What follows belongs to an exercise in optimizing a design on an open flow for small area, a short achievable clock period and few clock cycles per item; a production flow would make more cautious choices.
RTL that was checked went through simulation tests only; none was proved equivalent to the original.
Not every run is shown, and edits may drop behaviour that the tests do not exercise.
No functional check of the RTL was part of runs 2 to 4.

--- flow/design.v ---
`timescale 1ns /1 ns
module control_path(
    input logic clk,
    input logic reset, 
    input logic run, 
    input logic [15:0] INSTRin,
    output logic R0in, R1in, Ain, Rin, IRin, 
    output logic [1:0] select, ALUOP,
    output logic done
); 
parameter mv = 2'b00, add = 2'b01, sub = 2'b10, mult = 2'b11;
logic [1:0] II;
logic M, rX, rY;
assign II = INSTRin[15:14];
assign M =  INSTRin[13];
assign rX = INSTRin[12];
assign rY = INSTRin[0];
typedef enum logic[1:0]
{
    C0 = 'd0,
    C1 = 'd1, 
    C2 = 'd2, 
    C3 = 'd3
} statetype;
statetype current_state, next_state;
always_comb begin
    case(current_state)
	C0: next_state = run? C1:C0;
        C1: next_state = done? C0:C2;
        C2: next_state = C3;
        C3: next_state = C0;
    endcase
end
always_comb begin
    R0in = 1'b0; R1in = 1'b0;
    Ain = 1'b0; Rin = 1'b0; IRin = 1'b0;
    select = 2'bxx; 
    ALUOP = 2'bxx;
    done = 1'b0;
    case(current_state)
        C0: IRin = 1;
        C1: 
        begin 
            case(II)
                mv: 
                    begin 
                        if (M == 1)
                            select = 2'b11;
                        else
                            select = rY ? 2'b10 : 2'b01;
                    R0in = !rX;
                    R1in = rX;
                    done = 1;
                    end
                add:
                    begin
                    select = rX ? 2'b10 : 2'b01;
                    Ain = 1;
                    end
                sub:
                    begin
                    select = rX ? 2'b10 : 2'b01;
                    Ain = 1;
                    end
                mult:
                    begin
                    select = rX ? 2'b10 : 2'b01;
                    Ain = 1;
                    end
                default: done = 1;
            endcase
        end
        C2: 
        begin
            case(II)
                add:
                    begin
                    Rin = 1;
                    if (M == 1)
                        select = 2'b11;
                    else
                        select = rY ? 2'b10 : 2'b01;
                    ALUOP = 2'b00;
                    end
                sub:
                    begin
                    Rin = 1;
                    if (M == 1)
                        select = 2'b11;
                    else
                        select = rY ? 2'b10 : 2'b01;
                    ALUOP = 2'b01;
                    end
                mult:
                    begin
                    Rin = 1;
                    if (M == 1)
                        select = 2'b11;
                    else
                        select = rY ? 2'b10 : 2'b01;
                    ALUOP = 2'b10;
                    end
                default: done = 1;
            endcase
        end
        C3: 
        begin
            case(II)
                add:
                    begin
                    select = 0;
                    R0in = !rX;
                    R1in = rX;
                    done = 1;
                    end
                sub:
                    begin
                    select = 0;
                    R0in = !rX;
                    R1in = rX;
                    done = 1;
                    end
                mult:
                    begin
                    select = 0;
                    R0in = !rX;
                    R1in = rX;
                    done = 1;
                    end
            endcase
        end
    endcase 
end
always_ff @(posedge clk) begin
    if(reset)
        current_state <= C0;
    else
       current_state <= next_state;
end
endmodule
module datapath(
    input logic clk, 
    input logic reset,
    input logic [15:0] INSTRin,
    input logic IRin, R0in, R1in, Ain, Rin,
    input logic [1:0] select, ALUOP,
    output logic [15:0] r0, r1, a, r  
);
    logic [15:0] ir, MUXout, ALUout;
    FF IR (clk, reset, IRin, INSTRin, ir); 
    FF R0 (clk, reset, R0in, MUXout, r0);
    FF R1 (clk, reset, R1in, MUXout, r1);
    logic [15:0] ir1;
    assign ir1 = {ir[11], ir[11], ir[11], ir[11], ir[11:0]};
    mux MUX (r, r0, r1, ir1, select, MUXout);
    FF A (clk, reset, Ain, MUXout, a);
    ALU ALU (a, MUXout, ALUOP, ALUout);
    FF R (clk, reset, Rin, ALUout, r);
endmodule
module ALU(input logic [15:0] A, B, input logic [1:0] choose, output logic [15:0] out);
    always_comb
        begin
            case(choose)
                0: out = A + B;
                1: out = A - B;
                2: out = A * B;
                default: out = 16'b0000000000000000;
            endcase
        end
endmodule
module FF(input logic clk, reset, enable, input logic [15:0] D, output logic [15:0] Q);
    always_ff @ (posedge clk)
        begin
        if (reset == 1)
            Q <= 16'b0;
        if (enable == 1)
            Q <= D;
        end
endmodule
module mux(input logic [15:0] a, b, c, d, input logic [1:0] choose, output logic [15:0] out);
    always_comb
    begin
        case(choose)
            0: out = a;
            1: out = b;
            2: out = c;
            3: out = d;
            default: out = 16'b0000000000000000;
        endcase
    end
endmodule
module processor(
    input logic [15:0] INSTRin,
    input logic reset, 
    input logic clk,
    input logic run,
    output logic done,
    output logic[15:0] r0_out,r1_out, a_out, r_out
);
logic r0in, r1in, ain, rin, irin;
logic[1:0] select, aluop;
control_path control(
   .clk(clk),
   .reset(reset), 
   .run(run), 
   .INSTRin(INSTRin),
   .R0in(r0in), 
   .R1in(r1in), 
   .Ain(ain), 
   .Rin(rin), 
   .IRin(irin), 
   .select(select), 
   .ALUOP(aluop),
   .done(done)
);
datapath data(
    .clk(clk), 
    .reset(reset),
    .INSTRin(INSTRin),
    .IRin(irin), 
    .R0in(r0in),
    .R1in(r1in), 
    .Ain(ain),
    .Rin(rin),
    .select(select), 
    .ALUOP(aluop),
    .r0(r0_out), 
    .r1(r1_out),
    .a(a_out),
    .r(r_out)
);
endmodule
--- flow/run.sh ---
#!/bin/bash
# synth_recipe.tcl (not shown) runs the flow's synth.tcl, then flattens the netlist and writes it again
# the make line also repeats each setting of config.mk as NAME=value (left out here)
make -C /OpenROAD-flow-scripts/flow DESIGN_CONFIG=/design/flow/config.mk WORK_HOME=/design/flow/orfs CLKGATE_MAP_FILE= SYNTH_SCRIPT=/design/flow/synth_recipe.tcl finish
--- flow/config.mk ---
export PLATFORM = sky130hd
export DESIGN_NAME = processor
export DESIGN_NICKNAME = processor
export VERILOG_FILES = /design/flow/design.v
export SDC_FILE = /design/flow/constraint.sdc
export NUM_CORES = 4
export LEC_CHECK = 0
export CAP_MARGIN = 20
export CORE_MARGIN = 2
export CORE_UTILIZATION = 40
export SLEW_MARGIN = 20
--- flow/constraint.sdc ---
create_clock -name core_clock -period 8.0 [get_ports {clk}]
set_input_delay 1.6000 -clock core_clock [delete_from_list [all_inputs] [get_ports {clk}]]
set_output_delay 1.6000 -clock core_clock [all_outputs]
set_load 0.01 [all_outputs]
==> metrics.cfg, run 1 <==
[detailed_routing]
drc = 0
dr_total_vias = 7140
ant_nets = 0
first_pass_iters = 5
via_per_inst = 5.20
wl_mm = 27.2
detail_route.wl_per_cell_um = 19.8
first_iter_violations = 521

[clock_tree]
clkSinkCount = 78
cts_made_buffers = 9
cts_tree = done
cts_root_buf = clkbuf_16
path_clk_slew_ps = 60
insertion_delay_ps = 340
cts.path.max_buffers = 2
h-tree-depth = 3
postCtsHoldBufs = 0

[logic_synthesis]
synth_area_per_cell_um2 = 9.36
yosysWarnings = 4
syn_area_um2 = 8680
synth-edff-count = 76
ys_ff_latch = 78
yosysTopAreaCell = edfxtp_1
seq_area_frac_synth_pct = 26.8
synthArstFlopShare_pct = 0
ys_types = 55
synth_most_common_cell = inv_1
netlist_instances = 927
synth_ff_type = edfxtp_1
synth_fp_nets = 1097
netlist_top_cells_count = 128 x inv_1, 101 x nand2_1, 88 x nor2_1
synth_area_leaders = edfxtp_1 26%, fa_1 19%, ha_1 10%
synth_top_area_share_pct = 26.3

[critical_path]
crit_end = data.R.Q[15]
critPathCaptureType = register
cp.required_ps = 8180
crit_slowest_cell = or4b_4
r2r-end = data.R.Q[15]
reg2reg_depth = 27
r2r_setup_slack_ps = 900
crit_start = INSTRin[14]
r2r_start = control.current_state[0]
worstSetupStartpointType = input pin
worst_ep_arrival_time_ps = 7900
path_common_cell = fa_1
crit_fanout = 9
path_class = input pin to register
slowest_delay_ps = 520

[sta]
slew_headroom_pct = 33.8
fin_crit_ps = 7720
rsz0062_at_grt = no
hold_violations = 0
layout_worst_path_cycle_share_pct = 96.5
slew_viol_final = 0
tightest_slew_ps = 993
fin_skew_ps = 9.57
setup_viol = 0
fmax_ghz = 0.130

[floorplanning]
core_um2 = 21200
die_w_um = 151
initial_utilization_pct = 41.0
pin_count = 84
chipHeight_um = 151
dieArea_um2 = 22900
rows = 53

[job]
maxCapViolCount = 0

[cells_and_area]
syn2layout_area_growth_pct = 26.0
antenna_cells = 0
ff_latch_area_um2 = 2320
nFillCells = 2028
final_core_util_pct = 51.7
multi_input_area_um2 = 5810
drive_gt1_share_pct = 14.1
fin_nets = 1264

[global_route]
met3_usage_pct = 4.01
met2_usage_pct = 39.1
grtUsageMet1_pct = 34.7
grt_pass1_wl_mm = 41.2
antenna_found_initial = 0
busiest_layer = met2
grt_max_degree = 27
gr-usage-all-layers_pct = 24.2
overflow = 0
grt_pass1_vias = 7193

[placed_design]
port_buffers = 83
post-dp-hpwl_mm = 21.6
routabilityCongestion = 0.920

[min_path]
holdCritPathClass = register to register

[run_status]
outcome = timing/DRC/antenna clean

Testbench counts for the RTL of run 1, summed over its fixed seeds: cycles 16,754, instructions 4,800.
-- run 1: routing by layer --
| layer | routed length (µm) | share of wire (%) |
|---|---|---|
| met2 | 12700 | 47 |
| met5 | 0 | 0 |
| met4 | 393 | 1.4 |
| met1 | 12300 | 45 |
| met3 | 1760 | 6.5 |
-- run 1: cell type report --
cell class	instances	area share [%]
Inverter	128	4.40
Multi-Input combinational cell	686	53.1
Timing Repair Buffer	191	15.1
Tap cell	275	3.15
Clock inverter	7	0.882
Clock buffer	9	2.06
Sequential cell	78	21.2
-- run 1: worst min-delay path by stage --
stage	start	end	slack, ps	depth (start not counted)
6_report	control.current_state[0]	register	640	3
5_1_grt	control.current_state[0]	register	690	3
4_1_cts	control.current_state[0]	register	650	3
3_5_place_dp	control.current_state[0]	register	640	3
3_3_place_gp	control.current_state[0]	register	630	3
2_1_floorplan	control.current_state[0]	register	590	3
-- run 1: sequential cells by signal, indices dropped and copies added, names as in the netlist, named ones only --
signal,flops
data.A.Q,16
data.R.Q,16
data.R0.Q,16
data.R1.Q,16
data.IR.Q,12
control.current_state,1
-- run 1: cell families after synthesis --
| group | Yosys count | share of synthesized area (%) |
|---|---|---|
| adder cells (fa/ha/maj) | 151 | 28.8 |
| AO/OA/AOI/OAI | 112 | 8.39 |
| multiplexers | 31 | 3.66 |
| flip-flops | 78 | 26.8 |
| buffers and inverters | 163 | 7.31 |
| AND/OR/NAND/NOR | 334 | 18.4 |
| XOR/XNOR | 58 | 6.65 |
-- run 1: metrics by stage --
stage / std cells / cell area, µm² / worst slack, ps / setup TNS [ps] / hold WS [ps]
2_1_floorplan: 927 / 8700 / 18.4 / 0 / 586
3_3_place_gp: 1353 / 10500 / -436 / -1610 / 625
3_5_place_dp: 1353 / 10500 / -526 / -1890 / 640
4_1_cts: 1369 / 10800 / 29.3 / 0 / 651
5_1_grt: 1374 / 10900 / 5.35 / 0 / 695
6_report: 1374 / 10900 / 279 / 0 / 637
-- run 1: layout by cell type (no fill, tap or decap), types with 11 or more instances in the layout --
cell               n
nor3_1            11
nor2_1            87
xnor2_1           45
o21ai_0           21
inv_1            127
and2_1            52
ha_1              70
edfxtp_1          76
clkdlybuf4s50_1   78
nand2_1          100
buf_4            106
nand3_1           25
mux2i_1           24
a21oi_1           30
fa_1              80
and3_1            22
-- run 1: critical path, delay by kind of cell --
kind / cells / cell delay [ps]
buf+inv: 7 / 920
simple gates: 5 / 870
compound gates: 2 / 310
fa+ha+maj: 6 / 2830
xor+xnor: 7 / 1360
-- run 1: timing repair --
action | CTS | global route
pin swaps | 0 | 16
endpoints found under the setup margin | 4 | 4
gates resized for setup | 4 | 27
buffers inserted | 0 | 5
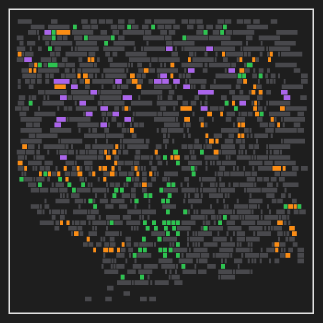
Figure 1: run 1, selected gate families.
Drawn at 2 px/µm.
inverting AOI/OAI gates -> orange  # cells 97, most used a21oi_1
AND and OR gates -> green  # cells 86, most used and2_1
multiplexers -> purple  # cells 31, most used mux2i_1

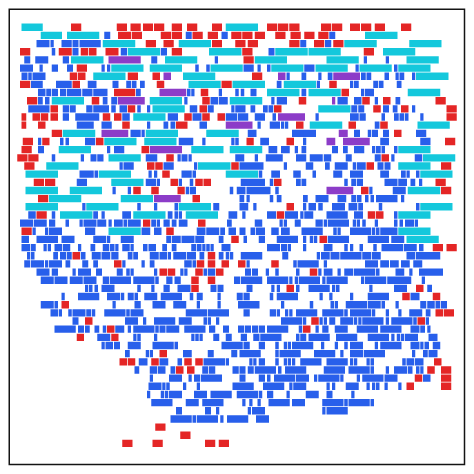
Figure 2: run 1, placed cells, one color a class.
Drawn at 3 px/µm.
other buffers and delay cells -> red  # cells 191
clock drivers and dummy loads -> purple  # cells 16
all other logic -> blue  # cells 814
flip-flops -> cyan  # cells 78

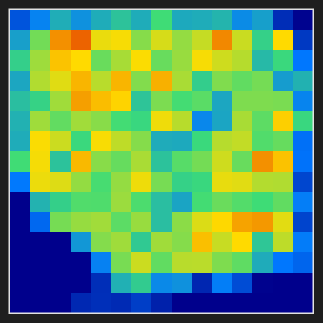
Figure 3: run 1, cell area per tile.
Drawn at 2 px/µm. 15 x 15 tiles, from dark blue (low) to red (high), 0 to 100% covered.
nearly empty tiles = 12%
tiles over 75% full = 9.3%
mean over tiles = 46%
fullest tile = 89%
emptiest ninth of the die = lower left

==> run 2: changes to the inputs <==
==> flow/design.v (replaced) <==
`timescale 1ns /1 ns
module processor(
    input logic [15:0] INSTRin,
    input logic reset,
    input logic clk,
    input logic run,
    output logic done,
    output logic [15:0] r0_out, r1_out, a_out, r_out
);
    logic [1:0]  II;
    logic        M, X, Y;
    logic [15:0] rx, op2, res;
    assign II = INSTRin[15:14];
    assign M  = INSTRin[13];
    assign X  = INSTRin[12];
    assign Y  = INSTRin[0];
    assign rx  = X ? r1_out : r0_out;
    assign op2 = M ? {{4{INSTRin[11]}}, INSTRin[11:0]} : (Y ? r1_out : r0_out);
    always_comb begin
        case (II)
            2'b00: res = op2;
            2'b01: res = rx + op2;
            2'b10: res = rx - op2;
            default: res = rx * op2;
        endcase
    end
    assign done = run;
    always_ff @(posedge clk) begin
        if (reset) begin
            r0_out <= 16'h0;
            r1_out <= 16'h0;
            a_out  <= 16'h0;
            r_out  <= 16'h0;
        end else if (run) begin
            if (X) r1_out <= res; else r0_out <= res;
            if (II != 2'b00) begin
                a_out <= rx;
                r_out <= res;
            end
        end
    end
endmodule
==> metrics.cfg, run 2 <==
[run_status]
outcome = timing/DRC/antenna clean

[critical_path]
worst_ep_arrival_time_ps = 7900  ; about the same
crit_slowest_cell = fa_1
slowest_delay_ps = 550  ; +30 ps
critPathCaptureType = register
crit_chain = clkdlybuf4s50_1 > buf_12 > buf_4 > mux2i_1 > buf_4 > nor2_1 > fa_1 > inv_1 > fa_1 > inv_1 > fa_1 > fa_1 > inv_1 > fa_1 > fa_1 > xor2_1 > xnor2_1 > xnor2_1 > xnor2_1 > xnor3_1 > xnor3_1 > xnor2_2 > o211ai_1 > a21oi_1
r2r-end = r_out[15]
r2r_setup_slack_ps = 1760  ; +860 ps
cp.required_ps = 8180  ; about the same
crit_fanout = 21  ; +12
reg2reg_depth = 22  ; -19%
path_common_cell = fa_1
path_class = input pin to register
r2r_start = r1_out[1]
worstSetupStartpointType = input pin

[global_route]
grt_max_degree = 72  ; +170%
overflow = 0  ; unchanged
met2_usage_pct = 40.6  ; +1.4 points
gr-usage-all-layers_pct = 26.1  ; +1.9 points
antenna_found_initial = 0  ; unchanged
grt_pass1_wl_mm = 43.0  ; +4.4%
busiest_layer = met2
met3_usage_pct = 5.38  ; +1.4 points
grtUsageMet1_pct = 37.3  ; +2.6 points
grt_pass1_vias = 7383  ; +2.6%

[detailed_routing]
drc = 0  ; unchanged
first_pass_iters = 5  ; unchanged
via_per_inst = 5.25  ; +1.0%
ant_nets = 0  ; unchanged
first_iter_violations = 469  ; -10%

[cells_and_area]
fin_nets = 1318  ; +4.3%
syn2layout_area_growth_pct = 25.8
stdcell_area_um2 = 10200  ; -6.6%
multi_input_area_um2 = 6110  ; +5.3%
final_common_cell = nand2_1
layout_common_cells = 141 x nand2_1, 132 x inv_1, 118 x nor2_1
antenna_cells = 0  ; unchanged
ff_latch_area_um2 = 1280  ; -45%
drive_gt1_share_pct = 14.4  ; +0.28 points
nFillCells = 2003  ; -1.2%

[logic_synthesis]
syn_area_um2 = 8110  ; -6.5%
netlist_instances = 995  ; +7.3%
synth_most_common_cell = nand2_1
seq_area_frac_synth_pct = 15.8  ; -11 points
synth-edff-count = 0  ; -100%
yosysWarnings = 1  ; -3
synth_area_leaders = fa_1 20%, dfxtp_1 16%, ha_1 11%
synth_area_per_cell_um2 = 8.15  ; -13%
ys_ff_latch = 64  ; -18%
synth_top_area_share_pct = 20.0  ; -6.3 points
yosysTopAreaCell = fa_1
synth_ff_type = dfxtp_1
ys_types = 71  ; +29%
synthArstFlopShare_pct = 0  ; unchanged
synth_fp_nets = 1164  ; +6.1%
netlist_top_cells_count = 141 x nand2_1, 132 x inv_1, 118 x nor2_1

[sta]
slew_headroom_pct = 32.1  ; -1.7 points
rsz0062_at_grt = no
tightest_slew_ps = 1020  ; +22.7 ps
setup_viol = 0  ; unchanged
fin_crit_ps = 7710  ; -9.64 ps
layout_worst_path_cycle_share_pct = 96.4  ; -0.12 points
hold_violations = 0  ; unchanged
slew_viol_final = 0  ; unchanged
fin_skew_ps = 6.72  ; -2.85 ps
fmax_ghz = 0.130  ; +0.13%
tns_ps = 0  ; unchanged

[clock_tree]
path_clk_slew_ps = 60  ; about the same
cts.path.max_buffers = 2  ; unchanged
postCtsHoldBufs = 0  ; unchanged
h-tree-depth = 3  ; unchanged
post_cts_buffers = 0  ; unchanged
cts_tree = done
cts_resized = 0  ; -4
clkSinkCount = 64  ; -18%
cts_made_buffers = 9  ; unchanged
cts_root_buf = clkbuf_16
insertion_delay_ps = 330  ; about the same

[min_path]
hold_end = r_out[11]
min_from = r_out[11]
hold_path_depth = 2  ; -1
holdCritPathClass = register to register

[job]
maxCapViolCount = 0  ; unchanged

[floorplanning]
pin_count = 84  ; unchanged
rows = 52  ; -1.9%
chipHeight_um = 146  ; -3.2%
dieArea_um2 = 21400  ; -6.3%
die_w_um = 146  ; -3.2%

[placed_design]
port_buffers = 83  ; unchanged
post-dp-hpwl_mm = 22.5  ; +4.4%
postPlaceCellArea_um2 = 9910  ; -5.5%
routabilityCongestion = 1.01  ; +9.3%

-- run 2: cell count changes in the layout (fill, tap and decap cells not counted), sizes merged, moves of 20 or more --
| cell | change |
|---|---|
| and3 | -21 |
| nand3 | -20 |
| and2 | -47 |
| nor2 | +29 |
| edfxtp | -76 |
| a21oi | +26 |
| nand2 | +39 |
| dfxtp | +62 |
-- run 2: worst max path at each step --
stage	start	to	slack (ps)	cells after the start
final	INSTRin[12]	r_out[15]	290	24
after global routing	INSTRin[12]	r_out[15]	20	23
after CTS	INSTRin[0]	r_out[15]	170	22
after detailed placement	INSTRin[0]	r1_out[15]	-150	22
after global placement	INSTRin[0]	r0_out[14]	-90	22
after floorplan	INSTRin[13]	r0_out[15]	270	24
-- run 2: layer usage --
metal,up-vias,routed length [µm]
met5,-,0
met4,0,659
met3,35,2040
met2,289,12300
met1,3586,12500
li1,3564,-
-- run 2: cell type report --
class	instances	area share (%)
timing repair buffer	190	16.4
clock inverter	6	0.588
inverter	136	5.00
clock buffer	10	2.24
multi-input combinational	748	59.9
sequential	64	12.6
tap	270	3.31
-- run 2: worst max-delay path, delay by kind of cell --
kind	cells	cell delay, ps
multiplexers	1	180
adder cells (fa/ha/maj)	6	2930
AND/OR/NAND/NOR	1	70
XOR/XNOR	7	1660
buffers and inverters	7	1180
AO/OA/AOI/OAI	2	270
-- run 2: cells by family (layout without fill, tap and decap cells) --
kind of cell    Yosys count  count (layout)  synth area share [%]
compound gates          179             179                  14.8
xor+xnor                 57              57                  7.11
fa+ha+maj               150             150                  30.6
buf+inv                 183             342                  9.05
flops                    64              64                  15.8
mux                      35              35                  5.10
simple gates            327             327                  17.6
-- run 2: stage by stage --
step	std cells	utilization, %	worst slack, ps	hold slack (ps)
2_1_floorplan	995	-	266	481
3_3_place_gp	1408	49.5	-92.1	445
3_5_place_dp	1408	49.5	-153	446
4_1_cts	1424	50.9	167	454
5_1_grt	1424	50.9	16.3	476
6_report	1424	50.9	289	454
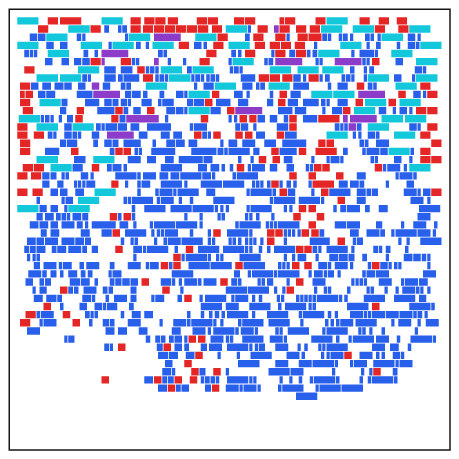
Figure 4: run 2, placed cells, one color a class.
Drawn at 3 px/µm.
all other logic -> blue  # cells 884
other buffers and delay cells -> red  # cells 190
clock drivers and dummy loads -> purple  # cells 16
flip-flops -> cyan  # cells 64

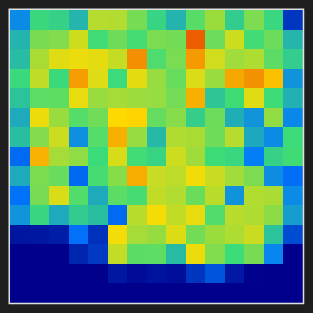
Figure 5: run 2, cell area per tile.
Drawn at 2 px/µm. 15 x 15 tiles, from dark blue (low) to red (high), 0 to 100% covered.
tiles over 75% full = 5.8%
mean over tiles = 46%
emptiest ninth of the die = lower left
post-layout util: 50.9%
initial core utilization: 40.5%
core area: 20000 µm²

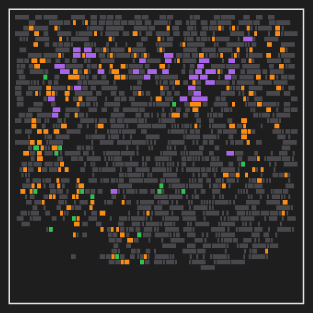
Figure 6: run 2, selected gate families.
Drawn at 2 px/µm.
multiplexers -> purple  # cells 35, most used mux2i_1
inverting AOI/OAI gates -> orange  # cells 154, most used a21oi_1
AND and OR gates -> green  # cells 17, most used and2_1

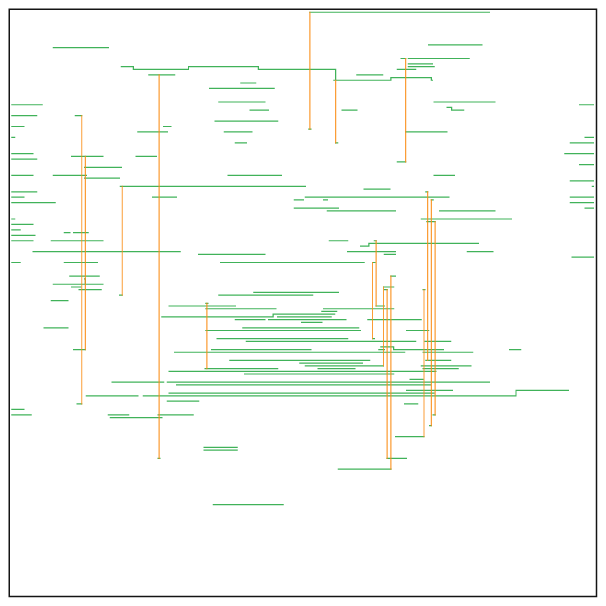
Figure 7: run 2, metal layers overlaid.
Drawn at 4 px/µm. Only two layers are drawn.
met3 -> green  # wire length 2040 µm
met4 -> orange  # wire length 660 µm
post-DR wirelength/cell: 19.3 µm
Total Wirelength: 27.5 mm
via total after detailed routing: 7474

==> run 3: changes to the inputs <==
--- a/flow/config.mk
+++ b/flow/config.mk
@@ -7,5 +7,6 @@
 export LEC_CHECK = 0
 export CAP_MARGIN = 20
 export CORE_MARGIN = 2
-export CORE_UTILIZATION = 40
+export CORE_UTILIZATION = 60
+export SETUP_SLACK_MARGIN = 2.5
 export SLEW_MARGIN = 20
==> metrics.cfg, run 3 <==
[floorplanning]
dieArea_um2 = 14500  ; -33%
rows = 42  ; -19%
pin_count = 84  ; unchanged
die_w_um = 120  ; -18%
chipHeight_um = 120  ; -18%

[logic_synthesis]
synth_most_common_cell = nand2_1
synth_ff_type = dfxtp_1
syn_area_um2 = 8110  ; unchanged
synth-edff-count = 0  ; unchanged
netlist_instances = 995  ; unchanged
synth_area_per_cell_um2 = 8.15  ; unchanged
ys_ff_latch = 64  ; unchanged
seq_area_frac_synth_pct = 15.8  ; unchanged
ys_types = 71  ; unchanged
synth_area_leaders = fa_1 20%, dfxtp_1 16%, ha_1 11%
synth_fp_nets = 1164  ; unchanged
synth_top_area_share_pct = 20.0  ; unchanged
yosysTopAreaCell = fa_1
yosysWarnings = 1  ; unchanged
synthArstFlopShare_pct = 0  ; unchanged
netlist_top_cells_count = 141 x nand2_1, 132 x inv_1, 118 x nor2_1

[sta]
final.setup.worst_slack_ps = 853  ; +564 ps
fmax_ghz = 0.140  ; +7.9%
rsz0062_at_grt = yes
fin_crit_ps = 7150  ; -564 ps
layout_worst_path_cycle_share_pct = 89.3  ; -7.1 points
setup_viol = 0  ; unchanged
slew_headroom_pct = 30.2  ; -2.0 points
fin_skew_ps = 7.04  ; +0.325 ps
slew_viol_final = 0  ; unchanged
hold_violations = 0  ; unchanged
tightest_slew_ps = 1050  ; +31.5 ps
fin_hold_ws_ps = 452  ; -2.35 ps

[min_path]
holdCritPathClass = register to register

[detailed_routing]
detail_route.wl_per_cell_um = 21.8  ; +13%
ant_nets = 0  ; unchanged
first_pass_iters = 5  ; unchanged
first_iter_violations = 743  ; +58%
wl_mm = 28.9  ; +4.9%
drc = 0  ; unchanged
dr_total_vias = 8049  ; +7.7%
via_per_inst = 6.07  ; +16%

[run_status]
outcome = timing/DRC/antenna clean

[cells_and_area]
antenna_cells = 0  ; unchanged
stdcell_area_um2 = 11000  ; +7.7%
fin_nets = 1314  ; -0.30%
layout_common_cells = 133 x nand2_1, 108 x inv_1, 108 x nor2_1
instances_no_fill = 1326  ; -6.9%
drive_gt1_share_pct = 24.7  ; +10 points
final_common_cell = nand2_1
syn2layout_area_growth_pct = 35.5
nFillCells = 843  ; -58%

[clock_tree]
insertion_delay_ps = 340  ; about the same
clkSinkCount = 64  ; unchanged
cts.path.max_buffers = 2  ; unchanged
postCtsHoldBufs = 0  ; unchanged
cts_made_buffers = 9  ; unchanged
path_clk_slew_ps = 60  ; about the same
cts_tree = done
h-tree-depth = 3  ; unchanged
cts_root_buf = clkbuf_16

[critical_path]
crit_fanout = 7  ; -67%
cp.required_ps = 8240  ; +60 ps
worst_ep_arrival_time_ps = 7390  ; -510 ps
critPathCaptureType = register
path_class = input pin to register
worstSetupStartpointType = input pin

[global_route]
grt_max_degree = 72  ; unchanged
antenna_found_initial = 0  ; unchanged
overflow = 0  ; unchanged
grt_pass1_wl_mm = 43.9  ; +2.0%
gr-usage-all-layers_pct = 40.2  ; +14 points
grt_pass1_vias = 7916  ; +7.2%

[placed_design]
place_inst = 1252  ; -11%
post-place-ws_ps = -23.1  ; +130 ps
port_buffers = 83  ; unchanged
postPlaceCellArea_um2 = 9530  ; -3.8%
routabilityCongestion = 1.03  ; +2.5%
post-dp-hpwl_mm = 20.8  ; -7.6%

[job]
maxCapViolCount = 0  ; unchanged

==> run 3: worst paths after layout <==
kind                endpoint  slack (ps)  cells past startpoint  startpoint
hold reg to reg     r_out[3]         450                      2    r_out[3]
setup reg to reg  r1_out[14]        1980                     21   r0_out[4]
hold / removal      r_out[3]         450                      2    r_out[3]
setup / recovery  r1_out[14]         850                     23  INSTRin[0]
==> run 3: through the flow <==
stage,TNS [ps]
2_1_floorplan,0
3_3_place_gp,0
3_5_place_dp,-23.1
4_1_cts,0
5_1_grt,0
6_report,0
==> run 3: worst max-delay path, stage by stage <==
cell,delay (ps)
buf_6,100
buf_12,130
mux2_4,320
o21ai_4,240
buf_6,150
nor2_1,50
fa_1,550
inv_2,50
fa_1,540
inv_1,50
fa_1,510
fa_2,450
fa_1,490
inv_1,50
fa_1,540
inv_2,70
ha_4,170
or3_4,360
a2111oi_4,210
nor3_2,110
xnor2_2,160
or2_4,270
a311oi_2,210
==> run 3: cell families after synthesis <==
kind of cell             Yosys count  share of synthesized area (%)
AND/OR/NAND/NOR                  327                           17.6
buffers and inverters            183                           9.05
AO/OA/AOI/OAI                    179                           14.8
adder cells (fa/ha/maj)          150                           30.6
flip-flops                        64                           15.8
XOR/XNOR                          57                           7.11
multiplexers                      35                           5.10
==> run 3: cell type report <==
| type | count | area, µm² | share of cell area [%] |
|---|---|---|---|
| Clock buffer | 12 | 256 | 2.33 |
| Clock inverter | 4 | 76.3 | 0.694 |
| Inverter | 136 | 524 | 4.77 |
| Multi-Input combinational cell | 748 | 6840 | 62.2 |
| Sequential cell | 64 | 1280 | 11.7 |
| Tap cell | 176 | 220 | 2.00 |
| Timing Repair Buffer | 186 | 1800 | 16.3 |
==> run 3: what timing repair did <==
action,in CTS,in global routing
cloned,2,0
setup endpoints to repair,36,33
buffers inserted,34,22
pin swaps,49,66
resized for setup,98,54
==> run 3: per-layer routing <==
metal	up-vias	GRT usage, %	part of all wire (%)
met4	0	19.8	6.5
met1	3817	51.8	38
met3	157	10.3	10
li1	3554	-	-
met2	521	62.9	45
met5	-	0	0
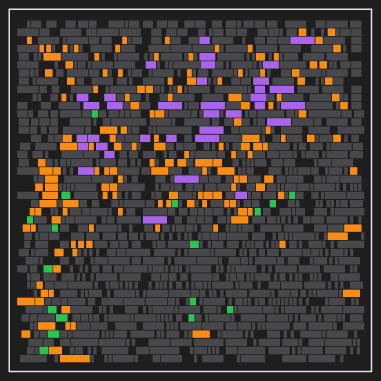
Figure 8: run 3, selected gate families.
Drawn at 3 px/µm.
AND and OR gates -> green  # cells 17, most used and2_1
multiplexers -> purple  # cells 35
inverting AOI/OAI gates -> orange  # cells 154, most used a21oi_1

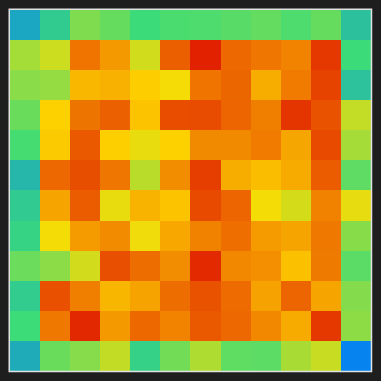
Figure 9: run 3, cell area per tile.
Drawn at 3 px/µm. 12 x 12 tiles, from dark blue (low) to red (high), 0 to 100% covered.
tiles over 75% full = 60%
fullest tile = 96%
mean over tiles = 75%
initial core utilization: 61.3%
core area: 13200 µm²
post-layout util: 83.0%

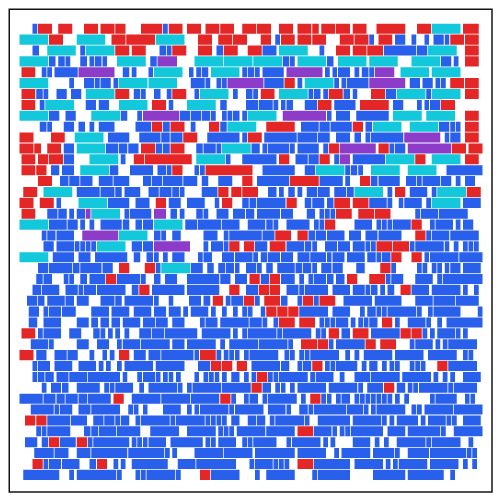
Figure 10: run 3, placed cells, one color a class.
Drawn at 4 px/µm.
all other logic -> blue  # cells 884
other buffers and delay cells -> red  # cells 186
flip-flops -> cyan  # cells 64
clock drivers and dummy loads -> purple  # cells 16

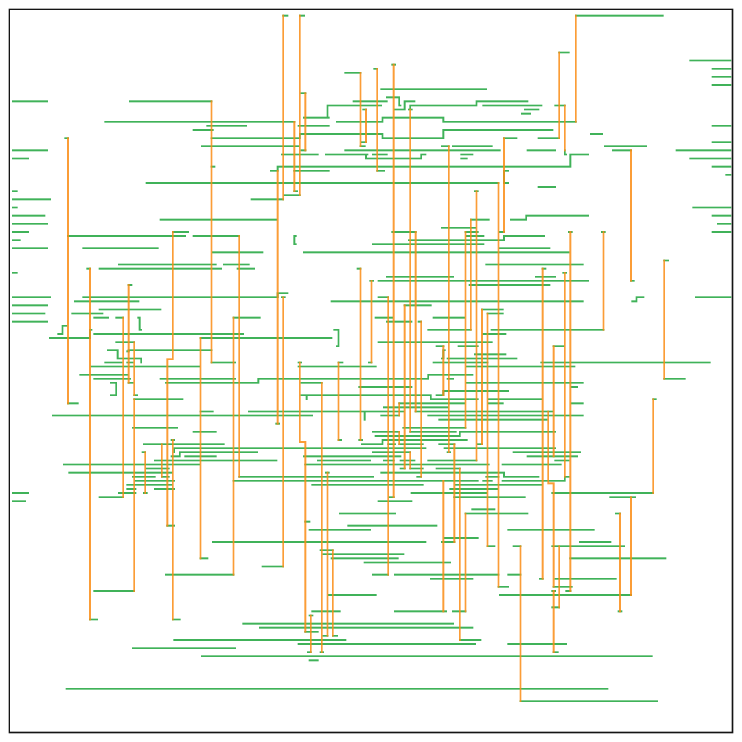
Figure 11: run 3, metal layers overlaid.
Drawn at 6 px/µm. Only two layers are drawn.
met3 -> green  # wire length 2940 µm
met4 -> orange  # wire length 1870 µm

==> run 4: changes to the inputs <==
==> flow/design.v (replaced) <==
`timescale 1ns /1 ns
module processor #(parameter int K = 8) (
    input logic [15:0] INSTRin,
    input logic reset,
    input logic clk,
    input logic run,
    output logic done,
    output logic [15:0] r0_out, r1_out, a_out, r_out
);
    localparam int N  = 16 / K;
    localparam int CW = (N > 1) ? $clog2(N) : 1;
    logic [1:0]  II;
    logic        M, X, Y, is_mul, last;
    logic [15:0] rx, op2, t, sum;
    logic [K-1:0] chunk;
    logic [CW-1:0] cnt;
    assign II = INSTRin[15:14];
    assign M  = INSTRin[13];
    assign X  = INSTRin[12];
    assign Y  = INSTRin[0];
    assign is_mul = II == 2'b11;
    assign rx  = X ? r1_out : r0_out;
    assign op2 = M ? {{4{INSTRin[11]}}, INSTRin[11:0]} : (Y ? r1_out : r0_out);
    generate if (N > 1) begin : g_cnt
        assign last  = cnt == CW'(N - 1);
        assign chunk = op2[15 - K*cnt -: K];
    end else begin : g_nocnt
        assign last  = 1'b1;
        assign chunk = op2;
    end endgenerate
    always_comb begin
        if (is_mul) t = (cnt == '0) ? 16'h0 : (r_out << K);
        else if (II == 2'b00) t = 16'h0;
        else t = rx;
    end
    always_comb begin
        sum = t;
        if (is_mul) begin
            for (int i = 0; i < K; i++)
                sum = sum + ((rx & {16{chunk[i]}}) << i);
        end else if (II == 2'b10) begin
            sum = sum + ~op2 + 16'd1;
        end else begin
            sum = sum + op2;
        end
    end
    assign done = run & (~is_mul | last);
    always_ff @(posedge clk) begin
        if (reset) begin
            r0_out <= 16'h0;
            r1_out <= 16'h0;
            a_out  <= 16'h0;
            r_out  <= 16'h0;
            cnt    <= '0;
        end else if (run) begin
            if (done) begin
                if (X) r1_out <= sum; else r0_out <= sum;
                cnt <= '0;
            end else begin
                cnt <= cnt + 1'b1;
            end
            if (II != 2'b00) begin
                a_out <= rx;
                r_out <= sum;
            end
        end
    end
endmodule
==> metrics.cfg, run 4 <==
[run_status]
outcome = timing/DRC/antenna clean

[logic_synthesis]
synth_most_common_cell = nor2_1
synthArstFlopShare_pct = 0  ; unchanged
synth_area_per_cell_um2 = 8.03  ; -1.5%
synth_area_leaders = fa_1 20%, dfxtp_1 17%, ha_1 8.5%
synth_ff_type = dfxtp_1
synth_top_area_share_pct = 20.0  ; +0.051 points
yosysWarnings = 1  ; unchanged
synth_fp_nets = 1106  ; -5.0%
netlist_top_cells_count = 152 x nor2_1, 114 x inv_1, 100 x nand2_1
synth-edff-count = 0  ; unchanged
yosysTopAreaCell = fa_1
netlist_instances = 958  ; -3.7%
syn_area_um2 = 7690  ; -5.2%
ys_types = 55  ; -23%
seq_area_frac_synth_pct = 16.9  ; +1.1 points
ys_ff_latch = 65  ; +1.6%

[critical_path]
r2r_start = cnt
path_class = input pin to register
critPathCaptureType = register
cp.required_ps = 8260  ; +20 ps
crit_fanout = 8  ; +1
reg2reg_depth = 17  ; -19%
worst_ep_arrival_time_ps = 6980  ; -410 ps
r2r_setup_slack_ps = 2070  ; +90 ps
r2r-end = r_out[15]
worstSetupStartpointType = input pin

[floorplanning]
chipHeight_um = 117  ; -2.5%
die_w_um = 117  ; -2.5%
pin_count = 84  ; unchanged
initial_utilization_pct = 61.2  ; about the same
dieArea_um2 = 13700  ; -5.0%

[clock_tree]
cts_tree = done
h-tree-depth = 3  ; unchanged
insertion_delay_ps = 350  ; about the same
cts_root_buf = clkbuf_16
cts_made_buffers = 9  ; unchanged
clkSinkCount = 65  ; +1.6%
cts.path.max_buffers = 2  ; unchanged
path_clk_slew_ps = 60  ; about the same

[sta]
rsz0062_at_grt = yes
hold_violations = 0  ; unchanged
fin_skew_ps = 7.83  ; +0.790 ps
slew_headroom_pct = 36.3  ; +6.1 points
layout_worst_path_cycle_share_pct = 84.0  ; -5.3 points
slew_viol_final = 0  ; unchanged
fmax_ghz = 0.149  ; +6.4%
tns_ps = 0  ; unchanged
tightest_slew_ps = 944  ; -103 ps
setup_viol = 0  ; unchanged
fin_crit_ps = 6720  ; -427 ps

[global_route]
antenna_found_initial = 1  ; +1
grt_max_degree = 70  ; -2.8%
grt_pass1_wl_mm = 41.6  ; -5.1%
gr-usage-all-layers_pct = 40.6  ; +0.46 points
grt_pass1_vias = 7815  ; -1.3%
overflow = 0  ; unchanged

[detailed_routing]
first_pass_iters = 8  ; +3
first_iter_violations = 1059  ; +43%
via_per_inst = 6.25  ; +3.0%
dr_total_vias = 7802  ; -3.1%
drc = 0  ; unchanged
wl_mm = 27.8  ; -3.6%
detail_route.wl_per_cell_um = 22.3  ; +2.4%
ant_nets = 0  ; unchanged

[cells_and_area]
syn2layout_area_growth_pct = 30.5
fin_nets = 1218  ; -7.3%
drive_gt1_share_pct = 19.4  ; -5.3 points
layout_common_cells = 131 x nor2_1, 111 x inv_1, 95 x nand2_1

[min_path]
min_from = r_out[5]
hold_path_depth = 2  ; unchanged
holdCritPathClass = register to register
hold_end = r_out[5]

[job]
maxCapViolCount = 0  ; unchanged

[placed_design]
routabilityCongestion = 0.950  ; -7.8%
place_inst = 1193  ; -4.7%
post-dp-hpwl_mm = 19.7  ; -5.2%
port_buffers = 83  ; unchanged

## run 4: worst max path at each step
stage	startpoint	endpoint	cells after the start
2_1_floorplan	INSTRin[0]	r0_out[15]	20
3_3_place_gp	INSTRin[13]	r_out[15]	19
3_5_place_dp	INSTRin[13]	r1_out[12]	19
4_1_cts	INSTRin[0]	r0_out[15]	20
6_report	INSTRin[0]	r_out[15]	21
5_1_grt	INSTRin[0]	r_out[15]	21
## run 4: cells by family after synthesis
group,share of synthesized area [%]
flip-flops,16.9
AND/OR/NAND/NOR,17.2
XOR/XNOR,5.14
AO/OA/AOI/OAI,16.0
multiplexers,8.07
adder cells (fa/ha/maj),28.5
buffers and inverters,8.20
## run 4: final cells by class
type                            count  area, µm²  area share, %
Multi-Input combinational cell    732       6380           63.5
Timing Repair Buffer              147       1400           14.0
Sequential cell                    65       1300           13.0
Inverter                          115        437           4.35
Clock buffer                        9        225           2.24
Tap cell                          172        215           2.14
Clock inverter                      7       77.6          0.773
Antenna cell                        1       2.50         0.0249
## run 4: per-layer routing
| layer | vias up | wire length (µm) | track usage [%] |
|---|---|---|---|
| met5 | - | 0 | 0 |
| met4 | 0 | 1650 | 22.3 |
| met3 | 137 | 2920 | 11.3 |
| li1 | 3401 | - | - |
| met2 | 540 | 13100 | 64.4 |
| met1 | 3724 | 10200 | 50.2 |
## run 4: through the flow
| stage | utilization, % | area (µm²) | hold slack, ps | worst slack [ps] |
|---|---|---|---|---|
| detailed placement | 70.4 | 8850 | 456 | 17.9 |
| finish | 79.9 | 10000 | 478 | 1280 |
| global placement | 70.4 | 8850 | 449 | 174 |
| floorplan | - | 7840 | 481 | 1460 |
| CTS | 78.0 | 9800 | 462 | 1330 |
| global route | 79.9 | 10000 | 499 | 1180 |
## run 4: timing repair
item / CTS / global route
gates cloned: 1 / 0
gates resized for setup: 114 / 43
setup endpoints to repair: 42 / 34
setup buffers: 30 / 7
hold buffers: 0 / 0
pin swaps: 44 / 28
## run 4: critical path, cell delays in order
cell and delay, ps:
buf_12 120, bufbuf_16 270, mux2i_2 140, o21a_1 220, mux2_4 330, nand2b_4 160, fa_1 540, inv_2 50
fa_2 380, fa_1 560, fa_1 470, ha_4 270, o21ai_2 130, nor2_2 70, o31a_1 280, o311a_1 350
nor4_2 300, or2_4 170, xor2_2 150, mux2i_2 120, a211oi_1 240
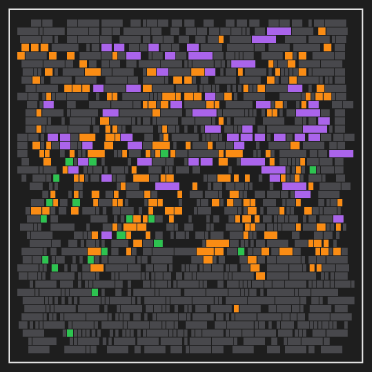
Figure 12: run 4, selected gate families.
Drawn at 3 px/µm.
multiplexers -> purple  # cells 55, most used mux2i_1
inverting AOI/OAI gates -> orange  # cells 173, most used a21oi_1
AND and OR gates -> green  # cells 19, most used or3_1
most common cell after layout, fill and taps aside: nor2_1
Final Non-Filler Cells: 1248
fraction of area in multi-input gates: 63.5%

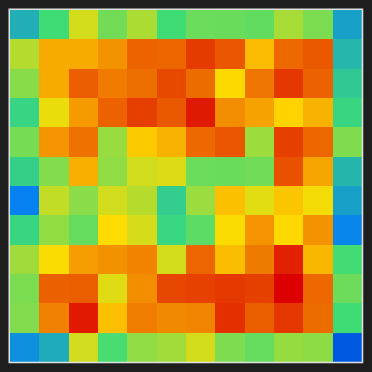
Figure 13: run 4, cell area per tile.
Drawn at 3 px/µm. 12 x 12 tiles, from dark blue (low) to red (high), 0 to 100% covered.
mean over tiles = 72%
tiles over 75% full = 50%
fullest tile = 100%
core area: 12600 µm²
post-layout util: 79.9%

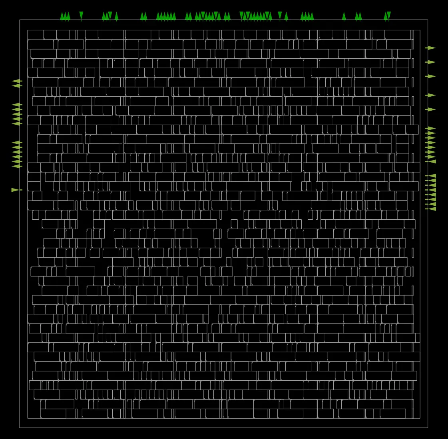
Figure 14: run 4, placed standard cells.
row cnt: 41
Layout fillers: 835
number of tapcells: 172
sequential cell area share: 13.0%
seq_cells: 65

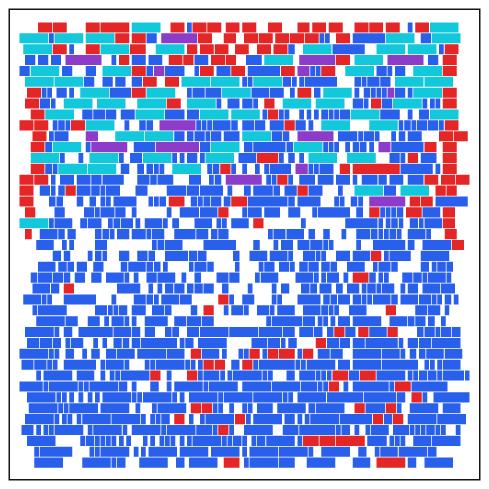
Figure 15: run 4, placed cells, one color a class.
Drawn at 4 px/µm.
other buffers and delay cells -> red  # cells 147
all other logic -> blue  # cells 847
clock drivers and dummy loads -> purple  # cells 16
flip-flops -> cyan  # cells 65
post-route cell area: 10000 µm²

## Run 5: files that changed since run 4, shown whole
==> flow/design.v <==
`timescale 1ns /1 ns
module processor(
    input logic [15:0] INSTRin,
    input logic reset,
    input logic clk,
    input logic run,
    output logic done,
    output logic [15:0] r0_out, r1_out, a_out, r_out
);
    logic [1:0]  II;
    logic        M, X, Y, is_mul, is_sub, is_as;
    logic [15:0] rx, op2, b, sum;
    logic [7:0]  one, two, neg;
    assign II = INSTRin[15:14];
    assign M  = INSTRin[13];
    assign X  = INSTRin[12];
    assign Y  = INSTRin[0];
    assign is_mul = II == 2'b11;
    assign is_sub = II == 2'b10;
    assign is_as  = II == 2'b01 || II == 2'b10;
    assign rx  = X ? r1_out : r0_out;
    assign op2 = M ? {{4{INSTRin[11]}}, INSTRin[11:0]} : (Y ? r1_out : r0_out);
    assign b   = is_as ? rx : 16'h0;
    logic [7:0] one0, two0, neg0, one1, two1, neg1;
    logic [16:0] r0e, r1e;
    assign r0e = {r0_out, 1'b0};
    assign r1e = {r1_out, 1'b0};
    always_comb begin
        for (int j = 0; j < 8; j++) begin
            one0[j] = r0e[2*j+1] ^ r0e[2*j];
            two0[j] = (r0e[2*j+2] & ~r0e[2*j+1] & ~r0e[2*j]) | (~r0e[2*j+2] & r0e[2*j+1] & r0e[2*j]);
            neg0[j] = r0e[2*j+2];
            one1[j] = r1e[2*j+1] ^ r1e[2*j];
            two1[j] = (r1e[2*j+2] & ~r1e[2*j+1] & ~r1e[2*j]) | (~r1e[2*j+2] & r1e[2*j+1] & r1e[2*j]);
            neg1[j] = r1e[2*j+2];
            if (is_mul) begin
                one[j] = X ? one1[j] : one0[j];
                two[j] = X ? two1[j] : two0[j];
                neg[j] = X ? neg1[j] : neg0[j];
            end else begin
                one[j] = (j == 0);
                two[j] = 1'b0;
                neg[j] = (j == 0) & is_sub;
            end
        end
    end
    logic c10;
    logic c100;
    logic c102;
    logic c104;
    logic c106;
    logic c108;
    logic c12;
    logic c14;
    logic c16;
    logic c18;
    logic c2;
    logic c23;
    logic c25;
    logic c27;
    logic c29;
    logic c31;
    logic c33;
    logic c35;
    logic c37;
    logic c39;
    logic c4;
    logic c41;
    logic c43;
    logic c45;
    logic c47;
    logic c49;
    logic c51;
    logic c53;
    logic c57;
    logic c59;
    logic c6;
    logic c61;
    logic c63;
    logic c65;
    logic c67;
    logic c69;
    logic c71;
    logic c73;
    logic c75;
    logic c77;
    logic c8;
    logic c80;
    logic c82;
    logic c84;
    logic c86;
    logic c88;
    logic c90;
    logic c92;
    logic c94;
    logic c96;
    logic c98;
    logic pp0_0;
    logic pp0_1;
    logic pp0_10;
    logic pp0_11;
    logic pp0_12;
    logic pp0_13;
    logic pp0_14;
    logic pp0_15;
    logic pp0_2;
    logic pp0_3;
    logic pp0_4;
    logic pp0_5;
    logic pp0_6;
    logic pp0_7;
    logic pp0_8;
    logic pp0_9;
    logic pp1_10;
    logic pp1_11;
    logic pp1_12;
    logic pp1_13;
    logic pp1_14;
    logic pp1_15;
    logic pp1_2;
    logic pp1_3;
    logic pp1_4;
    logic pp1_5;
    logic pp1_6;
    logic pp1_7;
    logic pp1_8;
    logic pp1_9;
    logic pp2_10;
    logic pp2_11;
    logic pp2_12;
    logic pp2_13;
    logic pp2_14;
    logic pp2_15;
    logic pp2_4;
    logic pp2_5;
    logic pp2_6;
    logic pp2_7;
    logic pp2_8;
    logic pp2_9;
    logic pp3_10;
    logic pp3_11;
    logic pp3_12;
    logic pp3_13;
    logic pp3_14;
    logic pp3_15;
    logic pp3_6;
    logic pp3_7;
    logic pp3_8;
    logic pp3_9;
    logic pp4_10;
    logic pp4_11;
    logic pp4_12;
    logic pp4_13;
    logic pp4_14;
    logic pp4_15;
    logic pp4_8;
    logic pp4_9;
    logic pp5_10;
    logic pp5_11;
    logic pp5_12;
    logic pp5_13;
    logic pp5_14;
    logic pp5_15;
    logic pp6_12;
    logic pp6_13;
    logic pp6_14;
    logic pp6_15;
    logic pp7_14;
    logic pp7_15;
    logic s1;
    logic s101;
    logic s103;
    logic s105;
    logic s107;
    logic s109;
    logic s11;
    logic s13;
    logic s15;
    logic s17;
    logic s19;
    logic s20;
    logic s21;
    logic s22;
    logic s24;
    logic s26;
    logic s28;
    logic s3;
    logic s30;
    logic s32;
    logic s34;
    logic s36;
    logic s38;
    logic s40;
    logic s42;
    logic s44;
    logic s46;
    logic s48;
    logic s5;
    logic s50;
    logic s52;
    logic s54;
    logic s55;
    logic s56;
    logic s58;
    logic s60;
    logic s62;
    logic s64;
    logic s66;
    logic s68;
    logic s7;
    logic s70;
    logic s72;
    logic s74;
    logic s76;
    logic s78;
    logic s79;
    logic s81;
    logic s83;
    logic s85;
    logic s87;
    logic s89;
    logic s9;
    logic s91;
    logic s93;
    logic s95;
    logic s97;
    logic s99;
    assign pp0_0 = ((one[0] & op2[0])) ^ neg[0];
    assign pp0_1 = ((one[0] & op2[1]) | (two[0] & op2[0])) ^ neg[0];
    assign pp0_2 = ((one[0] & op2[2]) | (two[0] & op2[1])) ^ neg[0];
    assign pp0_3 = ((one[0] & op2[3]) | (two[0] & op2[2])) ^ neg[0];
    assign pp0_4 = ((one[0] & op2[4]) | (two[0] & op2[3])) ^ neg[0];
    assign pp0_5 = ((one[0] & op2[5]) | (two[0] & op2[4])) ^ neg[0];
    assign pp0_6 = ((one[0] & op2[6]) | (two[0] & op2[5])) ^ neg[0];
    assign pp0_7 = ((one[0] & op2[7]) | (two[0] & op2[6])) ^ neg[0];
    assign pp0_8 = ((one[0] & op2[8]) | (two[0] & op2[7])) ^ neg[0];
    assign pp0_9 = ((one[0] & op2[9]) | (two[0] & op2[8])) ^ neg[0];
    assign pp0_10 = ((one[0] & op2[10]) | (two[0] & op2[9])) ^ neg[0];
    assign pp0_11 = ((one[0] & op2[11]) | (two[0] & op2[10])) ^ neg[0];
    assign pp0_12 = ((one[0] & op2[12]) | (two[0] & op2[11])) ^ neg[0];
    assign pp0_13 = ((one[0] & op2[13]) | (two[0] & op2[12])) ^ neg[0];
    assign pp0_14 = ((one[0] & op2[14]) | (two[0] & op2[13])) ^ neg[0];
    assign pp0_15 = ((one[0] & op2[15]) | (two[0] & op2[14])) ^ neg[0];
    assign pp1_2 = (((one[1] & op2[0])) ^ neg[1]) | b[2];
    assign pp1_3 = (((one[1] & op2[1]) | (two[1] & op2[0])) ^ neg[1]) | b[3];
    assign pp1_4 = (((one[1] & op2[2]) | (two[1] & op2[1])) ^ neg[1]) | b[4];
    assign pp1_5 = (((one[1] & op2[3]) | (two[1] & op2[2])) ^ neg[1]) | b[5];
    assign pp1_6 = (((one[1] & op2[4]) | (two[1] & op2[3])) ^ neg[1]) | b[6];
    assign pp1_7 = (((one[1] & op2[5]) | (two[1] & op2[4])) ^ neg[1]) | b[7];
    assign pp1_8 = (((one[1] & op2[6]) | (two[1] & op2[5])) ^ neg[1]) | b[8];
    assign pp1_9 = (((one[1] & op2[7]) | (two[1] & op2[6])) ^ neg[1]) | b[9];
    assign pp1_10 = (((one[1] & op2[8]) | (two[1] & op2[7])) ^ neg[1]) | b[10];
    assign pp1_11 = (((one[1] & op2[9]) | (two[1] & op2[8])) ^ neg[1]) | b[11];
    assign pp1_12 = (((one[1] & op2[10]) | (two[1] & op2[9])) ^ neg[1]) | b[12];
    assign pp1_13 = (((one[1] & op2[11]) | (two[1] & op2[10])) ^ neg[1]) | b[13];
    assign pp1_14 = (((one[1] & op2[12]) | (two[1] & op2[11])) ^ neg[1]) | b[14];
    assign pp1_15 = (((one[1] & op2[13]) | (two[1] & op2[12])) ^ neg[1]) | b[15];
    assign pp2_4 = ((one[2] & op2[0])) ^ neg[2];
    assign pp2_5 = ((one[2] & op2[1]) | (two[2] & op2[0])) ^ neg[2];
    assign pp2_6 = ((one[2] & op2[2]) | (two[2] & op2[1])) ^ neg[2];
    assign pp2_7 = ((one[2] & op2[3]) | (two[2] & op2[2])) ^ neg[2];
    assign pp2_8 = ((one[2] & op2[4]) | (two[2] & op2[3])) ^ neg[2];
    assign pp2_9 = ((one[2] & op2[5]) | (two[2] & op2[4])) ^ neg[2];
    assign pp2_10 = ((one[2] & op2[6]) | (two[2] & op2[5])) ^ neg[2];
    assign pp2_11 = ((one[2] & op2[7]) | (two[2] & op2[6])) ^ neg[2];
    assign pp2_12 = ((one[2] & op2[8]) | (two[2] & op2[7])) ^ neg[2];
    assign pp2_13 = ((one[2] & op2[9]) | (two[2] & op2[8])) ^ neg[2];
    assign pp2_14 = ((one[2] & op2[10]) | (two[2] & op2[9])) ^ neg[2];
    assign pp2_15 = ((one[2] & op2[11]) | (two[2] & op2[10])) ^ neg[2];
    assign pp3_6 = ((one[3] & op2[0])) ^ neg[3];
    assign pp3_7 = ((one[3] & op2[1]) | (two[3] & op2[0])) ^ neg[3];
    assign pp3_8 = ((one[3] & op2[2]) | (two[3] & op2[1])) ^ neg[3];
    assign pp3_9 = ((one[3] & op2[3]) | (two[3] & op2[2])) ^ neg[3];
    assign pp3_10 = ((one[3] & op2[4]) | (two[3] & op2[3])) ^ neg[3];
    assign pp3_11 = ((one[3] & op2[5]) | (two[3] & op2[4])) ^ neg[3];
    assign pp3_12 = ((one[3] & op2[6]) | (two[3] & op2[5])) ^ neg[3];
    assign pp3_13 = ((one[3] & op2[7]) | (two[3] & op2[6])) ^ neg[3];
    assign pp3_14 = ((one[3] & op2[8]) | (two[3] & op2[7])) ^ neg[3];
    assign pp3_15 = ((one[3] & op2[9]) | (two[3] & op2[8])) ^ neg[3];
    assign pp4_8 = ((one[4] & op2[0])) ^ neg[4];
    assign pp4_9 = ((one[4] & op2[1]) | (two[4] & op2[0])) ^ neg[4];
    assign pp4_10 = ((one[4] & op2[2]) | (two[4] & op2[1])) ^ neg[4];
    assign pp4_11 = ((one[4] & op2[3]) | (two[4] & op2[2])) ^ neg[4];
    assign pp4_12 = ((one[4] & op2[4]) | (two[4] & op2[3])) ^ neg[4];
    assign pp4_13 = ((one[4] & op2[5]) | (two[4] & op2[4])) ^ neg[4];
    assign pp4_14 = ((one[4] & op2[6]) | (two[4] & op2[5])) ^ neg[4];
    assign pp4_15 = ((one[4] & op2[7]) | (two[4] & op2[6])) ^ neg[4];
    assign pp5_10 = ((one[5] & op2[0])) ^ neg[5];
    assign pp5_11 = ((one[5] & op2[1]) | (two[5] & op2[0])) ^ neg[5];
    assign pp5_12 = ((one[5] & op2[2]) | (two[5] & op2[1])) ^ neg[5];
    assign pp5_13 = ((one[5] & op2[3]) | (two[5] & op2[2])) ^ neg[5];
    assign pp5_14 = ((one[5] & op2[4]) | (two[5] & op2[3])) ^ neg[5];
    assign pp5_15 = ((one[5] & op2[5]) | (two[5] & op2[4])) ^ neg[5];
    assign pp6_12 = ((one[6] & op2[0])) ^ neg[6];
    assign pp6_13 = ((one[6] & op2[1]) | (two[6] & op2[0])) ^ neg[6];
    assign pp6_14 = ((one[6] & op2[2]) | (two[6] & op2[1])) ^ neg[6];
    assign pp6_15 = ((one[6] & op2[3]) | (two[6] & op2[2])) ^ neg[6];
    assign pp7_14 = ((one[7] & op2[0])) ^ neg[7];
    assign pp7_15 = ((one[7] & op2[1]) | (two[7] & op2[0])) ^ neg[7];
    assign s1 = pp0_10 ^ pp1_10;
    assign c2 = pp0_10 & pp1_10;
    assign s3 = pp0_11 ^ pp1_11;
    assign c4 = pp0_11 & pp1_11;
    assign s5 = pp0_12 ^ pp1_12 ^ pp2_12;
    assign c6 = (pp0_12 & pp1_12) | (pp0_12 & pp2_12) | (pp1_12 & pp2_12);
    assign s7 = pp3_12 ^ pp4_12;
    assign c8 = pp3_12 & pp4_12;
    assign s9 = pp0_13 ^ pp1_13 ^ pp2_13;
    assign c10 = (pp0_13 & pp1_13) | (pp0_13 & pp2_13) | (pp1_13 & pp2_13);
    assign s11 = pp3_13 ^ pp4_13;
    assign c12 = pp3_13 & pp4_13;
    assign s13 = pp0_14 ^ pp1_14 ^ pp2_14;
    assign c14 = (pp0_14 & pp1_14) | (pp0_14 & pp2_14) | (pp1_14 & pp2_14);
    assign s15 = pp3_14 ^ pp4_14 ^ pp5_14;
    assign c16 = (pp3_14 & pp4_14) | (pp3_14 & pp5_14) | (pp4_14 & pp5_14);
    assign s17 = pp6_14 ^ pp7_14;
    assign c18 = pp6_14 & pp7_14;
    assign s19 = pp0_15 ^ pp1_15 ^ pp2_15;
    assign s20 = pp3_15 ^ pp4_15 ^ pp5_15;
    assign s21 = pp6_15 ^ pp7_15;
    assign s22 = pp0_6 ^ pp1_6;
    assign c23 = pp0_6 & pp1_6;
    assign s24 = pp0_7 ^ pp1_7;
    assign c25 = pp0_7 & pp1_7;
    assign s26 = pp0_8 ^ pp1_8 ^ pp2_8;
    assign c27 = (pp0_8 & pp1_8) | (pp0_8 & pp2_8) | (pp1_8 & pp2_8);
    assign s28 = pp3_8 ^ pp4_8;
    assign c29 = pp3_8 & pp4_8;
    assign s30 = pp0_9 ^ pp1_9 ^ pp2_9;
    assign c31 = (pp0_9 & pp1_9) | (pp0_9 & pp2_9) | (pp1_9 & pp2_9);
    assign s32 = pp3_9 ^ pp4_9;
    assign c33 = pp3_9 & pp4_9;
    assign s34 = pp2_10 ^ pp3_10 ^ pp4_10;
    assign c35 = (pp2_10 & pp3_10) | (pp2_10 & pp4_10) | (pp3_10 & pp4_10);
    assign s36 = pp5_10 ^ neg[5] ^ s1;
    assign c37 = (pp5_10 & neg[5]) | (pp5_10 & s1) | (neg[5] & s1);
    assign s38 = pp2_11 ^ pp3_11 ^ pp4_11;
    assign c39 = (pp2_11 & pp3_11) | (pp2_11 & pp4_11) | (pp3_11 & pp4_11);
    assign s40 = pp5_11 ^ s3 ^ c2;
    assign c41 = (pp5_11 & s3) | (pp5_11 & c2) | (s3 & c2);
    assign s42 = pp5_12 ^ pp6_12 ^ neg[6];
    assign c43 = (pp5_12 & pp6_12) | (pp5_12 & neg[6]) | (pp6_12 & neg[6]);
    assign s44 = s5 ^ s7 ^ c4;
    assign c45 = (s5 & s7) | (s5 & c4) | (s7 & c4);
    assign s46 = pp5_13 ^ pp6_13 ^ s9;
    assign c47 = (pp5_13 & pp6_13) | (pp5_13 & s9) | (pp6_13 & s9);
    assign s48 = s11 ^ c6 ^ c8;
    assign c49 = (s11 & c6) | (s11 & c8) | (c6 & c8);
    assign s50 = neg[7] ^ s13 ^ s15;
    assign c51 = (neg[7] & s13) | (neg[7] & s15) | (s13 & s15);
    assign s52 = s17 ^ c10 ^ c12;
    assign c53 = (s17 & c10) | (s17 & c12) | (c10 & c12);
    assign s54 = s19 ^ s20 ^ s21;
    assign s55 = c14 ^ c16 ^ c18;
    assign s56 = pp0_4 ^ pp1_4;
    assign c57 = pp0_4 & pp1_4;
    assign s58 = pp0_5 ^ pp1_5;
    assign c59 = pp0_5 & pp1_5;
    assign s60 = pp2_6 ^ pp3_6 ^ neg[3];
    assign c61 = (pp2_6 & pp3_6) | (pp2_6 & neg[3]) | (pp3_6 & neg[3]);
    assign s62 = pp2_7 ^ pp3_7 ^ s24;
    assign c63 = (pp2_7 & pp3_7) | (pp2_7 & s24) | (pp3_7 & s24);
    assign s64 = neg[4] ^ s26 ^ s28;
    assign c65 = (neg[4] & s26) | (neg[4] & s28) | (s26 & s28);
    assign s66 = s30 ^ s32 ^ c27;
    assign c67 = (s30 & s32) | (s30 & c27) | (s32 & c27);
    assign s68 = s34 ^ s36 ^ c31;
    assign c69 = (s34 & s36) | (s34 & c31) | (s36 & c31);
    assign s70 = s38 ^ s40 ^ c35;
    assign c71 = (s38 & s40) | (s38 & c35) | (s40 & c35);
    assign s72 = s42 ^ s44 ^ c39;
    assign c73 = (s42 & s44) | (s42 & c39) | (s44 & c39);
    assign s74 = s46 ^ s48 ^ c43;
    assign c75 = (s46 & s48) | (s46 & c43) | (s48 & c43);
    assign s76 = s50 ^ s52 ^ c47;
    assign c77 = (s50 & s52) | (s50 & c47) | (s52 & c47);
    assign s78 = s54 ^ s55 ^ c51;
    assign s79 = pp0_0 ^ neg[0];
    assign c80 = pp0_0 & neg[0];
    assign s81 = pp0_1 ^ b[1];
    assign c82 = pp0_1 & b[1];
    assign s83 = pp0_2 ^ pp1_2 ^ neg[1];
    assign c84 = (pp0_2 & pp1_2) | (pp0_2 & neg[1]) | (pp1_2 & neg[1]);
    assign s85 = pp0_3 ^ pp1_3;
    assign c86 = pp0_3 & pp1_3;
    assign s87 = pp2_4 ^ neg[2] ^ s56;
    assign c88 = (pp2_4 & neg[2]) | (pp2_4 & s56) | (neg[2] & s56);
    assign s89 = pp2_5 ^ s58 ^ c57;
    assign c90 = (pp2_5 & s58) | (pp2_5 & c57) | (s58 & c57);
    assign s91 = s22 ^ s60 ^ c59;
    assign c92 = (s22 & s60) | (s22 & c59) | (s60 & c59);
    assign s93 = c23 ^ s62 ^ c61;
    assign c94 = (c23 & s62) | (c23 & c61) | (s62 & c61);
    assign s95 = c25 ^ s64 ^ c63;
    assign c96 = (c25 & s64) | (c25 & c63) | (s64 & c63);
    assign s97 = c29 ^ s66 ^ c65;
    assign c98 = (c29 & s66) | (c29 & c65) | (s66 & c65);
    assign s99 = c33 ^ s68 ^ c67;
    assign c100 = (c33 & s68) | (c33 & c67) | (s68 & c67);
    assign s101 = c37 ^ s70 ^ c69;
    assign c102 = (c37 & s70) | (c37 & c69) | (s70 & c69);
    assign s103 = c41 ^ s72 ^ c71;
    assign c104 = (c41 & s72) | (c41 & c71) | (s72 & c71);
    assign s105 = c45 ^ s74 ^ c73;
    assign c106 = (c45 & s74) | (c45 & c73) | (s74 & c73);
    assign s107 = c49 ^ s76 ^ c75;
    assign c108 = (c49 & s76) | (c49 & c75) | (s76 & c75);
    assign s109 = c53 ^ s78 ^ c77;
    assign sum = {s109, s107, s105, s103, s101, s99, s97, s95, s93, s91, s89, s87, s85, s83, s81, b[0]}
               + {c108, c106, c104, c102, c100, c98, c96, c94, c92, c90, c88, c86, c84, c82, c80, s79};
    assign done = run;
    always_ff @(posedge clk) begin
        if (reset) begin
            r0_out <= 16'h0;
            r1_out <= 16'h0;
            a_out  <= 16'h0;
            r_out  <= 16'h0;
        end else if (run) begin
            if (X) r1_out <= sum; else r0_out <= sum;
            if (II != 2'b00) begin
                a_out <= rx;
                r_out <= sum;
            end
        end
    end
endmodule
==> flow/config.mk <==
export PLATFORM = sky130hd
export DESIGN_NAME = processor
export DESIGN_NICKNAME = processor
export VERILOG_FILES = /design/flow/design.v
export SDC_FILE = /design/flow/constraint.sdc
export NUM_CORES = 4
export LEC_CHECK = 0
export CAP_MARGIN = 20
export CORE_MARGIN = 2
export CORE_UTILIZATION = 60
export SETUP_SLACK_MARGIN = 1.5
export SLEW_MARGIN = 20
==> metrics.cfg, run 5 <==
[sta]
rsz0062_at_grt = no
fin_skew_ps = 5.23  ; -2.60 ps
tightest_slew_ps = 764  ; -180 ps
setup_viol = 0  ; unchanged
tns_ps = 0  ; unchanged
slew_headroom_pct = 49.0  ; +13 points
slew_viol_final = 0  ; unchanged
fin_crit_ps = 6360  ; -359 ps
fmax_ghz = 0.157  ; +5.6%
layout_worst_path_cycle_share_pct = 79.5  ; -4.5 points

[cells_and_area]
ff_latch_area_um2 = 1280  ; -1.5%
fin_nets = 979  ; -20%
final_common_cell = nand2_1
syn2layout_area_growth_pct = 24.4
multi_input_area_um2 = 4920  ; -23%
antenna_cells = 0  ; -1
drive_gt1_share_pct = 14.5  ; -5.0 points
nFillCells = 772  ; -7.5%
layout_common_cells = 110 x nand2_1, 77 x clkdlybuf4s50_1, 75 x xnor2_1

[critical_path]
cp.required_ps = 8250  ; about the same
r2r_start = r1_out[5]
critPathCaptureType = register
path_class = input pin to register
crit_fanout = 13  ; +5
r2r-end = r1_out[15]
r2r_setup_slack_ps = 2650  ; +580 ps
worst_ep_arrival_time_ps = 6610  ; -370 ps
reg2reg_depth = 17  ; unchanged
worstSetupStartpointType = input pin

[clock_tree]
clkSinkCount = 64  ; -1.5%
insertion_delay_ps = 340  ; about the same
postCtsHoldBufs = 0  ; unchanged
path_clk_slew_ps = 70  ; about the same
cts.path.max_buffers = 2  ; unchanged
h-tree-depth = 3  ; unchanged
cts_root_buf = clkbuf_8
cts_made_buffers = 9  ; unchanged
cts_tree = done

[floorplanning]
pin_count = 84  ; unchanged
chipHeight_um = 108  ; -8.3%
die_w_um = 108  ; -8.3%
dieArea_um2 = 11600  ; -16%
initial_utilization_pct = 62.0  ; +0.79 points

[logic_synthesis]
synth-edff-count = 0  ; unchanged
seq_area_frac_synth_pct = 19.9  ; +3.0 points
netlist_top_cells_count = 113 x nand2_1, 78 x xnor2_1, 71 x o22ai_1
ys_ff_latch = 64  ; -1.5%
synth_fp_nets = 900  ; -19%
synth_area_per_cell_um2 = 7.89  ; -1.8%
yosysWarnings = 1  ; unchanged
synthArstFlopShare_pct = 0  ; unchanged
yosysTopAreaCell = dfxtp_1
synth_top_area_share_pct = 19.9  ; -0.11 points
synth_area_leaders = dfxtp_1 20%, xnor2_1 11%, fa_1 11%
synth_most_common_cell = nand2_1

[min_path]
hold_end = r_out[1]
min_from = r_out[1]
holdCritPathClass = register to register

[detailed_routing]
first_pass_iters = 5  ; -3
drc = 0  ; unchanged
via_per_inst = 6.24  ; -0.13%
first_iter_violations = 658  ; -38%
dr_total_vias = 6462  ; -17%

[placed_design]
routabilityCongestion = 1.02  ; +7.7%
post-dp-hpwl_mm = 15.9  ; -20%
port_buffers = 83  ; unchanged

[job]
maxCapViolCount = 0  ; unchanged

[global_route]
grt_pass1_wl_mm = 33.5  ; -20%
grt_max_degree = 69  ; -1.4%
grt_pass1_vias = 6243  ; -20%
antenna_found_initial = 0  ; -1
overflow = 0  ; unchanged

[run_status]
outcome = timing/DRC/antenna clean

Testbench counts for the RTL of run 5, summed over its fixed seeds: cycles 4,800, instructions 4,800.
run 5: cell types whose count changed in the layout (fill, tap and decap cells not counted), moves of 15 or more:
cell | before | now
inv_1 | 111 | 40
nor2_1 | 131 | 61
o22ai_1 | 0 | 68
a211oi_1 | 32 | 11
xor2_1 | 7 | 34
xnor2_1 | 27 | 75
o21ai_0 | 32 | 17
fa_1 | 72 | 32
nand2_1 | 95 | 110
run 5: worst max path at each step:
stage	from	end	slack, ps	cells past startpoint
global route	INSTRin[0]	r1_out[15]	1470	23
finish	INSTRin[0]	r1_out[15]	1640	23
CTS	INSTRin[15]	r_out[15]	1530	23
floorplan	INSTRin[12]	r0_out[15]	1530	24
global placement	INSTRin[13]	r_out[15]	600	19
detailed placement	INSTRin[15]	r_out[15]	450	17
run 5: critical path, cell delays in order:
cell     delay [ps]
buf_2           190
buf_12          180
mux2i_1         200
nor2_1           60
a21oi_1         200
buf_4           210
o22ai_2         100
xnor2_2         170
fa_1            530
inv_1            70
fa_1            480
inv_1            50
fa_1            480
fa_2            360
xor2_1          180
xnor2_1         130
xnor2_1         210
xnor2_1         160
xnor2_1         150
xnor2_1         140
xnor3_1         240
xor3_2          280
o31ai_1         230
run 5: timing repair:
item                       in CTS  in global routing
setup endpoints to repair      18                  9
resized for setup              56                 20
buffers inserted               20                  6
pin swaps                      14                 16
gates cloned                    1                  0
run 5: cell type report:
class                      instances  share of cell area, %
clock buffer                      12                   2.06
clock inverter                     4                  0.938
sequential                        64                   16.0
multi-input combinational        646                   61.5
tap                              136                   2.13
timing repair buffer             131                   15.4
inverter                          42                   1.97
run 5: logic make-up after synthesis:
kind of cell | Yosys count | synth area share, %
muxes | 32 | 5.29
adders and majority gates | 66 | 16.8
AOI/OAI and AO/OA | 205 | 19.8
xor gates and xnor gates | 114 | 16.0
buffers and inverters | 105 | 6.75
DFF | 64 | 19.9
and+or+nand+nor | 229 | 15.4
run 5: routing by layer:
metal  vias to the layer above  track usage, %  wire length [µm]
li1                       2943               -                 -
met1                      3110            47.4              8670
met2                       355            64.3             10300
met3                        54            6.96              1920
met4                         0            12.2               613
met5                         -               0                 0
run 5: stage by stage:
stage / hold WS, ps / cell area (µm²) / setup slack, ps / util, % / instances
finish: 459 / 8000 / 1640 / 77.1 / 1035
global route: 484 / 8000 / 1470 / 77.1 / 1035
CTS: 463 / 7870 / 1530 / 75.9 / 1029
detailed placement: 449 / 7320 / 454 / 70.6 / 992
global placement: 443 / 7310 / 595 / 70.5 / 992
floorplan: 481 / 6450 / 1530 / - / 815
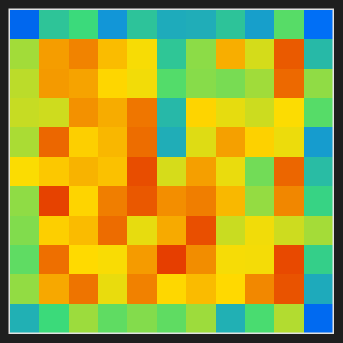
Figure 16: run 5, cell area per tile.
Drawn at 3 px/µm. 11 x 11 tiles, from dark blue (low) to red (high), 0 to 100% covered.
fullest tile = 93%
tiles over 75% full = 43%
mean over tiles = 68%
core area: 10400 µm²
post-layout util: 77.1%

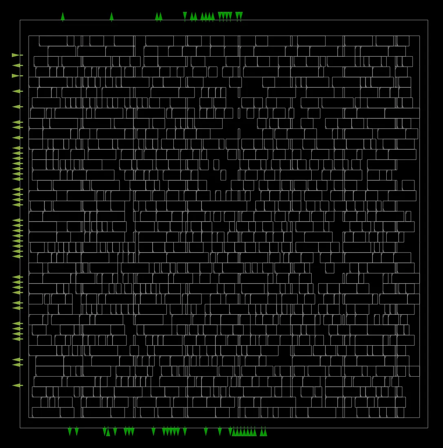
Figure 17: run 5, placed standard cells.
number of tapcells: 136
sequential cell area share: 16.0%

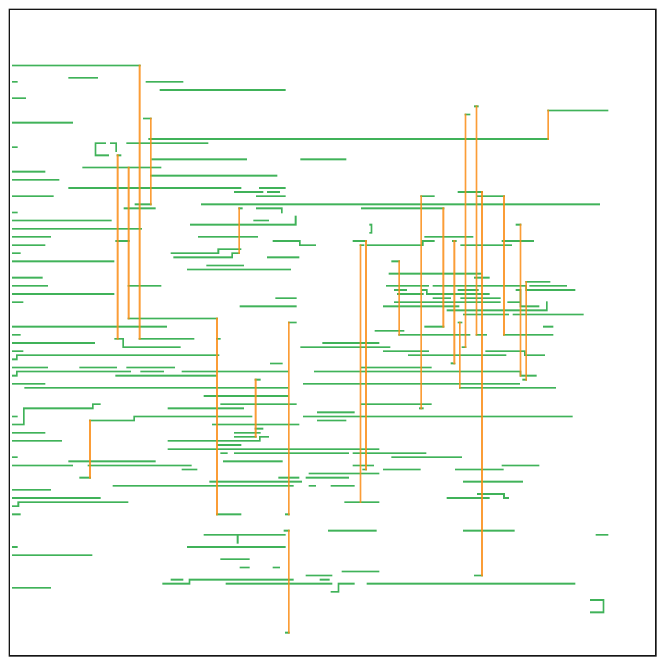
Figure 18: run 5, metal layers overlaid.
Drawn at 6 px/µm. Only two layers are drawn.
met4 -> orange  # wire length 613 µm
met3 -> green  # wire length 1920 µm
GR Util All Layers: 37.5%
Total Wirelength: 21.5 mm

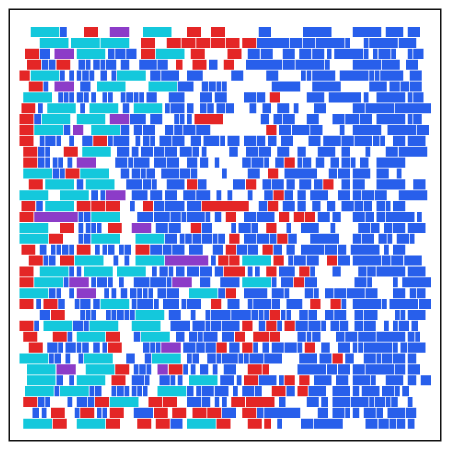
Figure 19: run 5, placed cells, one color a class.
Drawn at 4 px/µm.
all other logic -> blue  # cells 688
flip-flops -> cyan  # cells 64
clock drivers and dummy loads -> purple  # cells 16
other buffers and delay cells -> red  # cells 131
row cnt: 37
post-route cell area: 8000 µm²

==> run 6: changes to the inputs <==
==> flow/flow/run.sh (new file) <==
#!/bin/bash
# The standard layout (standard.sh, with its standard synthesis), except
# that the port buffers are inserted as sky130_fd_sc_hd__buf_1 cells.
set -euo pipefail
export BUFFER_PORTS_ARGS="-buffer_cell sky130_fd_sc_hd__buf_1"
bash standard.sh > standard_flow.log 2>&1
==> flow/standard.sh (new file) <==
#!/bin/bash
# synth_recipe.tcl (not shown) runs the flow's synth.tcl, then flattens the netlist and writes it again
# the make line also repeats each setting of config.mk as NAME=value (left out here)
make -C /OpenROAD-flow-scripts/flow DESIGN_CONFIG=/design/flow/config.mk WORK_HOME=/design/flow/orfs CLKGATE_MAP_FILE= SYNTH_SCRIPT=/design/flow/synth_recipe.tcl "${@:-finish}"
--- a/flow/config.mk
+++ b/flow/config.mk
@@ -8,5 +8,6 @@
 export CAP_MARGIN = 20
 export CORE_MARGIN = 2
 export CORE_UTILIZATION = 60
+export CTS_BUF_LIST = sky130_fd_sc_hd__clkbuf_4
 export SETUP_SLACK_MARGIN = 1.5
 export SLEW_MARGIN = 20
removed: flow/run.sh
==> metrics.cfg, run 6 <==
[clock_tree]
clkSinkCount = 64  ; unchanged
cts_made_buffers = 9  ; unchanged
cts_root_buf = clkbuf_4
insertion_delay_ps = 410  ; +70 ps
postCtsHoldBufs = 0  ; unchanged
cts.path.max_buffers = 2  ; unchanged
cts_tree = done
path_clk_slew_ps = 100  ; +30 ps
h-tree-depth = 3  ; unchanged

[cells_and_area]
fin_nets = 984  ; +0.51%
drive_gt1_share_pct = 12.7  ; -1.7 points
syn2layout_area_growth_pct = 13.9
layout_common_cells = 110 x nand2_1, 80 x buf_1, 78 x xnor2_1
stdcell_area_um2 = 7320  ; -8.5%
antenna_cells = 0  ; unchanged
final_common_cell = nand2_1

[critical_path]
r2r_setup_slack_ps = 2540  ; -110 ps
r2r-end = r_out[15]
r2r_start = r1_out[3]
crit_fanout = 18  ; +5
critPathCaptureType = register
worstSetupStartpointType = input pin
reg2reg_depth = 18  ; +1
cp.required_ps = 8320  ; +70 ps
worst_ep_arrival_time_ps = 6640  ; +30 ps
path_class = input pin to register

[logic_synthesis]
ys_ff_latch = 64  ; unchanged
netlist_instances = 815
synth_area_leaders = dfxtp_1 20%, xnor2_1 11%, fa_1 11%
synth_top_area_share_pct = 19.9  ; unchanged
synth_ff_type = dfxtp_1
ys_types = 47
syn_area_um2 = 6430
yosysTopAreaCell = dfxtp_1
synth-edff-count = 0  ; unchanged
yosysWarnings = 1  ; unchanged
netlist_top_cells_count = 113 x nand2_1, 78 x xnor2_1, 71 x o22ai_1
synth_fp_nets = 900  ; unchanged
synth_most_common_cell = nand2_1
seq_area_frac_synth_pct = 19.9  ; unchanged
synth_area_per_cell_um2 = 7.89  ; unchanged
synthArstFlopShare_pct = 0  ; unchanged

[min_path]
hold_path_depth = 2
holdCritPathClass = register to register
hold_end = r_out[11]
min_from = r_out[11]

[detailed_routing]
ant_nets = 0
detail_route.wl_per_cell_um = 18.9
first_pass_iters = 5  ; unchanged
dr_total_vias = 6274  ; -2.9%
first_iter_violations = 537  ; -18%
drc = 0  ; unchanged
wl_mm = 19.7  ; -8.6%
via_per_inst = 6.03  ; -3.4%

[floorplanning]
pin_count = 84  ; unchanged
chipHeight_um = 108  ; unchanged
core_um2 = 10400  ; unchanged
die_w_um = 108  ; unchanged
rows = 37  ; unchanged
dieArea_um2 = 11600  ; unchanged
initial_utilization_pct = 62.0  ; unchanged

[global_route]
antenna_found_initial = 0  ; unchanged
overflow = 0  ; unchanged
grt_max_degree = 69  ; unchanged
grt_pass1_wl_mm = 30.7  ; -8.2%
grt_pass1_vias = 5911  ; -5.3%
gr-usage-all-layers_pct = 34.1  ; -3.4 points

[sta]
tns_ps = 0  ; unchanged
fin_crit_ps = 6320  ; -44.0 ps
hold_violations = 0
fin_skew_ps = 11.5  ; +6.26 ps
slew_viol_final = 0  ; unchanged
final.setup.worst_slack_ps = 1680  ; +44.0 ps
layout_worst_path_cycle_share_pct = 79.0  ; -0.55 points
rsz0062_at_grt = no
fmax_ghz = 0.158  ; +0.70%
tightest_slew_ps = 1110  ; +343 ps
slew_headroom_pct = 26.2  ; -23 points
setup_viol = 0  ; unchanged

[placed_design]
routabilityCongestion = 0.969  ; -5.3%
post-dp-hpwl_mm = 14.8  ; -6.7%
postPlaceCellArea_um2 = 6790  ; -7.2%
post-place-ws_ps = 593  ; +139 ps
port_buffers = 83  ; unchanged

[job]
maxCapViolCount = 0  ; unchanged

[run_status]
outcome = timing/DRC/antenna clean

## run 6: how the worst max path moves through the flow
| stage | startpoint | to | cells after the start | slack, ps |
|---|---|---|---|---|
| 6_report | INSTRin[12] | r_out[15] | 16 | 1680 |
| 5_1_grt | INSTRin[12] | r_out[15] | 22 | 1480 |
| 4_1_cts | INSTRin[0] | r0_out[15] | 21 | 1520 |
| 3_5_place_dp | INSTRin[15] | r0_out[15] | 18 | 590 |
| 3_3_place_gp | INSTRin[15] | r_out[15] | 18 | 800 |
| 2_1_floorplan | INSTRin[12] | r0_out[15] | 24 | 1530 |
## run 6: cells by family after synthesis
group / share of synthesized area (%)
AO/OA/AOI/OAI: 19.8
XOR/XNOR: 16.0
adder cells (fa/ha/maj): 16.8
buffers and inverters: 6.75
flip-flops: 19.9
multiplexers: 5.29
AND/OR/NAND/NOR: 15.4
## run 6: timing repair
action,CTS,global route
resized for setup,19,24
setup buffers,3,30
pin swaps,1,6
setup endpoints to repair,14,15
gates cloned,0,1
## run 6: routing by layer
metal	up-vias	track usage [%]	routed length (µm)	share of wire [%]
li1	2959	-	-	-
met1	3031	47.7	8740	44
met2	252	54.4	9140	47
met3	32	4.60	1280	6.5
met4	0	10.9	499	2.5
met5	-	0	0	0
## run 6: through the flow
step	instances	util, %	hold slack (ps)
finish	1040	70.6	465
global route	1040	70.6	489
CTS	1009	67.4	463
detailed placement	990	65.5	448
global placement	990	65.4	442
floorplan	815	-	481
## run 6: area by class of cell
cell class	count	area (µm²)
clock buffer	9	67.6
clock inverter	7	38.8
fill	880	3050
inverter	42	161
multi-input combinational	646	4850
sequential	64	1280
tap	136	170
timing repair buffer	136	756
## run 6: worst max-delay path, cell delays in order
cell and delay, ps:
buf_4 210, buf_12 190, mux2_2 400, nand2_2 310, xor2_1 290, fa_1 500
fa_1 550, inv_1 50, fa_1 530, fa_1 420, ha_1 340, a21oi_1 250
o21ai_2 140, a31oi_2 220, xor3_1 420, o31ai_2 200
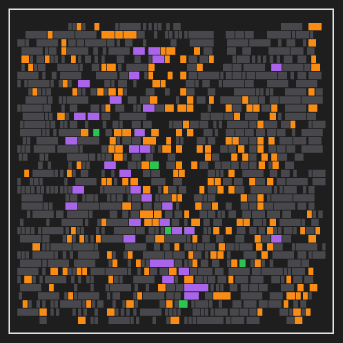
Figure 20: run 6, selected gate families.
Drawn at 3 px/µm.
multiplexers -> purple  # cells 32, most used mux2_2
inverting AOI/OAI gates -> orange  # cells 192, most used o22ai_1, where spread over the die
AND and OR gates -> green  # cells 5, most used and2_1

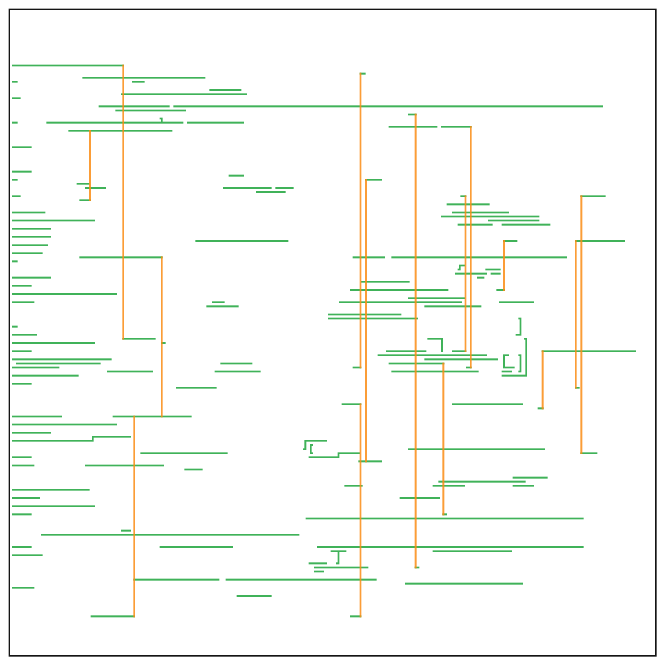
Figure 21: run 6, metal layers overlaid.
Drawn at 6 px/µm. Only two layers are drawn.
met4 -> orange  # wire length 500 µm
met3 -> green  # wire length 1280 µm

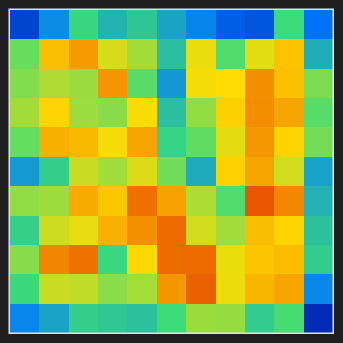
Figure 22: run 6, cell area per tile.
Drawn at 3 px/µm. 11 x 11 tiles, from dark blue (low) to red (high), 0 to 100% covered.
mean over tiles = 62%
tiles over 75% full = 32%
fullest tile = 90%

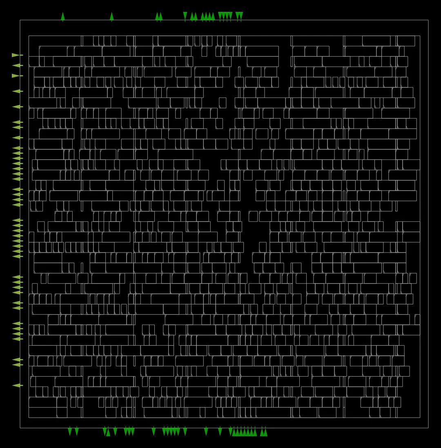
Figure 23: run 6, placed standard cells.
Final Non-Filler Cells: 1040
Layout fillers: 880
post-layout util: 70.6%
sequential cell area share: 17.5%
seq_cells: 64

## Run 7: files that changed since run 6, shown whole
==> flow/design.v <==
`timescale 1ns /1 ns
module processor(
    input logic [15:0] INSTRin,
    input logic reset,
    input logic clk,
    input logic run,
    output logic done,
    output logic [15:0] r0_out, r1_out, a_out, r_out
);
    logic [1:0]  II;
    logic        M, X, Y, is_mul, is_sub, is_as;
    logic [15:0] rx, op2, b, sum;
    logic [7:0]  one, two, neg;
    assign II = INSTRin[15:14];
    assign M  = INSTRin[13];
    assign X  = INSTRin[12];
    assign Y  = INSTRin[0];
    assign is_mul = II == 2'b11;
    assign is_sub = II == 2'b10;
    assign is_as  = II == 2'b01 || II == 2'b10;
    assign rx  = X ? r1_out : r0_out;
    assign op2 = M ? {{4{INSTRin[11]}}, INSTRin[11:0]} : (Y ? r1_out : r0_out);
    assign b   = is_as ? rx : 16'h0;
    logic [7:0] one0, two0, neg0, one1, two1, neg1;
    logic [16:0] r0e, r1e;
    assign r0e = {r0_out, 1'b0};
    assign r1e = {r1_out, 1'b0};
    always_comb begin
        for (int j = 0; j < 8; j++) begin
            one0[j] = r0e[2*j+1] ^ r0e[2*j];
            two0[j] = (r0e[2*j+2] & ~r0e[2*j+1] & ~r0e[2*j]) | (~r0e[2*j+2] & r0e[2*j+1] & r0e[2*j]);
            neg0[j] = r0e[2*j+2];
            one1[j] = r1e[2*j+1] ^ r1e[2*j];
            two1[j] = (r1e[2*j+2] & ~r1e[2*j+1] & ~r1e[2*j]) | (~r1e[2*j+2] & r1e[2*j+1] & r1e[2*j]);
            neg1[j] = r1e[2*j+2];
            if (is_mul) begin
                one[j] = X ? one1[j] : one0[j];
                two[j] = X ? two1[j] : two0[j];
                neg[j] = X ? neg1[j] : neg0[j];
            end else begin
                one[j] = (j == 0);
                two[j] = 1'b0;
                neg[j] = (j == 0) & is_sub;
            end
        end
    end
    logic c10;
    logic c100;
    logic c102;
    logic c104;
    logic c106;
    logic c108;
    logic c12;
    logic c14;
    logic c16;
    logic c18;
    logic c2;
    logic c23;
    logic c25;
    logic c27;
    logic c29;
    logic c31;
    logic c33;
    logic c35;
    logic c37;
    logic c39;
    logic c4;
    logic c41;
    logic c43;
    logic c45;
    logic c47;
    logic c49;
    logic c51;
    logic c53;
    logic c57;
    logic c59;
    logic c6;
    logic c61;
    logic c63;
    logic c65;
    logic c67;
    logic c69;
    logic c71;
    logic c73;
    logic c75;
    logic c77;
    logic c8;
    logic c80;
    logic c82;
    logic c84;
    logic c86;
    logic c88;
    logic c90;
    logic c92;
    logic c94;
    logic c96;
    logic c98;
    logic pp0_0;
    logic pp0_1;
    logic pp0_10;
    logic pp0_11;
    logic pp0_12;
    logic pp0_13;
    logic pp0_14;
    logic pp0_15;
    logic pp0_2;
    logic pp0_3;
    logic pp0_4;
    logic pp0_5;
    logic pp0_6;
    logic pp0_7;
    logic pp0_8;
    logic pp0_9;
    logic pp1_10;
    logic pp1_11;
    logic pp1_12;
    logic pp1_13;
    logic pp1_14;
    logic pp1_15;
    logic pp1_2;
    logic pp1_3;
    logic pp1_4;
    logic pp1_5;
    logic pp1_6;
    logic pp1_7;
    logic pp1_8;
    logic pp1_9;
    logic pp2_10;
    logic pp2_11;
    logic pp2_12;
    logic pp2_13;
    logic pp2_14;
    logic pp2_15;
    logic pp2_4;
    logic pp2_5;
    logic pp2_6;
    logic pp2_7;
    logic pp2_8;
    logic pp2_9;
    logic pp3_10;
    logic pp3_11;
    logic pp3_12;
    logic pp3_13;
    logic pp3_14;
    logic pp3_15;
    logic pp3_6;
    logic pp3_7;
    logic pp3_8;
    logic pp3_9;
    logic pp4_10;
    logic pp4_11;
    logic pp4_12;
    logic pp4_13;
    logic pp4_14;
    logic pp4_15;
    logic pp4_8;
    logic pp4_9;
    logic pp5_10;
    logic pp5_11;
    logic pp5_12;
    logic pp5_13;
    logic pp5_14;
    logic pp5_15;
    logic pp6_12;
    logic pp6_13;
    logic pp6_14;
    logic pp6_15;
    logic pp7_14;
    logic pp7_15;
    logic s1;
    logic s101;
    logic s103;
    logic s105;
    logic s107;
    logic s109;
    logic s11;
    logic s13;
    logic s15;
    logic s17;
    logic s19;
    logic s20;
    logic s21;
    logic s22;
    logic s24;
    logic s26;
    logic s28;
    logic s3;
    logic s30;
    logic s32;
    logic s34;
    logic s36;
    logic s38;
    logic s40;
    logic s42;
    logic s44;
    logic s46;
    logic s48;
    logic s5;
    logic s50;
    logic s52;
    logic s54;
    logic s55;
    logic s56;
    logic s58;
    logic s60;
    logic s62;
    logic s64;
    logic s66;
    logic s68;
    logic s7;
    logic s70;
    logic s72;
    logic s74;
    logic s76;
    logic s78;
    logic s79;
    logic s81;
    logic s83;
    logic s85;
    logic s87;
    logic s89;
    logic s9;
    logic s91;
    logic s93;
    logic s95;
    logic s97;
    logic s99;
    assign pp0_0 = ((one[0] & op2[0])) ^ neg[0];
    assign pp0_1 = ((one[0] & op2[1]) | (two[0] & op2[0])) ^ neg[0];
    assign pp0_2 = ((one[0] & op2[2]) | (two[0] & op2[1])) ^ neg[0];
    assign pp0_3 = ((one[0] & op2[3]) | (two[0] & op2[2])) ^ neg[0];
    assign pp0_4 = ((one[0] & op2[4]) | (two[0] & op2[3])) ^ neg[0];
    assign pp0_5 = ((one[0] & op2[5]) | (two[0] & op2[4])) ^ neg[0];
    assign pp0_6 = ((one[0] & op2[6]) | (two[0] & op2[5])) ^ neg[0];
    assign pp0_7 = ((one[0] & op2[7]) | (two[0] & op2[6])) ^ neg[0];
    assign pp0_8 = ((one[0] & op2[8]) | (two[0] & op2[7])) ^ neg[0];
    assign pp0_9 = ((one[0] & op2[9]) | (two[0] & op2[8])) ^ neg[0];
    assign pp0_10 = ((one[0] & op2[10]) | (two[0] & op2[9])) ^ neg[0];
    assign pp0_11 = ((one[0] & op2[11]) | (two[0] & op2[10])) ^ neg[0];
    assign pp0_12 = ((one[0] & op2[12]) | (two[0] & op2[11])) ^ neg[0];
    assign pp0_13 = ((one[0] & op2[13]) | (two[0] & op2[12])) ^ neg[0];
    assign pp0_14 = ((one[0] & op2[14]) | (two[0] & op2[13])) ^ neg[0];
    assign pp0_15 = ((one[0] & op2[15]) | (two[0] & op2[14])) ^ neg[0];
    assign pp1_2 = (((one[1] & op2[0])) ^ neg[1]) | b[2];
    assign pp1_3 = (((one[1] & op2[1]) | (two[1] & op2[0])) ^ neg[1]) | b[3];
    assign pp1_4 = (((one[1] & op2[2]) | (two[1] & op2[1])) ^ neg[1]) | b[4];
    assign pp1_5 = (((one[1] & op2[3]) | (two[1] & op2[2])) ^ neg[1]) | b[5];
    assign pp1_6 = (((one[1] & op2[4]) | (two[1] & op2[3])) ^ neg[1]) | b[6];
    assign pp1_7 = (((one[1] & op2[5]) | (two[1] & op2[4])) ^ neg[1]) | b[7];
    assign pp1_8 = (((one[1] & op2[6]) | (two[1] & op2[5])) ^ neg[1]) | b[8];
    assign pp1_9 = (((one[1] & op2[7]) | (two[1] & op2[6])) ^ neg[1]) | b[9];
    assign pp1_10 = (((one[1] & op2[8]) | (two[1] & op2[7])) ^ neg[1]) | b[10];
    assign pp1_11 = (((one[1] & op2[9]) | (two[1] & op2[8])) ^ neg[1]) | b[11];
    assign pp1_12 = (((one[1] & op2[10]) | (two[1] & op2[9])) ^ neg[1]) | b[12];
    assign pp1_13 = (((one[1] & op2[11]) | (two[1] & op2[10])) ^ neg[1]) | b[13];
    assign pp1_14 = (((one[1] & op2[12]) | (two[1] & op2[11])) ^ neg[1]) | b[14];
    assign pp1_15 = (((one[1] & op2[13]) | (two[1] & op2[12])) ^ neg[1]) | b[15];
    assign pp2_4 = ((one[2] & op2[0])) ^ neg[2];
    assign pp2_5 = ((one[2] & op2[1]) | (two[2] & op2[0])) ^ neg[2];
    assign pp2_6 = ((one[2] & op2[2]) | (two[2] & op2[1])) ^ neg[2];
    assign pp2_7 = ((one[2] & op2[3]) | (two[2] & op2[2])) ^ neg[2];
    assign pp2_8 = ((one[2] & op2[4]) | (two[2] & op2[3])) ^ neg[2];
    assign pp2_9 = ((one[2] & op2[5]) | (two[2] & op2[4])) ^ neg[2];
    assign pp2_10 = ((one[2] & op2[6]) | (two[2] & op2[5])) ^ neg[2];
    assign pp2_11 = ((one[2] & op2[7]) | (two[2] & op2[6])) ^ neg[2];
    assign pp2_12 = ((one[2] & op2[8]) | (two[2] & op2[7])) ^ neg[2];
    assign pp2_13 = ((one[2] & op2[9]) | (two[2] & op2[8])) ^ neg[2];
    assign pp2_14 = ((one[2] & op2[10]) | (two[2] & op2[9])) ^ neg[2];
    assign pp2_15 = ((one[2] & op2[11]) | (two[2] & op2[10])) ^ neg[2];
    assign pp3_6 = ((one[3] & op2[0])) ^ neg[3];
    assign pp3_7 = ((one[3] & op2[1]) | (two[3] & op2[0])) ^ neg[3];
    assign pp3_8 = ((one[3] & op2[2]) | (two[3] & op2[1])) ^ neg[3];
    assign pp3_9 = ((one[3] & op2[3]) | (two[3] & op2[2])) ^ neg[3];
    assign pp3_10 = ((one[3] & op2[4]) | (two[3] & op2[3])) ^ neg[3];
    assign pp3_11 = ((one[3] & op2[5]) | (two[3] & op2[4])) ^ neg[3];
    assign pp3_12 = ((one[3] & op2[6]) | (two[3] & op2[5])) ^ neg[3];
    assign pp3_13 = ((one[3] & op2[7]) | (two[3] & op2[6])) ^ neg[3];
    assign pp3_14 = ((one[3] & op2[8]) | (two[3] & op2[7])) ^ neg[3];
    assign pp3_15 = ((one[3] & op2[9]) | (two[3] & op2[8])) ^ neg[3];
    assign pp4_8 = ((one[4] & op2[0])) ^ neg[4];
    assign pp4_9 = ((one[4] & op2[1]) | (two[4] & op2[0])) ^ neg[4];
    assign pp4_10 = ((one[4] & op2[2]) | (two[4] & op2[1])) ^ neg[4];
    assign pp4_11 = ((one[4] & op2[3]) | (two[4] & op2[2])) ^ neg[4];
    assign pp4_12 = ((one[4] & op2[4]) | (two[4] & op2[3])) ^ neg[4];
    assign pp4_13 = ((one[4] & op2[5]) | (two[4] & op2[4])) ^ neg[4];
    assign pp4_14 = ((one[4] & op2[6]) | (two[4] & op2[5])) ^ neg[4];
    assign pp4_15 = ((one[4] & op2[7]) | (two[4] & op2[6])) ^ neg[4];
    assign pp5_10 = ((one[5] & op2[0])) ^ neg[5];
    assign pp5_11 = ((one[5] & op2[1]) | (two[5] & op2[0])) ^ neg[5];
    assign pp5_12 = ((one[5] & op2[2]) | (two[5] & op2[1])) ^ neg[5];
    assign pp5_13 = ((one[5] & op2[3]) | (two[5] & op2[2])) ^ neg[5];
    assign pp5_14 = ((one[5] & op2[4]) | (two[5] & op2[3])) ^ neg[5];
    assign pp5_15 = ((one[5] & op2[5]) | (two[5] & op2[4])) ^ neg[5];
    assign pp6_12 = ((one[6] & op2[0])) ^ neg[6];
    assign pp6_13 = ((one[6] & op2[1]) | (two[6] & op2[0])) ^ neg[6];
    assign pp6_14 = ((one[6] & op2[2]) | (two[6] & op2[1])) ^ neg[6];
    assign pp6_15 = ((one[6] & op2[3]) | (two[6] & op2[2])) ^ neg[6];
    assign pp7_14 = ((one[7] & op2[0])) ^ neg[7];
    assign pp7_15 = ((one[7] & op2[1]) | (two[7] & op2[0])) ^ neg[7];
    add2 u_s1 (pp0_10, pp1_10, s1, c2);
    add2 u_s3 (pp0_11, pp1_11, s3, c4);
    add3 u_s5 (pp0_12, pp1_12, pp2_12, s5, c6);
    add2 u_s7 (pp3_12, pp4_12, s7, c8);
    add3 u_s9 (pp0_13, pp1_13, pp2_13, s9, c10);
    add2 u_s11 (pp3_13, pp4_13, s11, c12);
    add3 u_s13 (pp0_14, pp1_14, pp2_14, s13, c14);
    add3 u_s15 (pp3_14, pp4_14, pp5_14, s15, c16);
    add2 u_s17 (pp6_14, pp7_14, s17, c18);
    xor3m u_s19 (pp0_15, pp1_15, pp2_15, s19);
    xor3m u_s20 (pp3_15, pp4_15, pp5_15, s20);
    assign s21 = pp6_15 ^ pp7_15;
    add2 u_s22 (pp0_6, pp1_6, s22, c23);
    add2 u_s24 (pp0_7, pp1_7, s24, c25);
    add3 u_s26 (pp0_8, pp1_8, pp2_8, s26, c27);
    add2 u_s28 (pp3_8, pp4_8, s28, c29);
    add3 u_s30 (pp0_9, pp1_9, pp2_9, s30, c31);
    add2 u_s32 (pp3_9, pp4_9, s32, c33);
    add3 u_s34 (pp2_10, pp3_10, pp4_10, s34, c35);
    add3 u_s36 (pp5_10, neg[5], s1, s36, c37);
    add3 u_s38 (pp2_11, pp3_11, pp4_11, s38, c39);
    add3 u_s40 (pp5_11, s3, c2, s40, c41);
    add3 u_s42 (pp5_12, pp6_12, neg[6], s42, c43);
    add3 u_s44 (s5, s7, c4, s44, c45);
    add3 u_s46 (pp5_13, pp6_13, s9, s46, c47);
    add3 u_s48 (s11, c6, c8, s48, c49);
    add3 u_s50 (neg[7], s13, s15, s50, c51);
    add3 u_s52 (s17, c10, c12, s52, c53);
    xor3m u_s54 (s19, s20, s21, s54);
    xor3m u_s55 (c14, c16, c18, s55);
    add2 u_s56 (pp0_4, pp1_4, s56, c57);
    add2 u_s58 (pp0_5, pp1_5, s58, c59);
    add3 u_s60 (pp2_6, pp3_6, neg[3], s60, c61);
    add3 u_s62 (pp2_7, pp3_7, s24, s62, c63);
    add3 u_s64 (neg[4], s26, s28, s64, c65);
    add3 u_s66 (s30, s32, c27, s66, c67);
    add3 u_s68 (s34, s36, c31, s68, c69);
    add3 u_s70 (s38, s40, c35, s70, c71);
    add3 u_s72 (s42, s44, c39, s72, c73);
    add3 u_s74 (s46, s48, c43, s74, c75);
    add3 u_s76 (s50, s52, c47, s76, c77);
    xor3m u_s78 (s54, s55, c51, s78);
    add2 u_s79 (pp0_0, neg[0], s79, c80);
    add2 u_s81 (pp0_1, b[1], s81, c82);
    add3 u_s83 (pp0_2, pp1_2, neg[1], s83, c84);
    add2 u_s85 (pp0_3, pp1_3, s85, c86);
    add3 u_s87 (pp2_4, neg[2], s56, s87, c88);
    add3 u_s89 (pp2_5, s58, c57, s89, c90);
    add3 u_s91 (s22, s60, c59, s91, c92);
    add3 u_s93 (c23, s62, c61, s93, c94);
    add3 u_s95 (c25, s64, c63, s95, c96);
    add3 u_s97 (c29, s66, c65, s97, c98);
    add3 u_s99 (c33, s68, c67, s99, c100);
    add3 u_s101 (c37, s70, c69, s101, c102);
    add3 u_s103 (c41, s72, c71, s103, c104);
    add3 u_s105 (c45, s74, c73, s105, c106);
    add3 u_s107 (c49, s76, c75, s107, c108);
    xor3m u_s109 (c53, s78, c77, s109);
    logic [15:0] g, p, c;
    add2 u_gp0 (b[0], s79, p[0], g[0]);
    add2 u_gp1 (s81, c80, p[1], g[1]);
    add2 u_gp2 (s83, c82, p[2], g[2]);
    add2 u_gp3 (s85, c84, p[3], g[3]);
    add2 u_gp4 (s87, c86, p[4], g[4]);
    add2 u_gp5 (s89, c88, p[5], g[5]);
    add2 u_gp6 (s91, c90, p[6], g[6]);
    add2 u_gp7 (s93, c92, p[7], g[7]);
    add2 u_gp8 (s95, c94, p[8], g[8]);
    add2 u_gp9 (s97, c96, p[9], g[9]);
    add2 u_gp10 (s99, c98, p[10], g[10]);
    add2 u_gp11 (s101, c100, p[11], g[11]);
    add2 u_gp12 (s103, c102, p[12], g[12]);
    add2 u_gp13 (s105, c104, p[13], g[13]);
    add2 u_gp14 (s107, c106, p[14], g[14]);
    add2 u_gp15 (s109, c108, p[15], g[15]);
    assign c[0] = 1'b0;
    assign c[1] = g[0];
    logic [15:0] gg, pp2;
    ao21 u_gg2 (g[1], p[1], g[0], gg[2]);
    assign c[2] = gg[2];
    ao21 u_c3 (g[2], p[2], c[2], c[3]);
    ao21 u_gg4 (g[3], p[3], g[2], gg[4]);
    assign pp2[4] = p[3] & p[2];
    ao21 u_c4 (gg[4], pp2[4], c[2], c[4]);
    ao21 u_c5 (g[4], p[4], c[4], c[5]);
    ao21 u_gg6 (g[5], p[5], g[4], gg[6]);
    assign pp2[6] = p[5] & p[4];
    ao21 u_c6 (gg[6], pp2[6], c[4], c[6]);
    ao21 u_c7 (g[6], p[6], c[6], c[7]);
    ao21 u_gg8 (g[7], p[7], g[6], gg[8]);
    assign pp2[8] = p[7] & p[6];
    ao21 u_c8 (gg[8], pp2[8], c[6], c[8]);
    ao21 u_c9 (g[8], p[8], c[8], c[9]);
    ao21 u_gg10 (g[9], p[9], g[8], gg[10]);
    assign pp2[10] = p[9] & p[8];
    ao21 u_c10 (gg[10], pp2[10], c[8], c[10]);
    ao21 u_c11 (g[10], p[10], c[10], c[11]);
    ao21 u_gg12 (g[11], p[11], g[10], gg[12]);
    assign pp2[12] = p[11] & p[10];
    ao21 u_c12 (gg[12], pp2[12], c[10], c[12]);
    ao21 u_c13 (g[12], p[12], c[12], c[13]);
    ao21 u_gg14 (g[13], p[13], g[12], gg[14]);
    assign pp2[14] = p[13] & p[12];
    ao21 u_c14 (gg[14], pp2[14], c[12], c[14]);
    ao21 u_c15 (g[14], p[14], c[14], c[15]);
    assign sum = p ^ c;
    assign done = run;
    always_ff @(posedge clk) begin
        if (reset) begin
            r0_out <= 16'h0;
            r1_out <= 16'h0;
            a_out  <= 16'h0;
            r_out  <= 16'h0;
        end else if (run) begin
            if (X) r1_out <= sum; else r0_out <= sum;
            if (II != 2'b00) begin
                a_out <= rx;
                r_out <= sum;
            end
        end
    end
endmodule
module add3(input logic a, b, c, output logic s, co);
    assign s  = a ^ b ^ c;
    assign co = (a & b) | (a & c) | (b & c);
endmodule
module add2(input logic a, b, output logic s, co);
    assign s  = a ^ b;
    assign co = a & b;
endmodule
module xor3m(input logic a, b, c, output logic s);
    assign s = a ^ b ^ c;
endmodule
module ao21(input logic g, p, c, output logic o);
    assign o = g | (p & c);
endmodule
module cpa(input logic [15:0] a, b, output logic [15:0] s);
    assign s = a + b;
endmodule
==> flow/config.mk <==
export PLATFORM = sky130hd
export DESIGN_NAME = processor
export DESIGN_NICKNAME = processor
export VERILOG_FILES = /design/flow/design.v
export SDC_FILE = /design/flow/constraint.sdc
export NUM_CORES = 4
export LEC_CHECK = 0
export CAP_MARGIN = 20
export CORE_MARGIN = 2
export CORE_UTILIZATION = 60
export SETUP_SLACK_MARGIN = 2
export SLEW_MARGIN = 20
export SYNTH_HIERARCHICAL = 1
export SYNTH_MINIMUM_KEEP_SIZE = 0
==> metrics.cfg, run 7 <==
[run_status]
outcome = timing/DRC/antenna clean

[clock_tree]
path_clk_slew_ps = 70  ; -30 ps
cts_tree = done
h-tree-depth = 3  ; unchanged
postCtsHoldBufs = 0  ; unchanged
cts_root_buf = clkbuf_8
insertion_delay_ps = 340  ; -70 ps
cts_made_buffers = 9  ; unchanged
cts.path.max_buffers = 2  ; unchanged
clkSinkCount = 64  ; unchanged

[floorplanning]
pin_count = 84  ; unchanged
die_w_um = 109  ; +1.4%
dieArea_um2 = 11900  ; +2.8%
chipHeight_um = 109  ; +1.4%

[logic_synthesis]
syn_area_um2 = 6620  ; +2.9%
synth_most_common_cell = xnor2_1
synth_top_area_share_pct = 19.4  ; -0.56 points
synthArstFlopShare_pct = 0  ; unchanged
ys_ff_latch = 64  ; unchanged
ys_types = 50  ; +6.4%
yosysTopAreaCell = dfxtp_1
synth_ff_type = dfxtp_1
netlist_top_cells_count = 77 x xnor2_1, 76 x nand2_1, 74 x nor2_1
synth_fp_nets = 839  ; -6.8%
netlist_instances = 750  ; -8.0%
synth_area_leaders = dfxtp_1 19%, fa_1 11%, xnor2_1 10%
seq_area_frac_synth_pct = 19.4  ; -0.56 points
yosysWarnings = 7  ; +6
synth_area_per_cell_um2 = 8.82  ; +12%
synth-edff-count = 0  ; unchanged

[detailed_routing]
dr_total_vias = 6003  ; -4.3%
detail_route.wl_per_cell_um = 20.3  ; +7.5%
ant_nets = 0  ; unchanged
first_iter_violations = 414  ; -23%
wl_mm = 19.2  ; -2.4%
drc = 0  ; unchanged
first_pass_iters = 5  ; unchanged
via_per_inst = 6.36  ; +5.4%

[cells_and_area]
antenna_cells = 0  ; unchanged
drive_gt1_share_pct = 14.1  ; +1.3 points
final_common_cell = buf_1
fin_nets = 890  ; -9.6%
multi_input_area_um2 = 5210  ; +7.6%
layout_common_cells = 78 x buf_1, 76 x nand2_1, 74 x nor2_1
syn2layout_area_growth_pct = 13.6
ff_latch_area_um2 = 1280  ; unchanged

[sta]
fin_crit_ps = 5890  ; -429 ps
slew_viol_final = 0  ; unchanged
setup_viol = 0  ; unchanged
fin_skew_ps = 7.24  ; -4.25 ps
slew_headroom_pct = 48.4  ; +22 points
layout_worst_path_cycle_share_pct = 73.6  ; -5.4 points
tightest_slew_ps = 770  ; -337 ps
tns_ps = 0  ; unchanged
fmax_ghz = 0.170  ; +7.3%
hold_violations = 0  ; unchanged
rsz0062_at_grt = no

[global_route]
grt_pass1_wl_mm = 30.1  ; -2.0%
gr-usage-all-layers_pct = 33.0  ; -1.0 points
grt_pass1_vias = 5820  ; -1.5%
grt_max_degree = 65  ; -5.8%
antenna_found_initial = 0  ; unchanged
overflow = 0  ; unchanged

[critical_path]
critPathCaptureType = register
worstSetupStartpointType = input pin
cp.required_ps = 8250  ; -70 ps
path_class = input pin to register
worst_ep_arrival_time_ps = 6140  ; -500 ps
crit_fanout = 30  ; +12

[job]
maxCapViolCount = 0  ; unchanged

[placed_design]
routabilityCongestion = 0.945  ; -2.5%
post-dp-hpwl_mm = 14.1  ; -4.6%
postPlaceCellArea_um2 = 6840  ; +0.76%
port_buffers = 83  ; unchanged

[min_path]
holdCritPathClass = register to register

Testbench counts for the RTL of run 7, summed over its fixed seeds: cycles 4,800, instructions 4,800.
## run 7: changes by cell type after synthesis, moves of 28 or more
cell      before  now
a21oi_1       54    4
nand2_1      113   76
a211oi_1      11   47
inv_1         42    9
xor2_1        34    6
## run 7: critical path, stage by stage
cell and delay (ps):
clkbuf_16 190, a221o_1 340, and3_4 220, a22oi_1 190
mux2_1 370, ha_1 300, fa_1 460, fa_1 490
fa_1 580, ha_4 220, and2_1 150, a21o_1 200
a21o_1 230, a21o_1 190, xnor2_2 160, a211oi_1 240
## run 7: cell families (layout without fill, tap and decap cells)
logic type | after synthesis | after routing | synth area share (%)
mux | 66 | 66 | 10.6
flops | 64 | 64 | 19.4
simple gates | 193 | 194 | 12.9
compound gates | 189 | 189 | 20.7
fa+ha+maj | 70 | 70 | 17.4
xor+xnor | 89 | 89 | 13.1
buf+inv | 79 | 132 | 5.88
## run 7: final cells by class
| cell class | instances | area share [%] |
|---|---|---|
| tap | 140 | 2.33 |
| inverter | 11 | 0.616 |
| sequential | 64 | 17.1 |
| clock inverter | 4 | 0.933 |
| multi-input combinational | 608 | 69.4 |
| timing repair buffer | 107 | 7.83 |
| clock buffer | 10 | 1.83 |
## run 7: metrics by stage
step	worst slack, ps	hold slack, ps	std cells
floorplan	2000	520	750
global placement	943	472	914
detailed placement	848	481	914
CTS	2020	501	938
global route	1980	525	944
finish	2110	494	944
## run 7: final timing paths
check / from / endpoint / slack (ps) / cells past startpoint
setup / recovery: INSTRin[12] / r_out[15] / 2110 / 16
hold / removal: a_out[6] / a_out[6] / 490 / 2
setup reg to reg: r0_out[3] / r_out[15] / 2840 / 16
hold reg to reg: a_out[6] / a_out[6] / 490 / 2
## run 7: metal layers
metal / global-route usage, % / up-vias / share of wire (%)
li1: - / 2754 / -
met4: 16.0 / 0 / 4.9
met3: 5.86 / 69 / 6.0
met1: 40.3 / 2929 / 40
met2: 56.0 / 251 / 49
met5: 0 / - / 0
## run 7: what timing repair did
action | CTS | global route
gates resized for setup | 30 | 41
setup buffers | 10 | 5
endpoints found under the setup margin | 24 | 15
pin swaps | 3 | 17
cloned | 0 | 1
## run 7: per-module statistics from Yosys, one instance, submodules excluded
module,flops+latches,cells
add2,0,1
ao21,0,1
add3,0,1
processor,64,657
xor3m,0,1
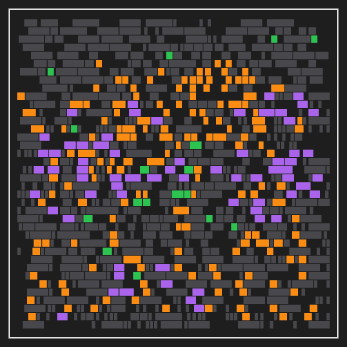
Figure 24: run 7, selected gate families.
Drawn at 3 px/µm.
AND and OR gates -> green  # cells 17, most used and2_1
inverting AOI/OAI gates -> orange  # cells 157, most used o22ai_1, where spread over the die
multiplexers -> purple  # cells 66, most used mux2i_1
Final Non-Filler Cells: 944
fraction of area in multi-input gates: 69.4%

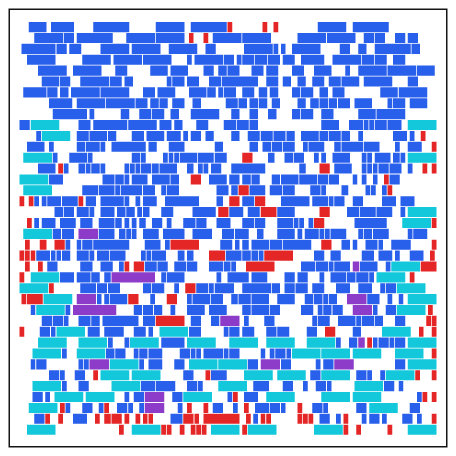
Figure 25: run 7, placed cells, one color a class.
Drawn at 4 px/µm.
clock drivers and dummy loads -> purple  # cells 14
flip-flops -> cyan  # cells 64
all other logic -> blue  # cells 619
other buffers and delay cells -> red  # cells 107
sequential cell area share: 17.1%
core area: 10800 µm²
post-layout util: 69.6%
row cnt: 38
post-route cell area: 7510 µm²

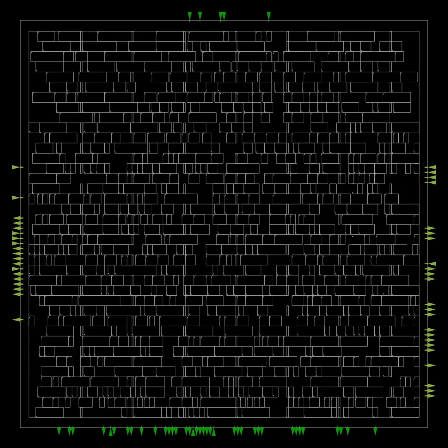
Figure 26: run 7, placed standard cells.
Layout fillers: 861
number of tapcells: 140

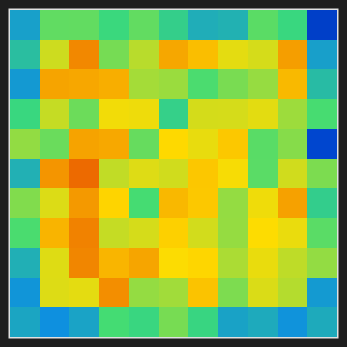
Figure 27: run 7, cell area per tile.
Drawn at 3 px/µm. 11 x 11 tiles, from dark blue (low) to red (high), 0 to 100% covered.
mean over tiles = 62%
fullest tile = 88%
tiles over 75% full = 24%
initial core utilization: 61.3%

==> run 8: changes to the inputs <==
--- a/flow/config.mk
+++ b/flow/config.mk
@@ -8,7 +8,8 @@
 export CAP_MARGIN = 20
 export CORE_MARGIN = 2
 export CORE_UTILIZATION = 60
-export SETUP_SLACK_MARGIN = 2
+export SETUP_SLACK_MARGIN = 2.5
 export SLEW_MARGIN = 20
 export SYNTH_HIERARCHICAL = 1
 export SYNTH_MINIMUM_KEEP_SIZE = 0
+export TNS_END_PERCENT = 0
==> metrics.cfg, run 8 <==
[critical_path]
worstSetupStartpointType = input pin
cp.required_ps = 8220  ; -30 ps
path_class = input pin to register
critPathCaptureType = register
worst_ep_arrival_time_ps = 6030  ; -110 ps
crit_fanout = 7  ; -77%

[global_route]
gr-usage-all-layers_pct = 33.0  ; about the same
antenna_found_initial = 0  ; unchanged
grt_pass1_vias = 5549  ; -4.7%
grt_max_degree = 65  ; unchanged
grt_pass1_wl_mm = 29.4  ; -2.3%
overflow = 0  ; unchanged

[logic_synthesis]
yosysTopAreaCell = dfxtp_1
seq_area_frac_synth_pct = 19.4  ; unchanged
syn_area_um2 = 6620  ; unchanged
yosysWarnings = 7  ; unchanged
ys_types = 50  ; unchanged
ys_ff_latch = 64  ; unchanged
netlist_top_cells_count = 77 x xnor2_1, 76 x nand2_1, 74 x nor2_1
synth_area_per_cell_um2 = 8.82  ; unchanged
synth_top_area_share_pct = 19.4  ; unchanged
netlist_instances = 750  ; unchanged
synth_ff_type = dfxtp_1
synthArstFlopShare_pct = 0  ; unchanged
synth-edff-count = 0  ; unchanged
synth_area_leaders = dfxtp_1 19%, fa_1 11%, xnor2_1 10%
synth_fp_nets = 839  ; unchanged
synth_most_common_cell = xnor2_1

[cells_and_area]
syn2layout_area_growth_pct = 13.7
nFillCells = 890  ; +3.4%
stdcell_area_um2 = 7520  ; +0.12%
drive_gt1_share_pct = 15.8  ; +1.8 points
fin_nets = 893  ; +0.34%
instances_no_fill = 949  ; +0.53%
ff_latch_area_um2 = 1280  ; unchanged
final_common_cell = buf_1
antenna_cells = 0  ; unchanged
multi_input_area_um2 = 5250  ; +0.60%
layout_common_cells = 78 x buf_1, 74 x xnor2_1, 74 x nor2_1

[job]
maxCapViolCount = 0  ; unchanged

[detailed_routing]
ant_nets = 0  ; unchanged
drc = 0  ; unchanged
wl_mm = 19.5  ; +1.6%
first_iter_violations = 351  ; -15%
first_pass_iters = 6  ; +1
via_per_inst = 6.19  ; -2.7%

[sta]
tightest_slew_ps = 783  ; +12.7 ps
rsz0062_at_grt = yes
fin_skew_ps = 15.1  ; +7.91 ps
fin_crit_ps = 5810  ; -78.4 ps
hold_violations = 0  ; unchanged
slew_headroom_pct = 47.6  ; -0.85 points
setup_viol = 0  ; unchanged
layout_worst_path_cycle_share_pct = 72.6  ; -0.98 points
tns_ps = 0  ; unchanged
fmax_ghz = 0.172  ; +1.4%
slew_viol_final = 0  ; unchanged
fin_hold_ws_ps = 501  ; +6.30 ps

[run_status]
outcome = timing/DRC/antenna clean

[placed_design]
port_buffers = 83  ; unchanged
routabilityCongestion = 0.910  ; -3.7%
post-dp-hpwl_mm = 13.9  ; -1.2%
place_inst = 914  ; unchanged
postPlaceCellArea_um2 = 6990  ; +2.2%

[clock_tree]
cts_tree = done
path_clk_slew_ps = 80  ; about the same
cts.path.max_buffers = 2  ; unchanged
cts_made_buffers = 9  ; unchanged
cts_root_buf = clkbuf_8
insertion_delay_ps = 380  ; +40 ps
h-tree-depth = 3  ; unchanged
clkSinkCount = 64  ; unchanged

[floorplanning]
die_w_um = 109  ; unchanged
initial_utilization_pct = 61.3  ; unchanged
core_um2 = 10800  ; unchanged
pin_count = 84  ; unchanged
chipHeight_um = 109  ; unchanged
rows = 38  ; unchanged
dieArea_um2 = 11900  ; unchanged

[min_path]
holdCritPathClass = register to register

run 8: worst paths after layout:
| kind | cells past startpoint | slack [ps] | start | end |
|---|---|---|---|---|
| worst max-delay path | 16 | 2190 | INSTRin[12] | r_out[12] |
| worst min-delay path | 2 | 500 | r_out[4] | r_out[4] |
| worst max register to register | 16 | 2820 | r0_out[3] | r_out[12] |
| worst min register to register | 2 | 500 | r_out[4] | r_out[4] |
run 8: layout make-up:
type / count / share of cell area [%]
inverter: 11 / 0.582
sequential: 64 / 17.0
timing repair buffer: 111 / 7.92
multi-input combinational: 607 / 69.7
tap: 140 / 2.33
clock buffer: 10 / 1.83
clock inverter: 6 / 0.566
run 8: cells by family (layout without fill, tap and decap cells):
logic type / count (synthesis) / count (layout) / synth area share [%]
fa+ha+maj: 70 / 70 / 17.4
mux: 66 / 66 / 10.6
flops: 64 / 64 / 19.4
xor+xnor: 89 / 89 / 13.1
buf+inv: 79 / 138 / 5.88
simple gates: 193 / 193 / 12.9
compound gates: 189 / 189 / 20.7
run 8: what timing repair did:
item	in CTS	in global routing
endpoints found under the setup margin	27	24
gates cloned	0	1
hold buffers	0	0
pin swaps	2	19
gates resized for setup	31	27
buffers inserted	8	10
run 8: per-stage QoR:
step / setup slack [ps] / utilization, %
3_3_place_gp: 1250 / 64.8
6_report: 2190 / 69.7
4_1_cts: 2220 / 67.9
5_1_grt: 2060 / 69.7
3_5_place_dp: 1220 / 64.8
2_1_floorplan: 2290 / -
run 8: critical path: stages:
cell and delay [ps]:
clkbuf_16 140, a221o_1 270, and3_4 200, buf_6 150, a22oi_2 170, mux2_4 340, ha_4 250, fa_1 490
fa_1 520, fa_1 600, ha_4 220, and2_4 130, a21o_1 220, buf_4 150, xnor2_1 420, a211oi_1 150
run 8: layer usage:
| metal | vias up | part of all wire, % | GRT usage [%] |
|---|---|---|---|
| met3 | 41 | 7.5 | 6.40 |
| met4 | 0 | 2.3 | 10.7 |
| met1 | 2819 | 45 | 46.6 |
| met5 | - | 0 | 0 |
| li1 | 2766 | - | - |
| met2 | 246 | 45 | 50.8 |
run 8: Yosys stat by module (local to each module, per instance):
module	flip-flops and latches	cells inside	area [µm²]
xor3m	0	1	23.8
ao21	0	1	7.51
add2	0	1	12.5
processor	64	657	5210
add3	0	1	20.0
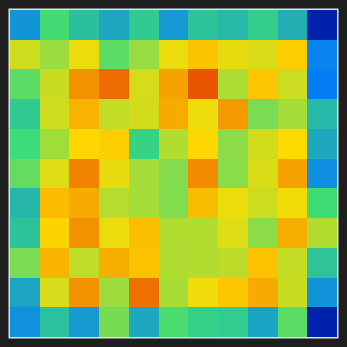
Figure 28: run 8, cell area per tile.
Drawn at 3 px/µm. 11 x 11 tiles, from dark blue (low) to red (high), 0 to 100% covered.
fullest tile = 90%
tiles over 75% full = 26%
mean over tiles = 62%

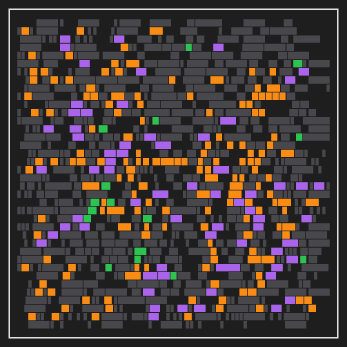
Figure 29: run 8, selected gate families.
Drawn at 3 px/µm.
inverting AOI/OAI gates -> orange  # cells 157, most used o22ai_1, where spread over the die
multiplexers -> purple  # cells 66, most used mux2i_1, where spread over the die
AND and OR gates -> green  # cells 16, most used and2_1

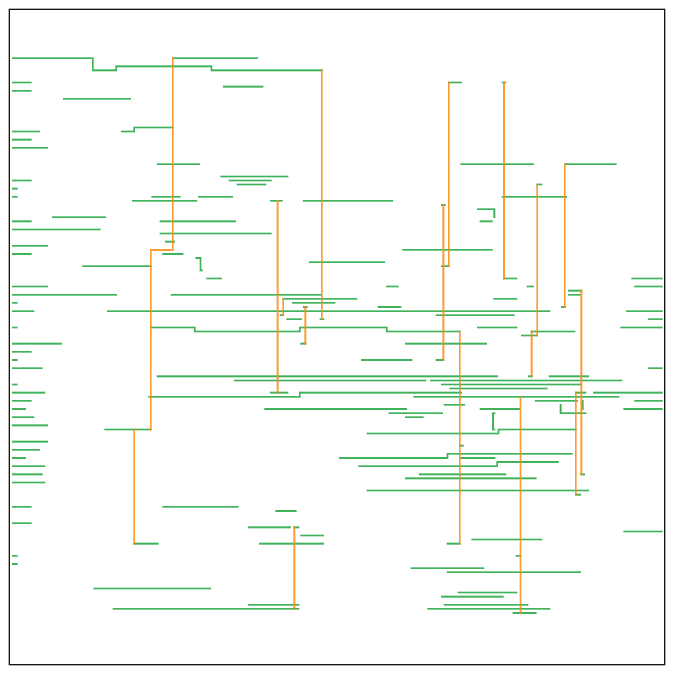
Figure 30: run 8, metal layers overlaid.
Drawn at 6 px/µm. Only two layers are drawn.
met4 -> orange  # wire length 445 µm
met3 -> green  # wire length 1460 µm
via total after detailed routing: 5872
post-DR wirelength/cell: 20.5 µm

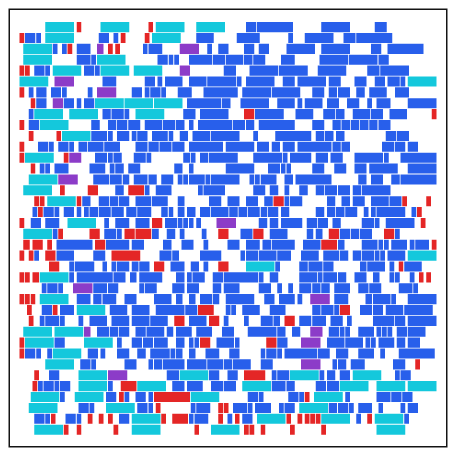
Figure 31: run 8, placed cells, one color a class.
Drawn at 4 px/µm.
flip-flops -> cyan  # cells 64
other buffers and delay cells -> red  # cells 111
clock drivers and dummy loads -> purple  # cells 16
all other logic -> blue  # cells 618

==> port drivers added, routing unchanged <==
The flow's constraints put no driver on any port. The routed layouts listed below were extracted and timed again, unchanged, in two steps. Step 1 (the two cells are an assumption about what drives the block):
set clk [get_ports {clk}]
set_driving_cell -lib_cell sky130_fd_sc_hd__clkbuf_16 $clk
set_driving_cell -lib_cell sky130_fd_sc_hd__buf_2 [delete_from_list [all_inputs] $clk]
Step 2 moves the port delays by t, midway between the first and last clock arrival at a register: inputs arrive t later, outputs are due t later. That takes back most of the time a late clock gives input paths. Slacks: ideal / step 1 / step 2; pairs: ideal / step 1.
run | t, ns | setup WS [ns] | latest minus earliest clock arrival (ns)
run 1 | 0.371 | 0.279 / 0.291 / -0.080 | 0.010 / 0.010
run 2 | 0.363 | 0.289 / 0.280 / -0.083 | 0.007 / 0.008
run 3 | 0.368 | 0.853 / 0.852 / 0.484 | 0.008 / 0.008
run 4 | 0.381 | 1.280 / 1.270 / 0.889 | 0.008 / 0.008
run 5 | 0.371 | 1.639 / 1.645 / 1.273 | 0.005 / 0.005
run 6 | 0.436 | 1.683 / 1.685 / 1.249 | 0.011 / 0.011
run 7 | 0.368 | 2.113 / 2.102 / 1.733 | 0.008 / 0.007
run 8 | 0.408 | 2.191 / 2.120 / 1.711 | 0.015 / 0.015
Met with ideal ports but missed after step 2: setup timing in run 1 and run 2. For run 8, which loses most, drivers alone change the setup slack by -0.071 ns; drivers and shift together by -0.480 ns.
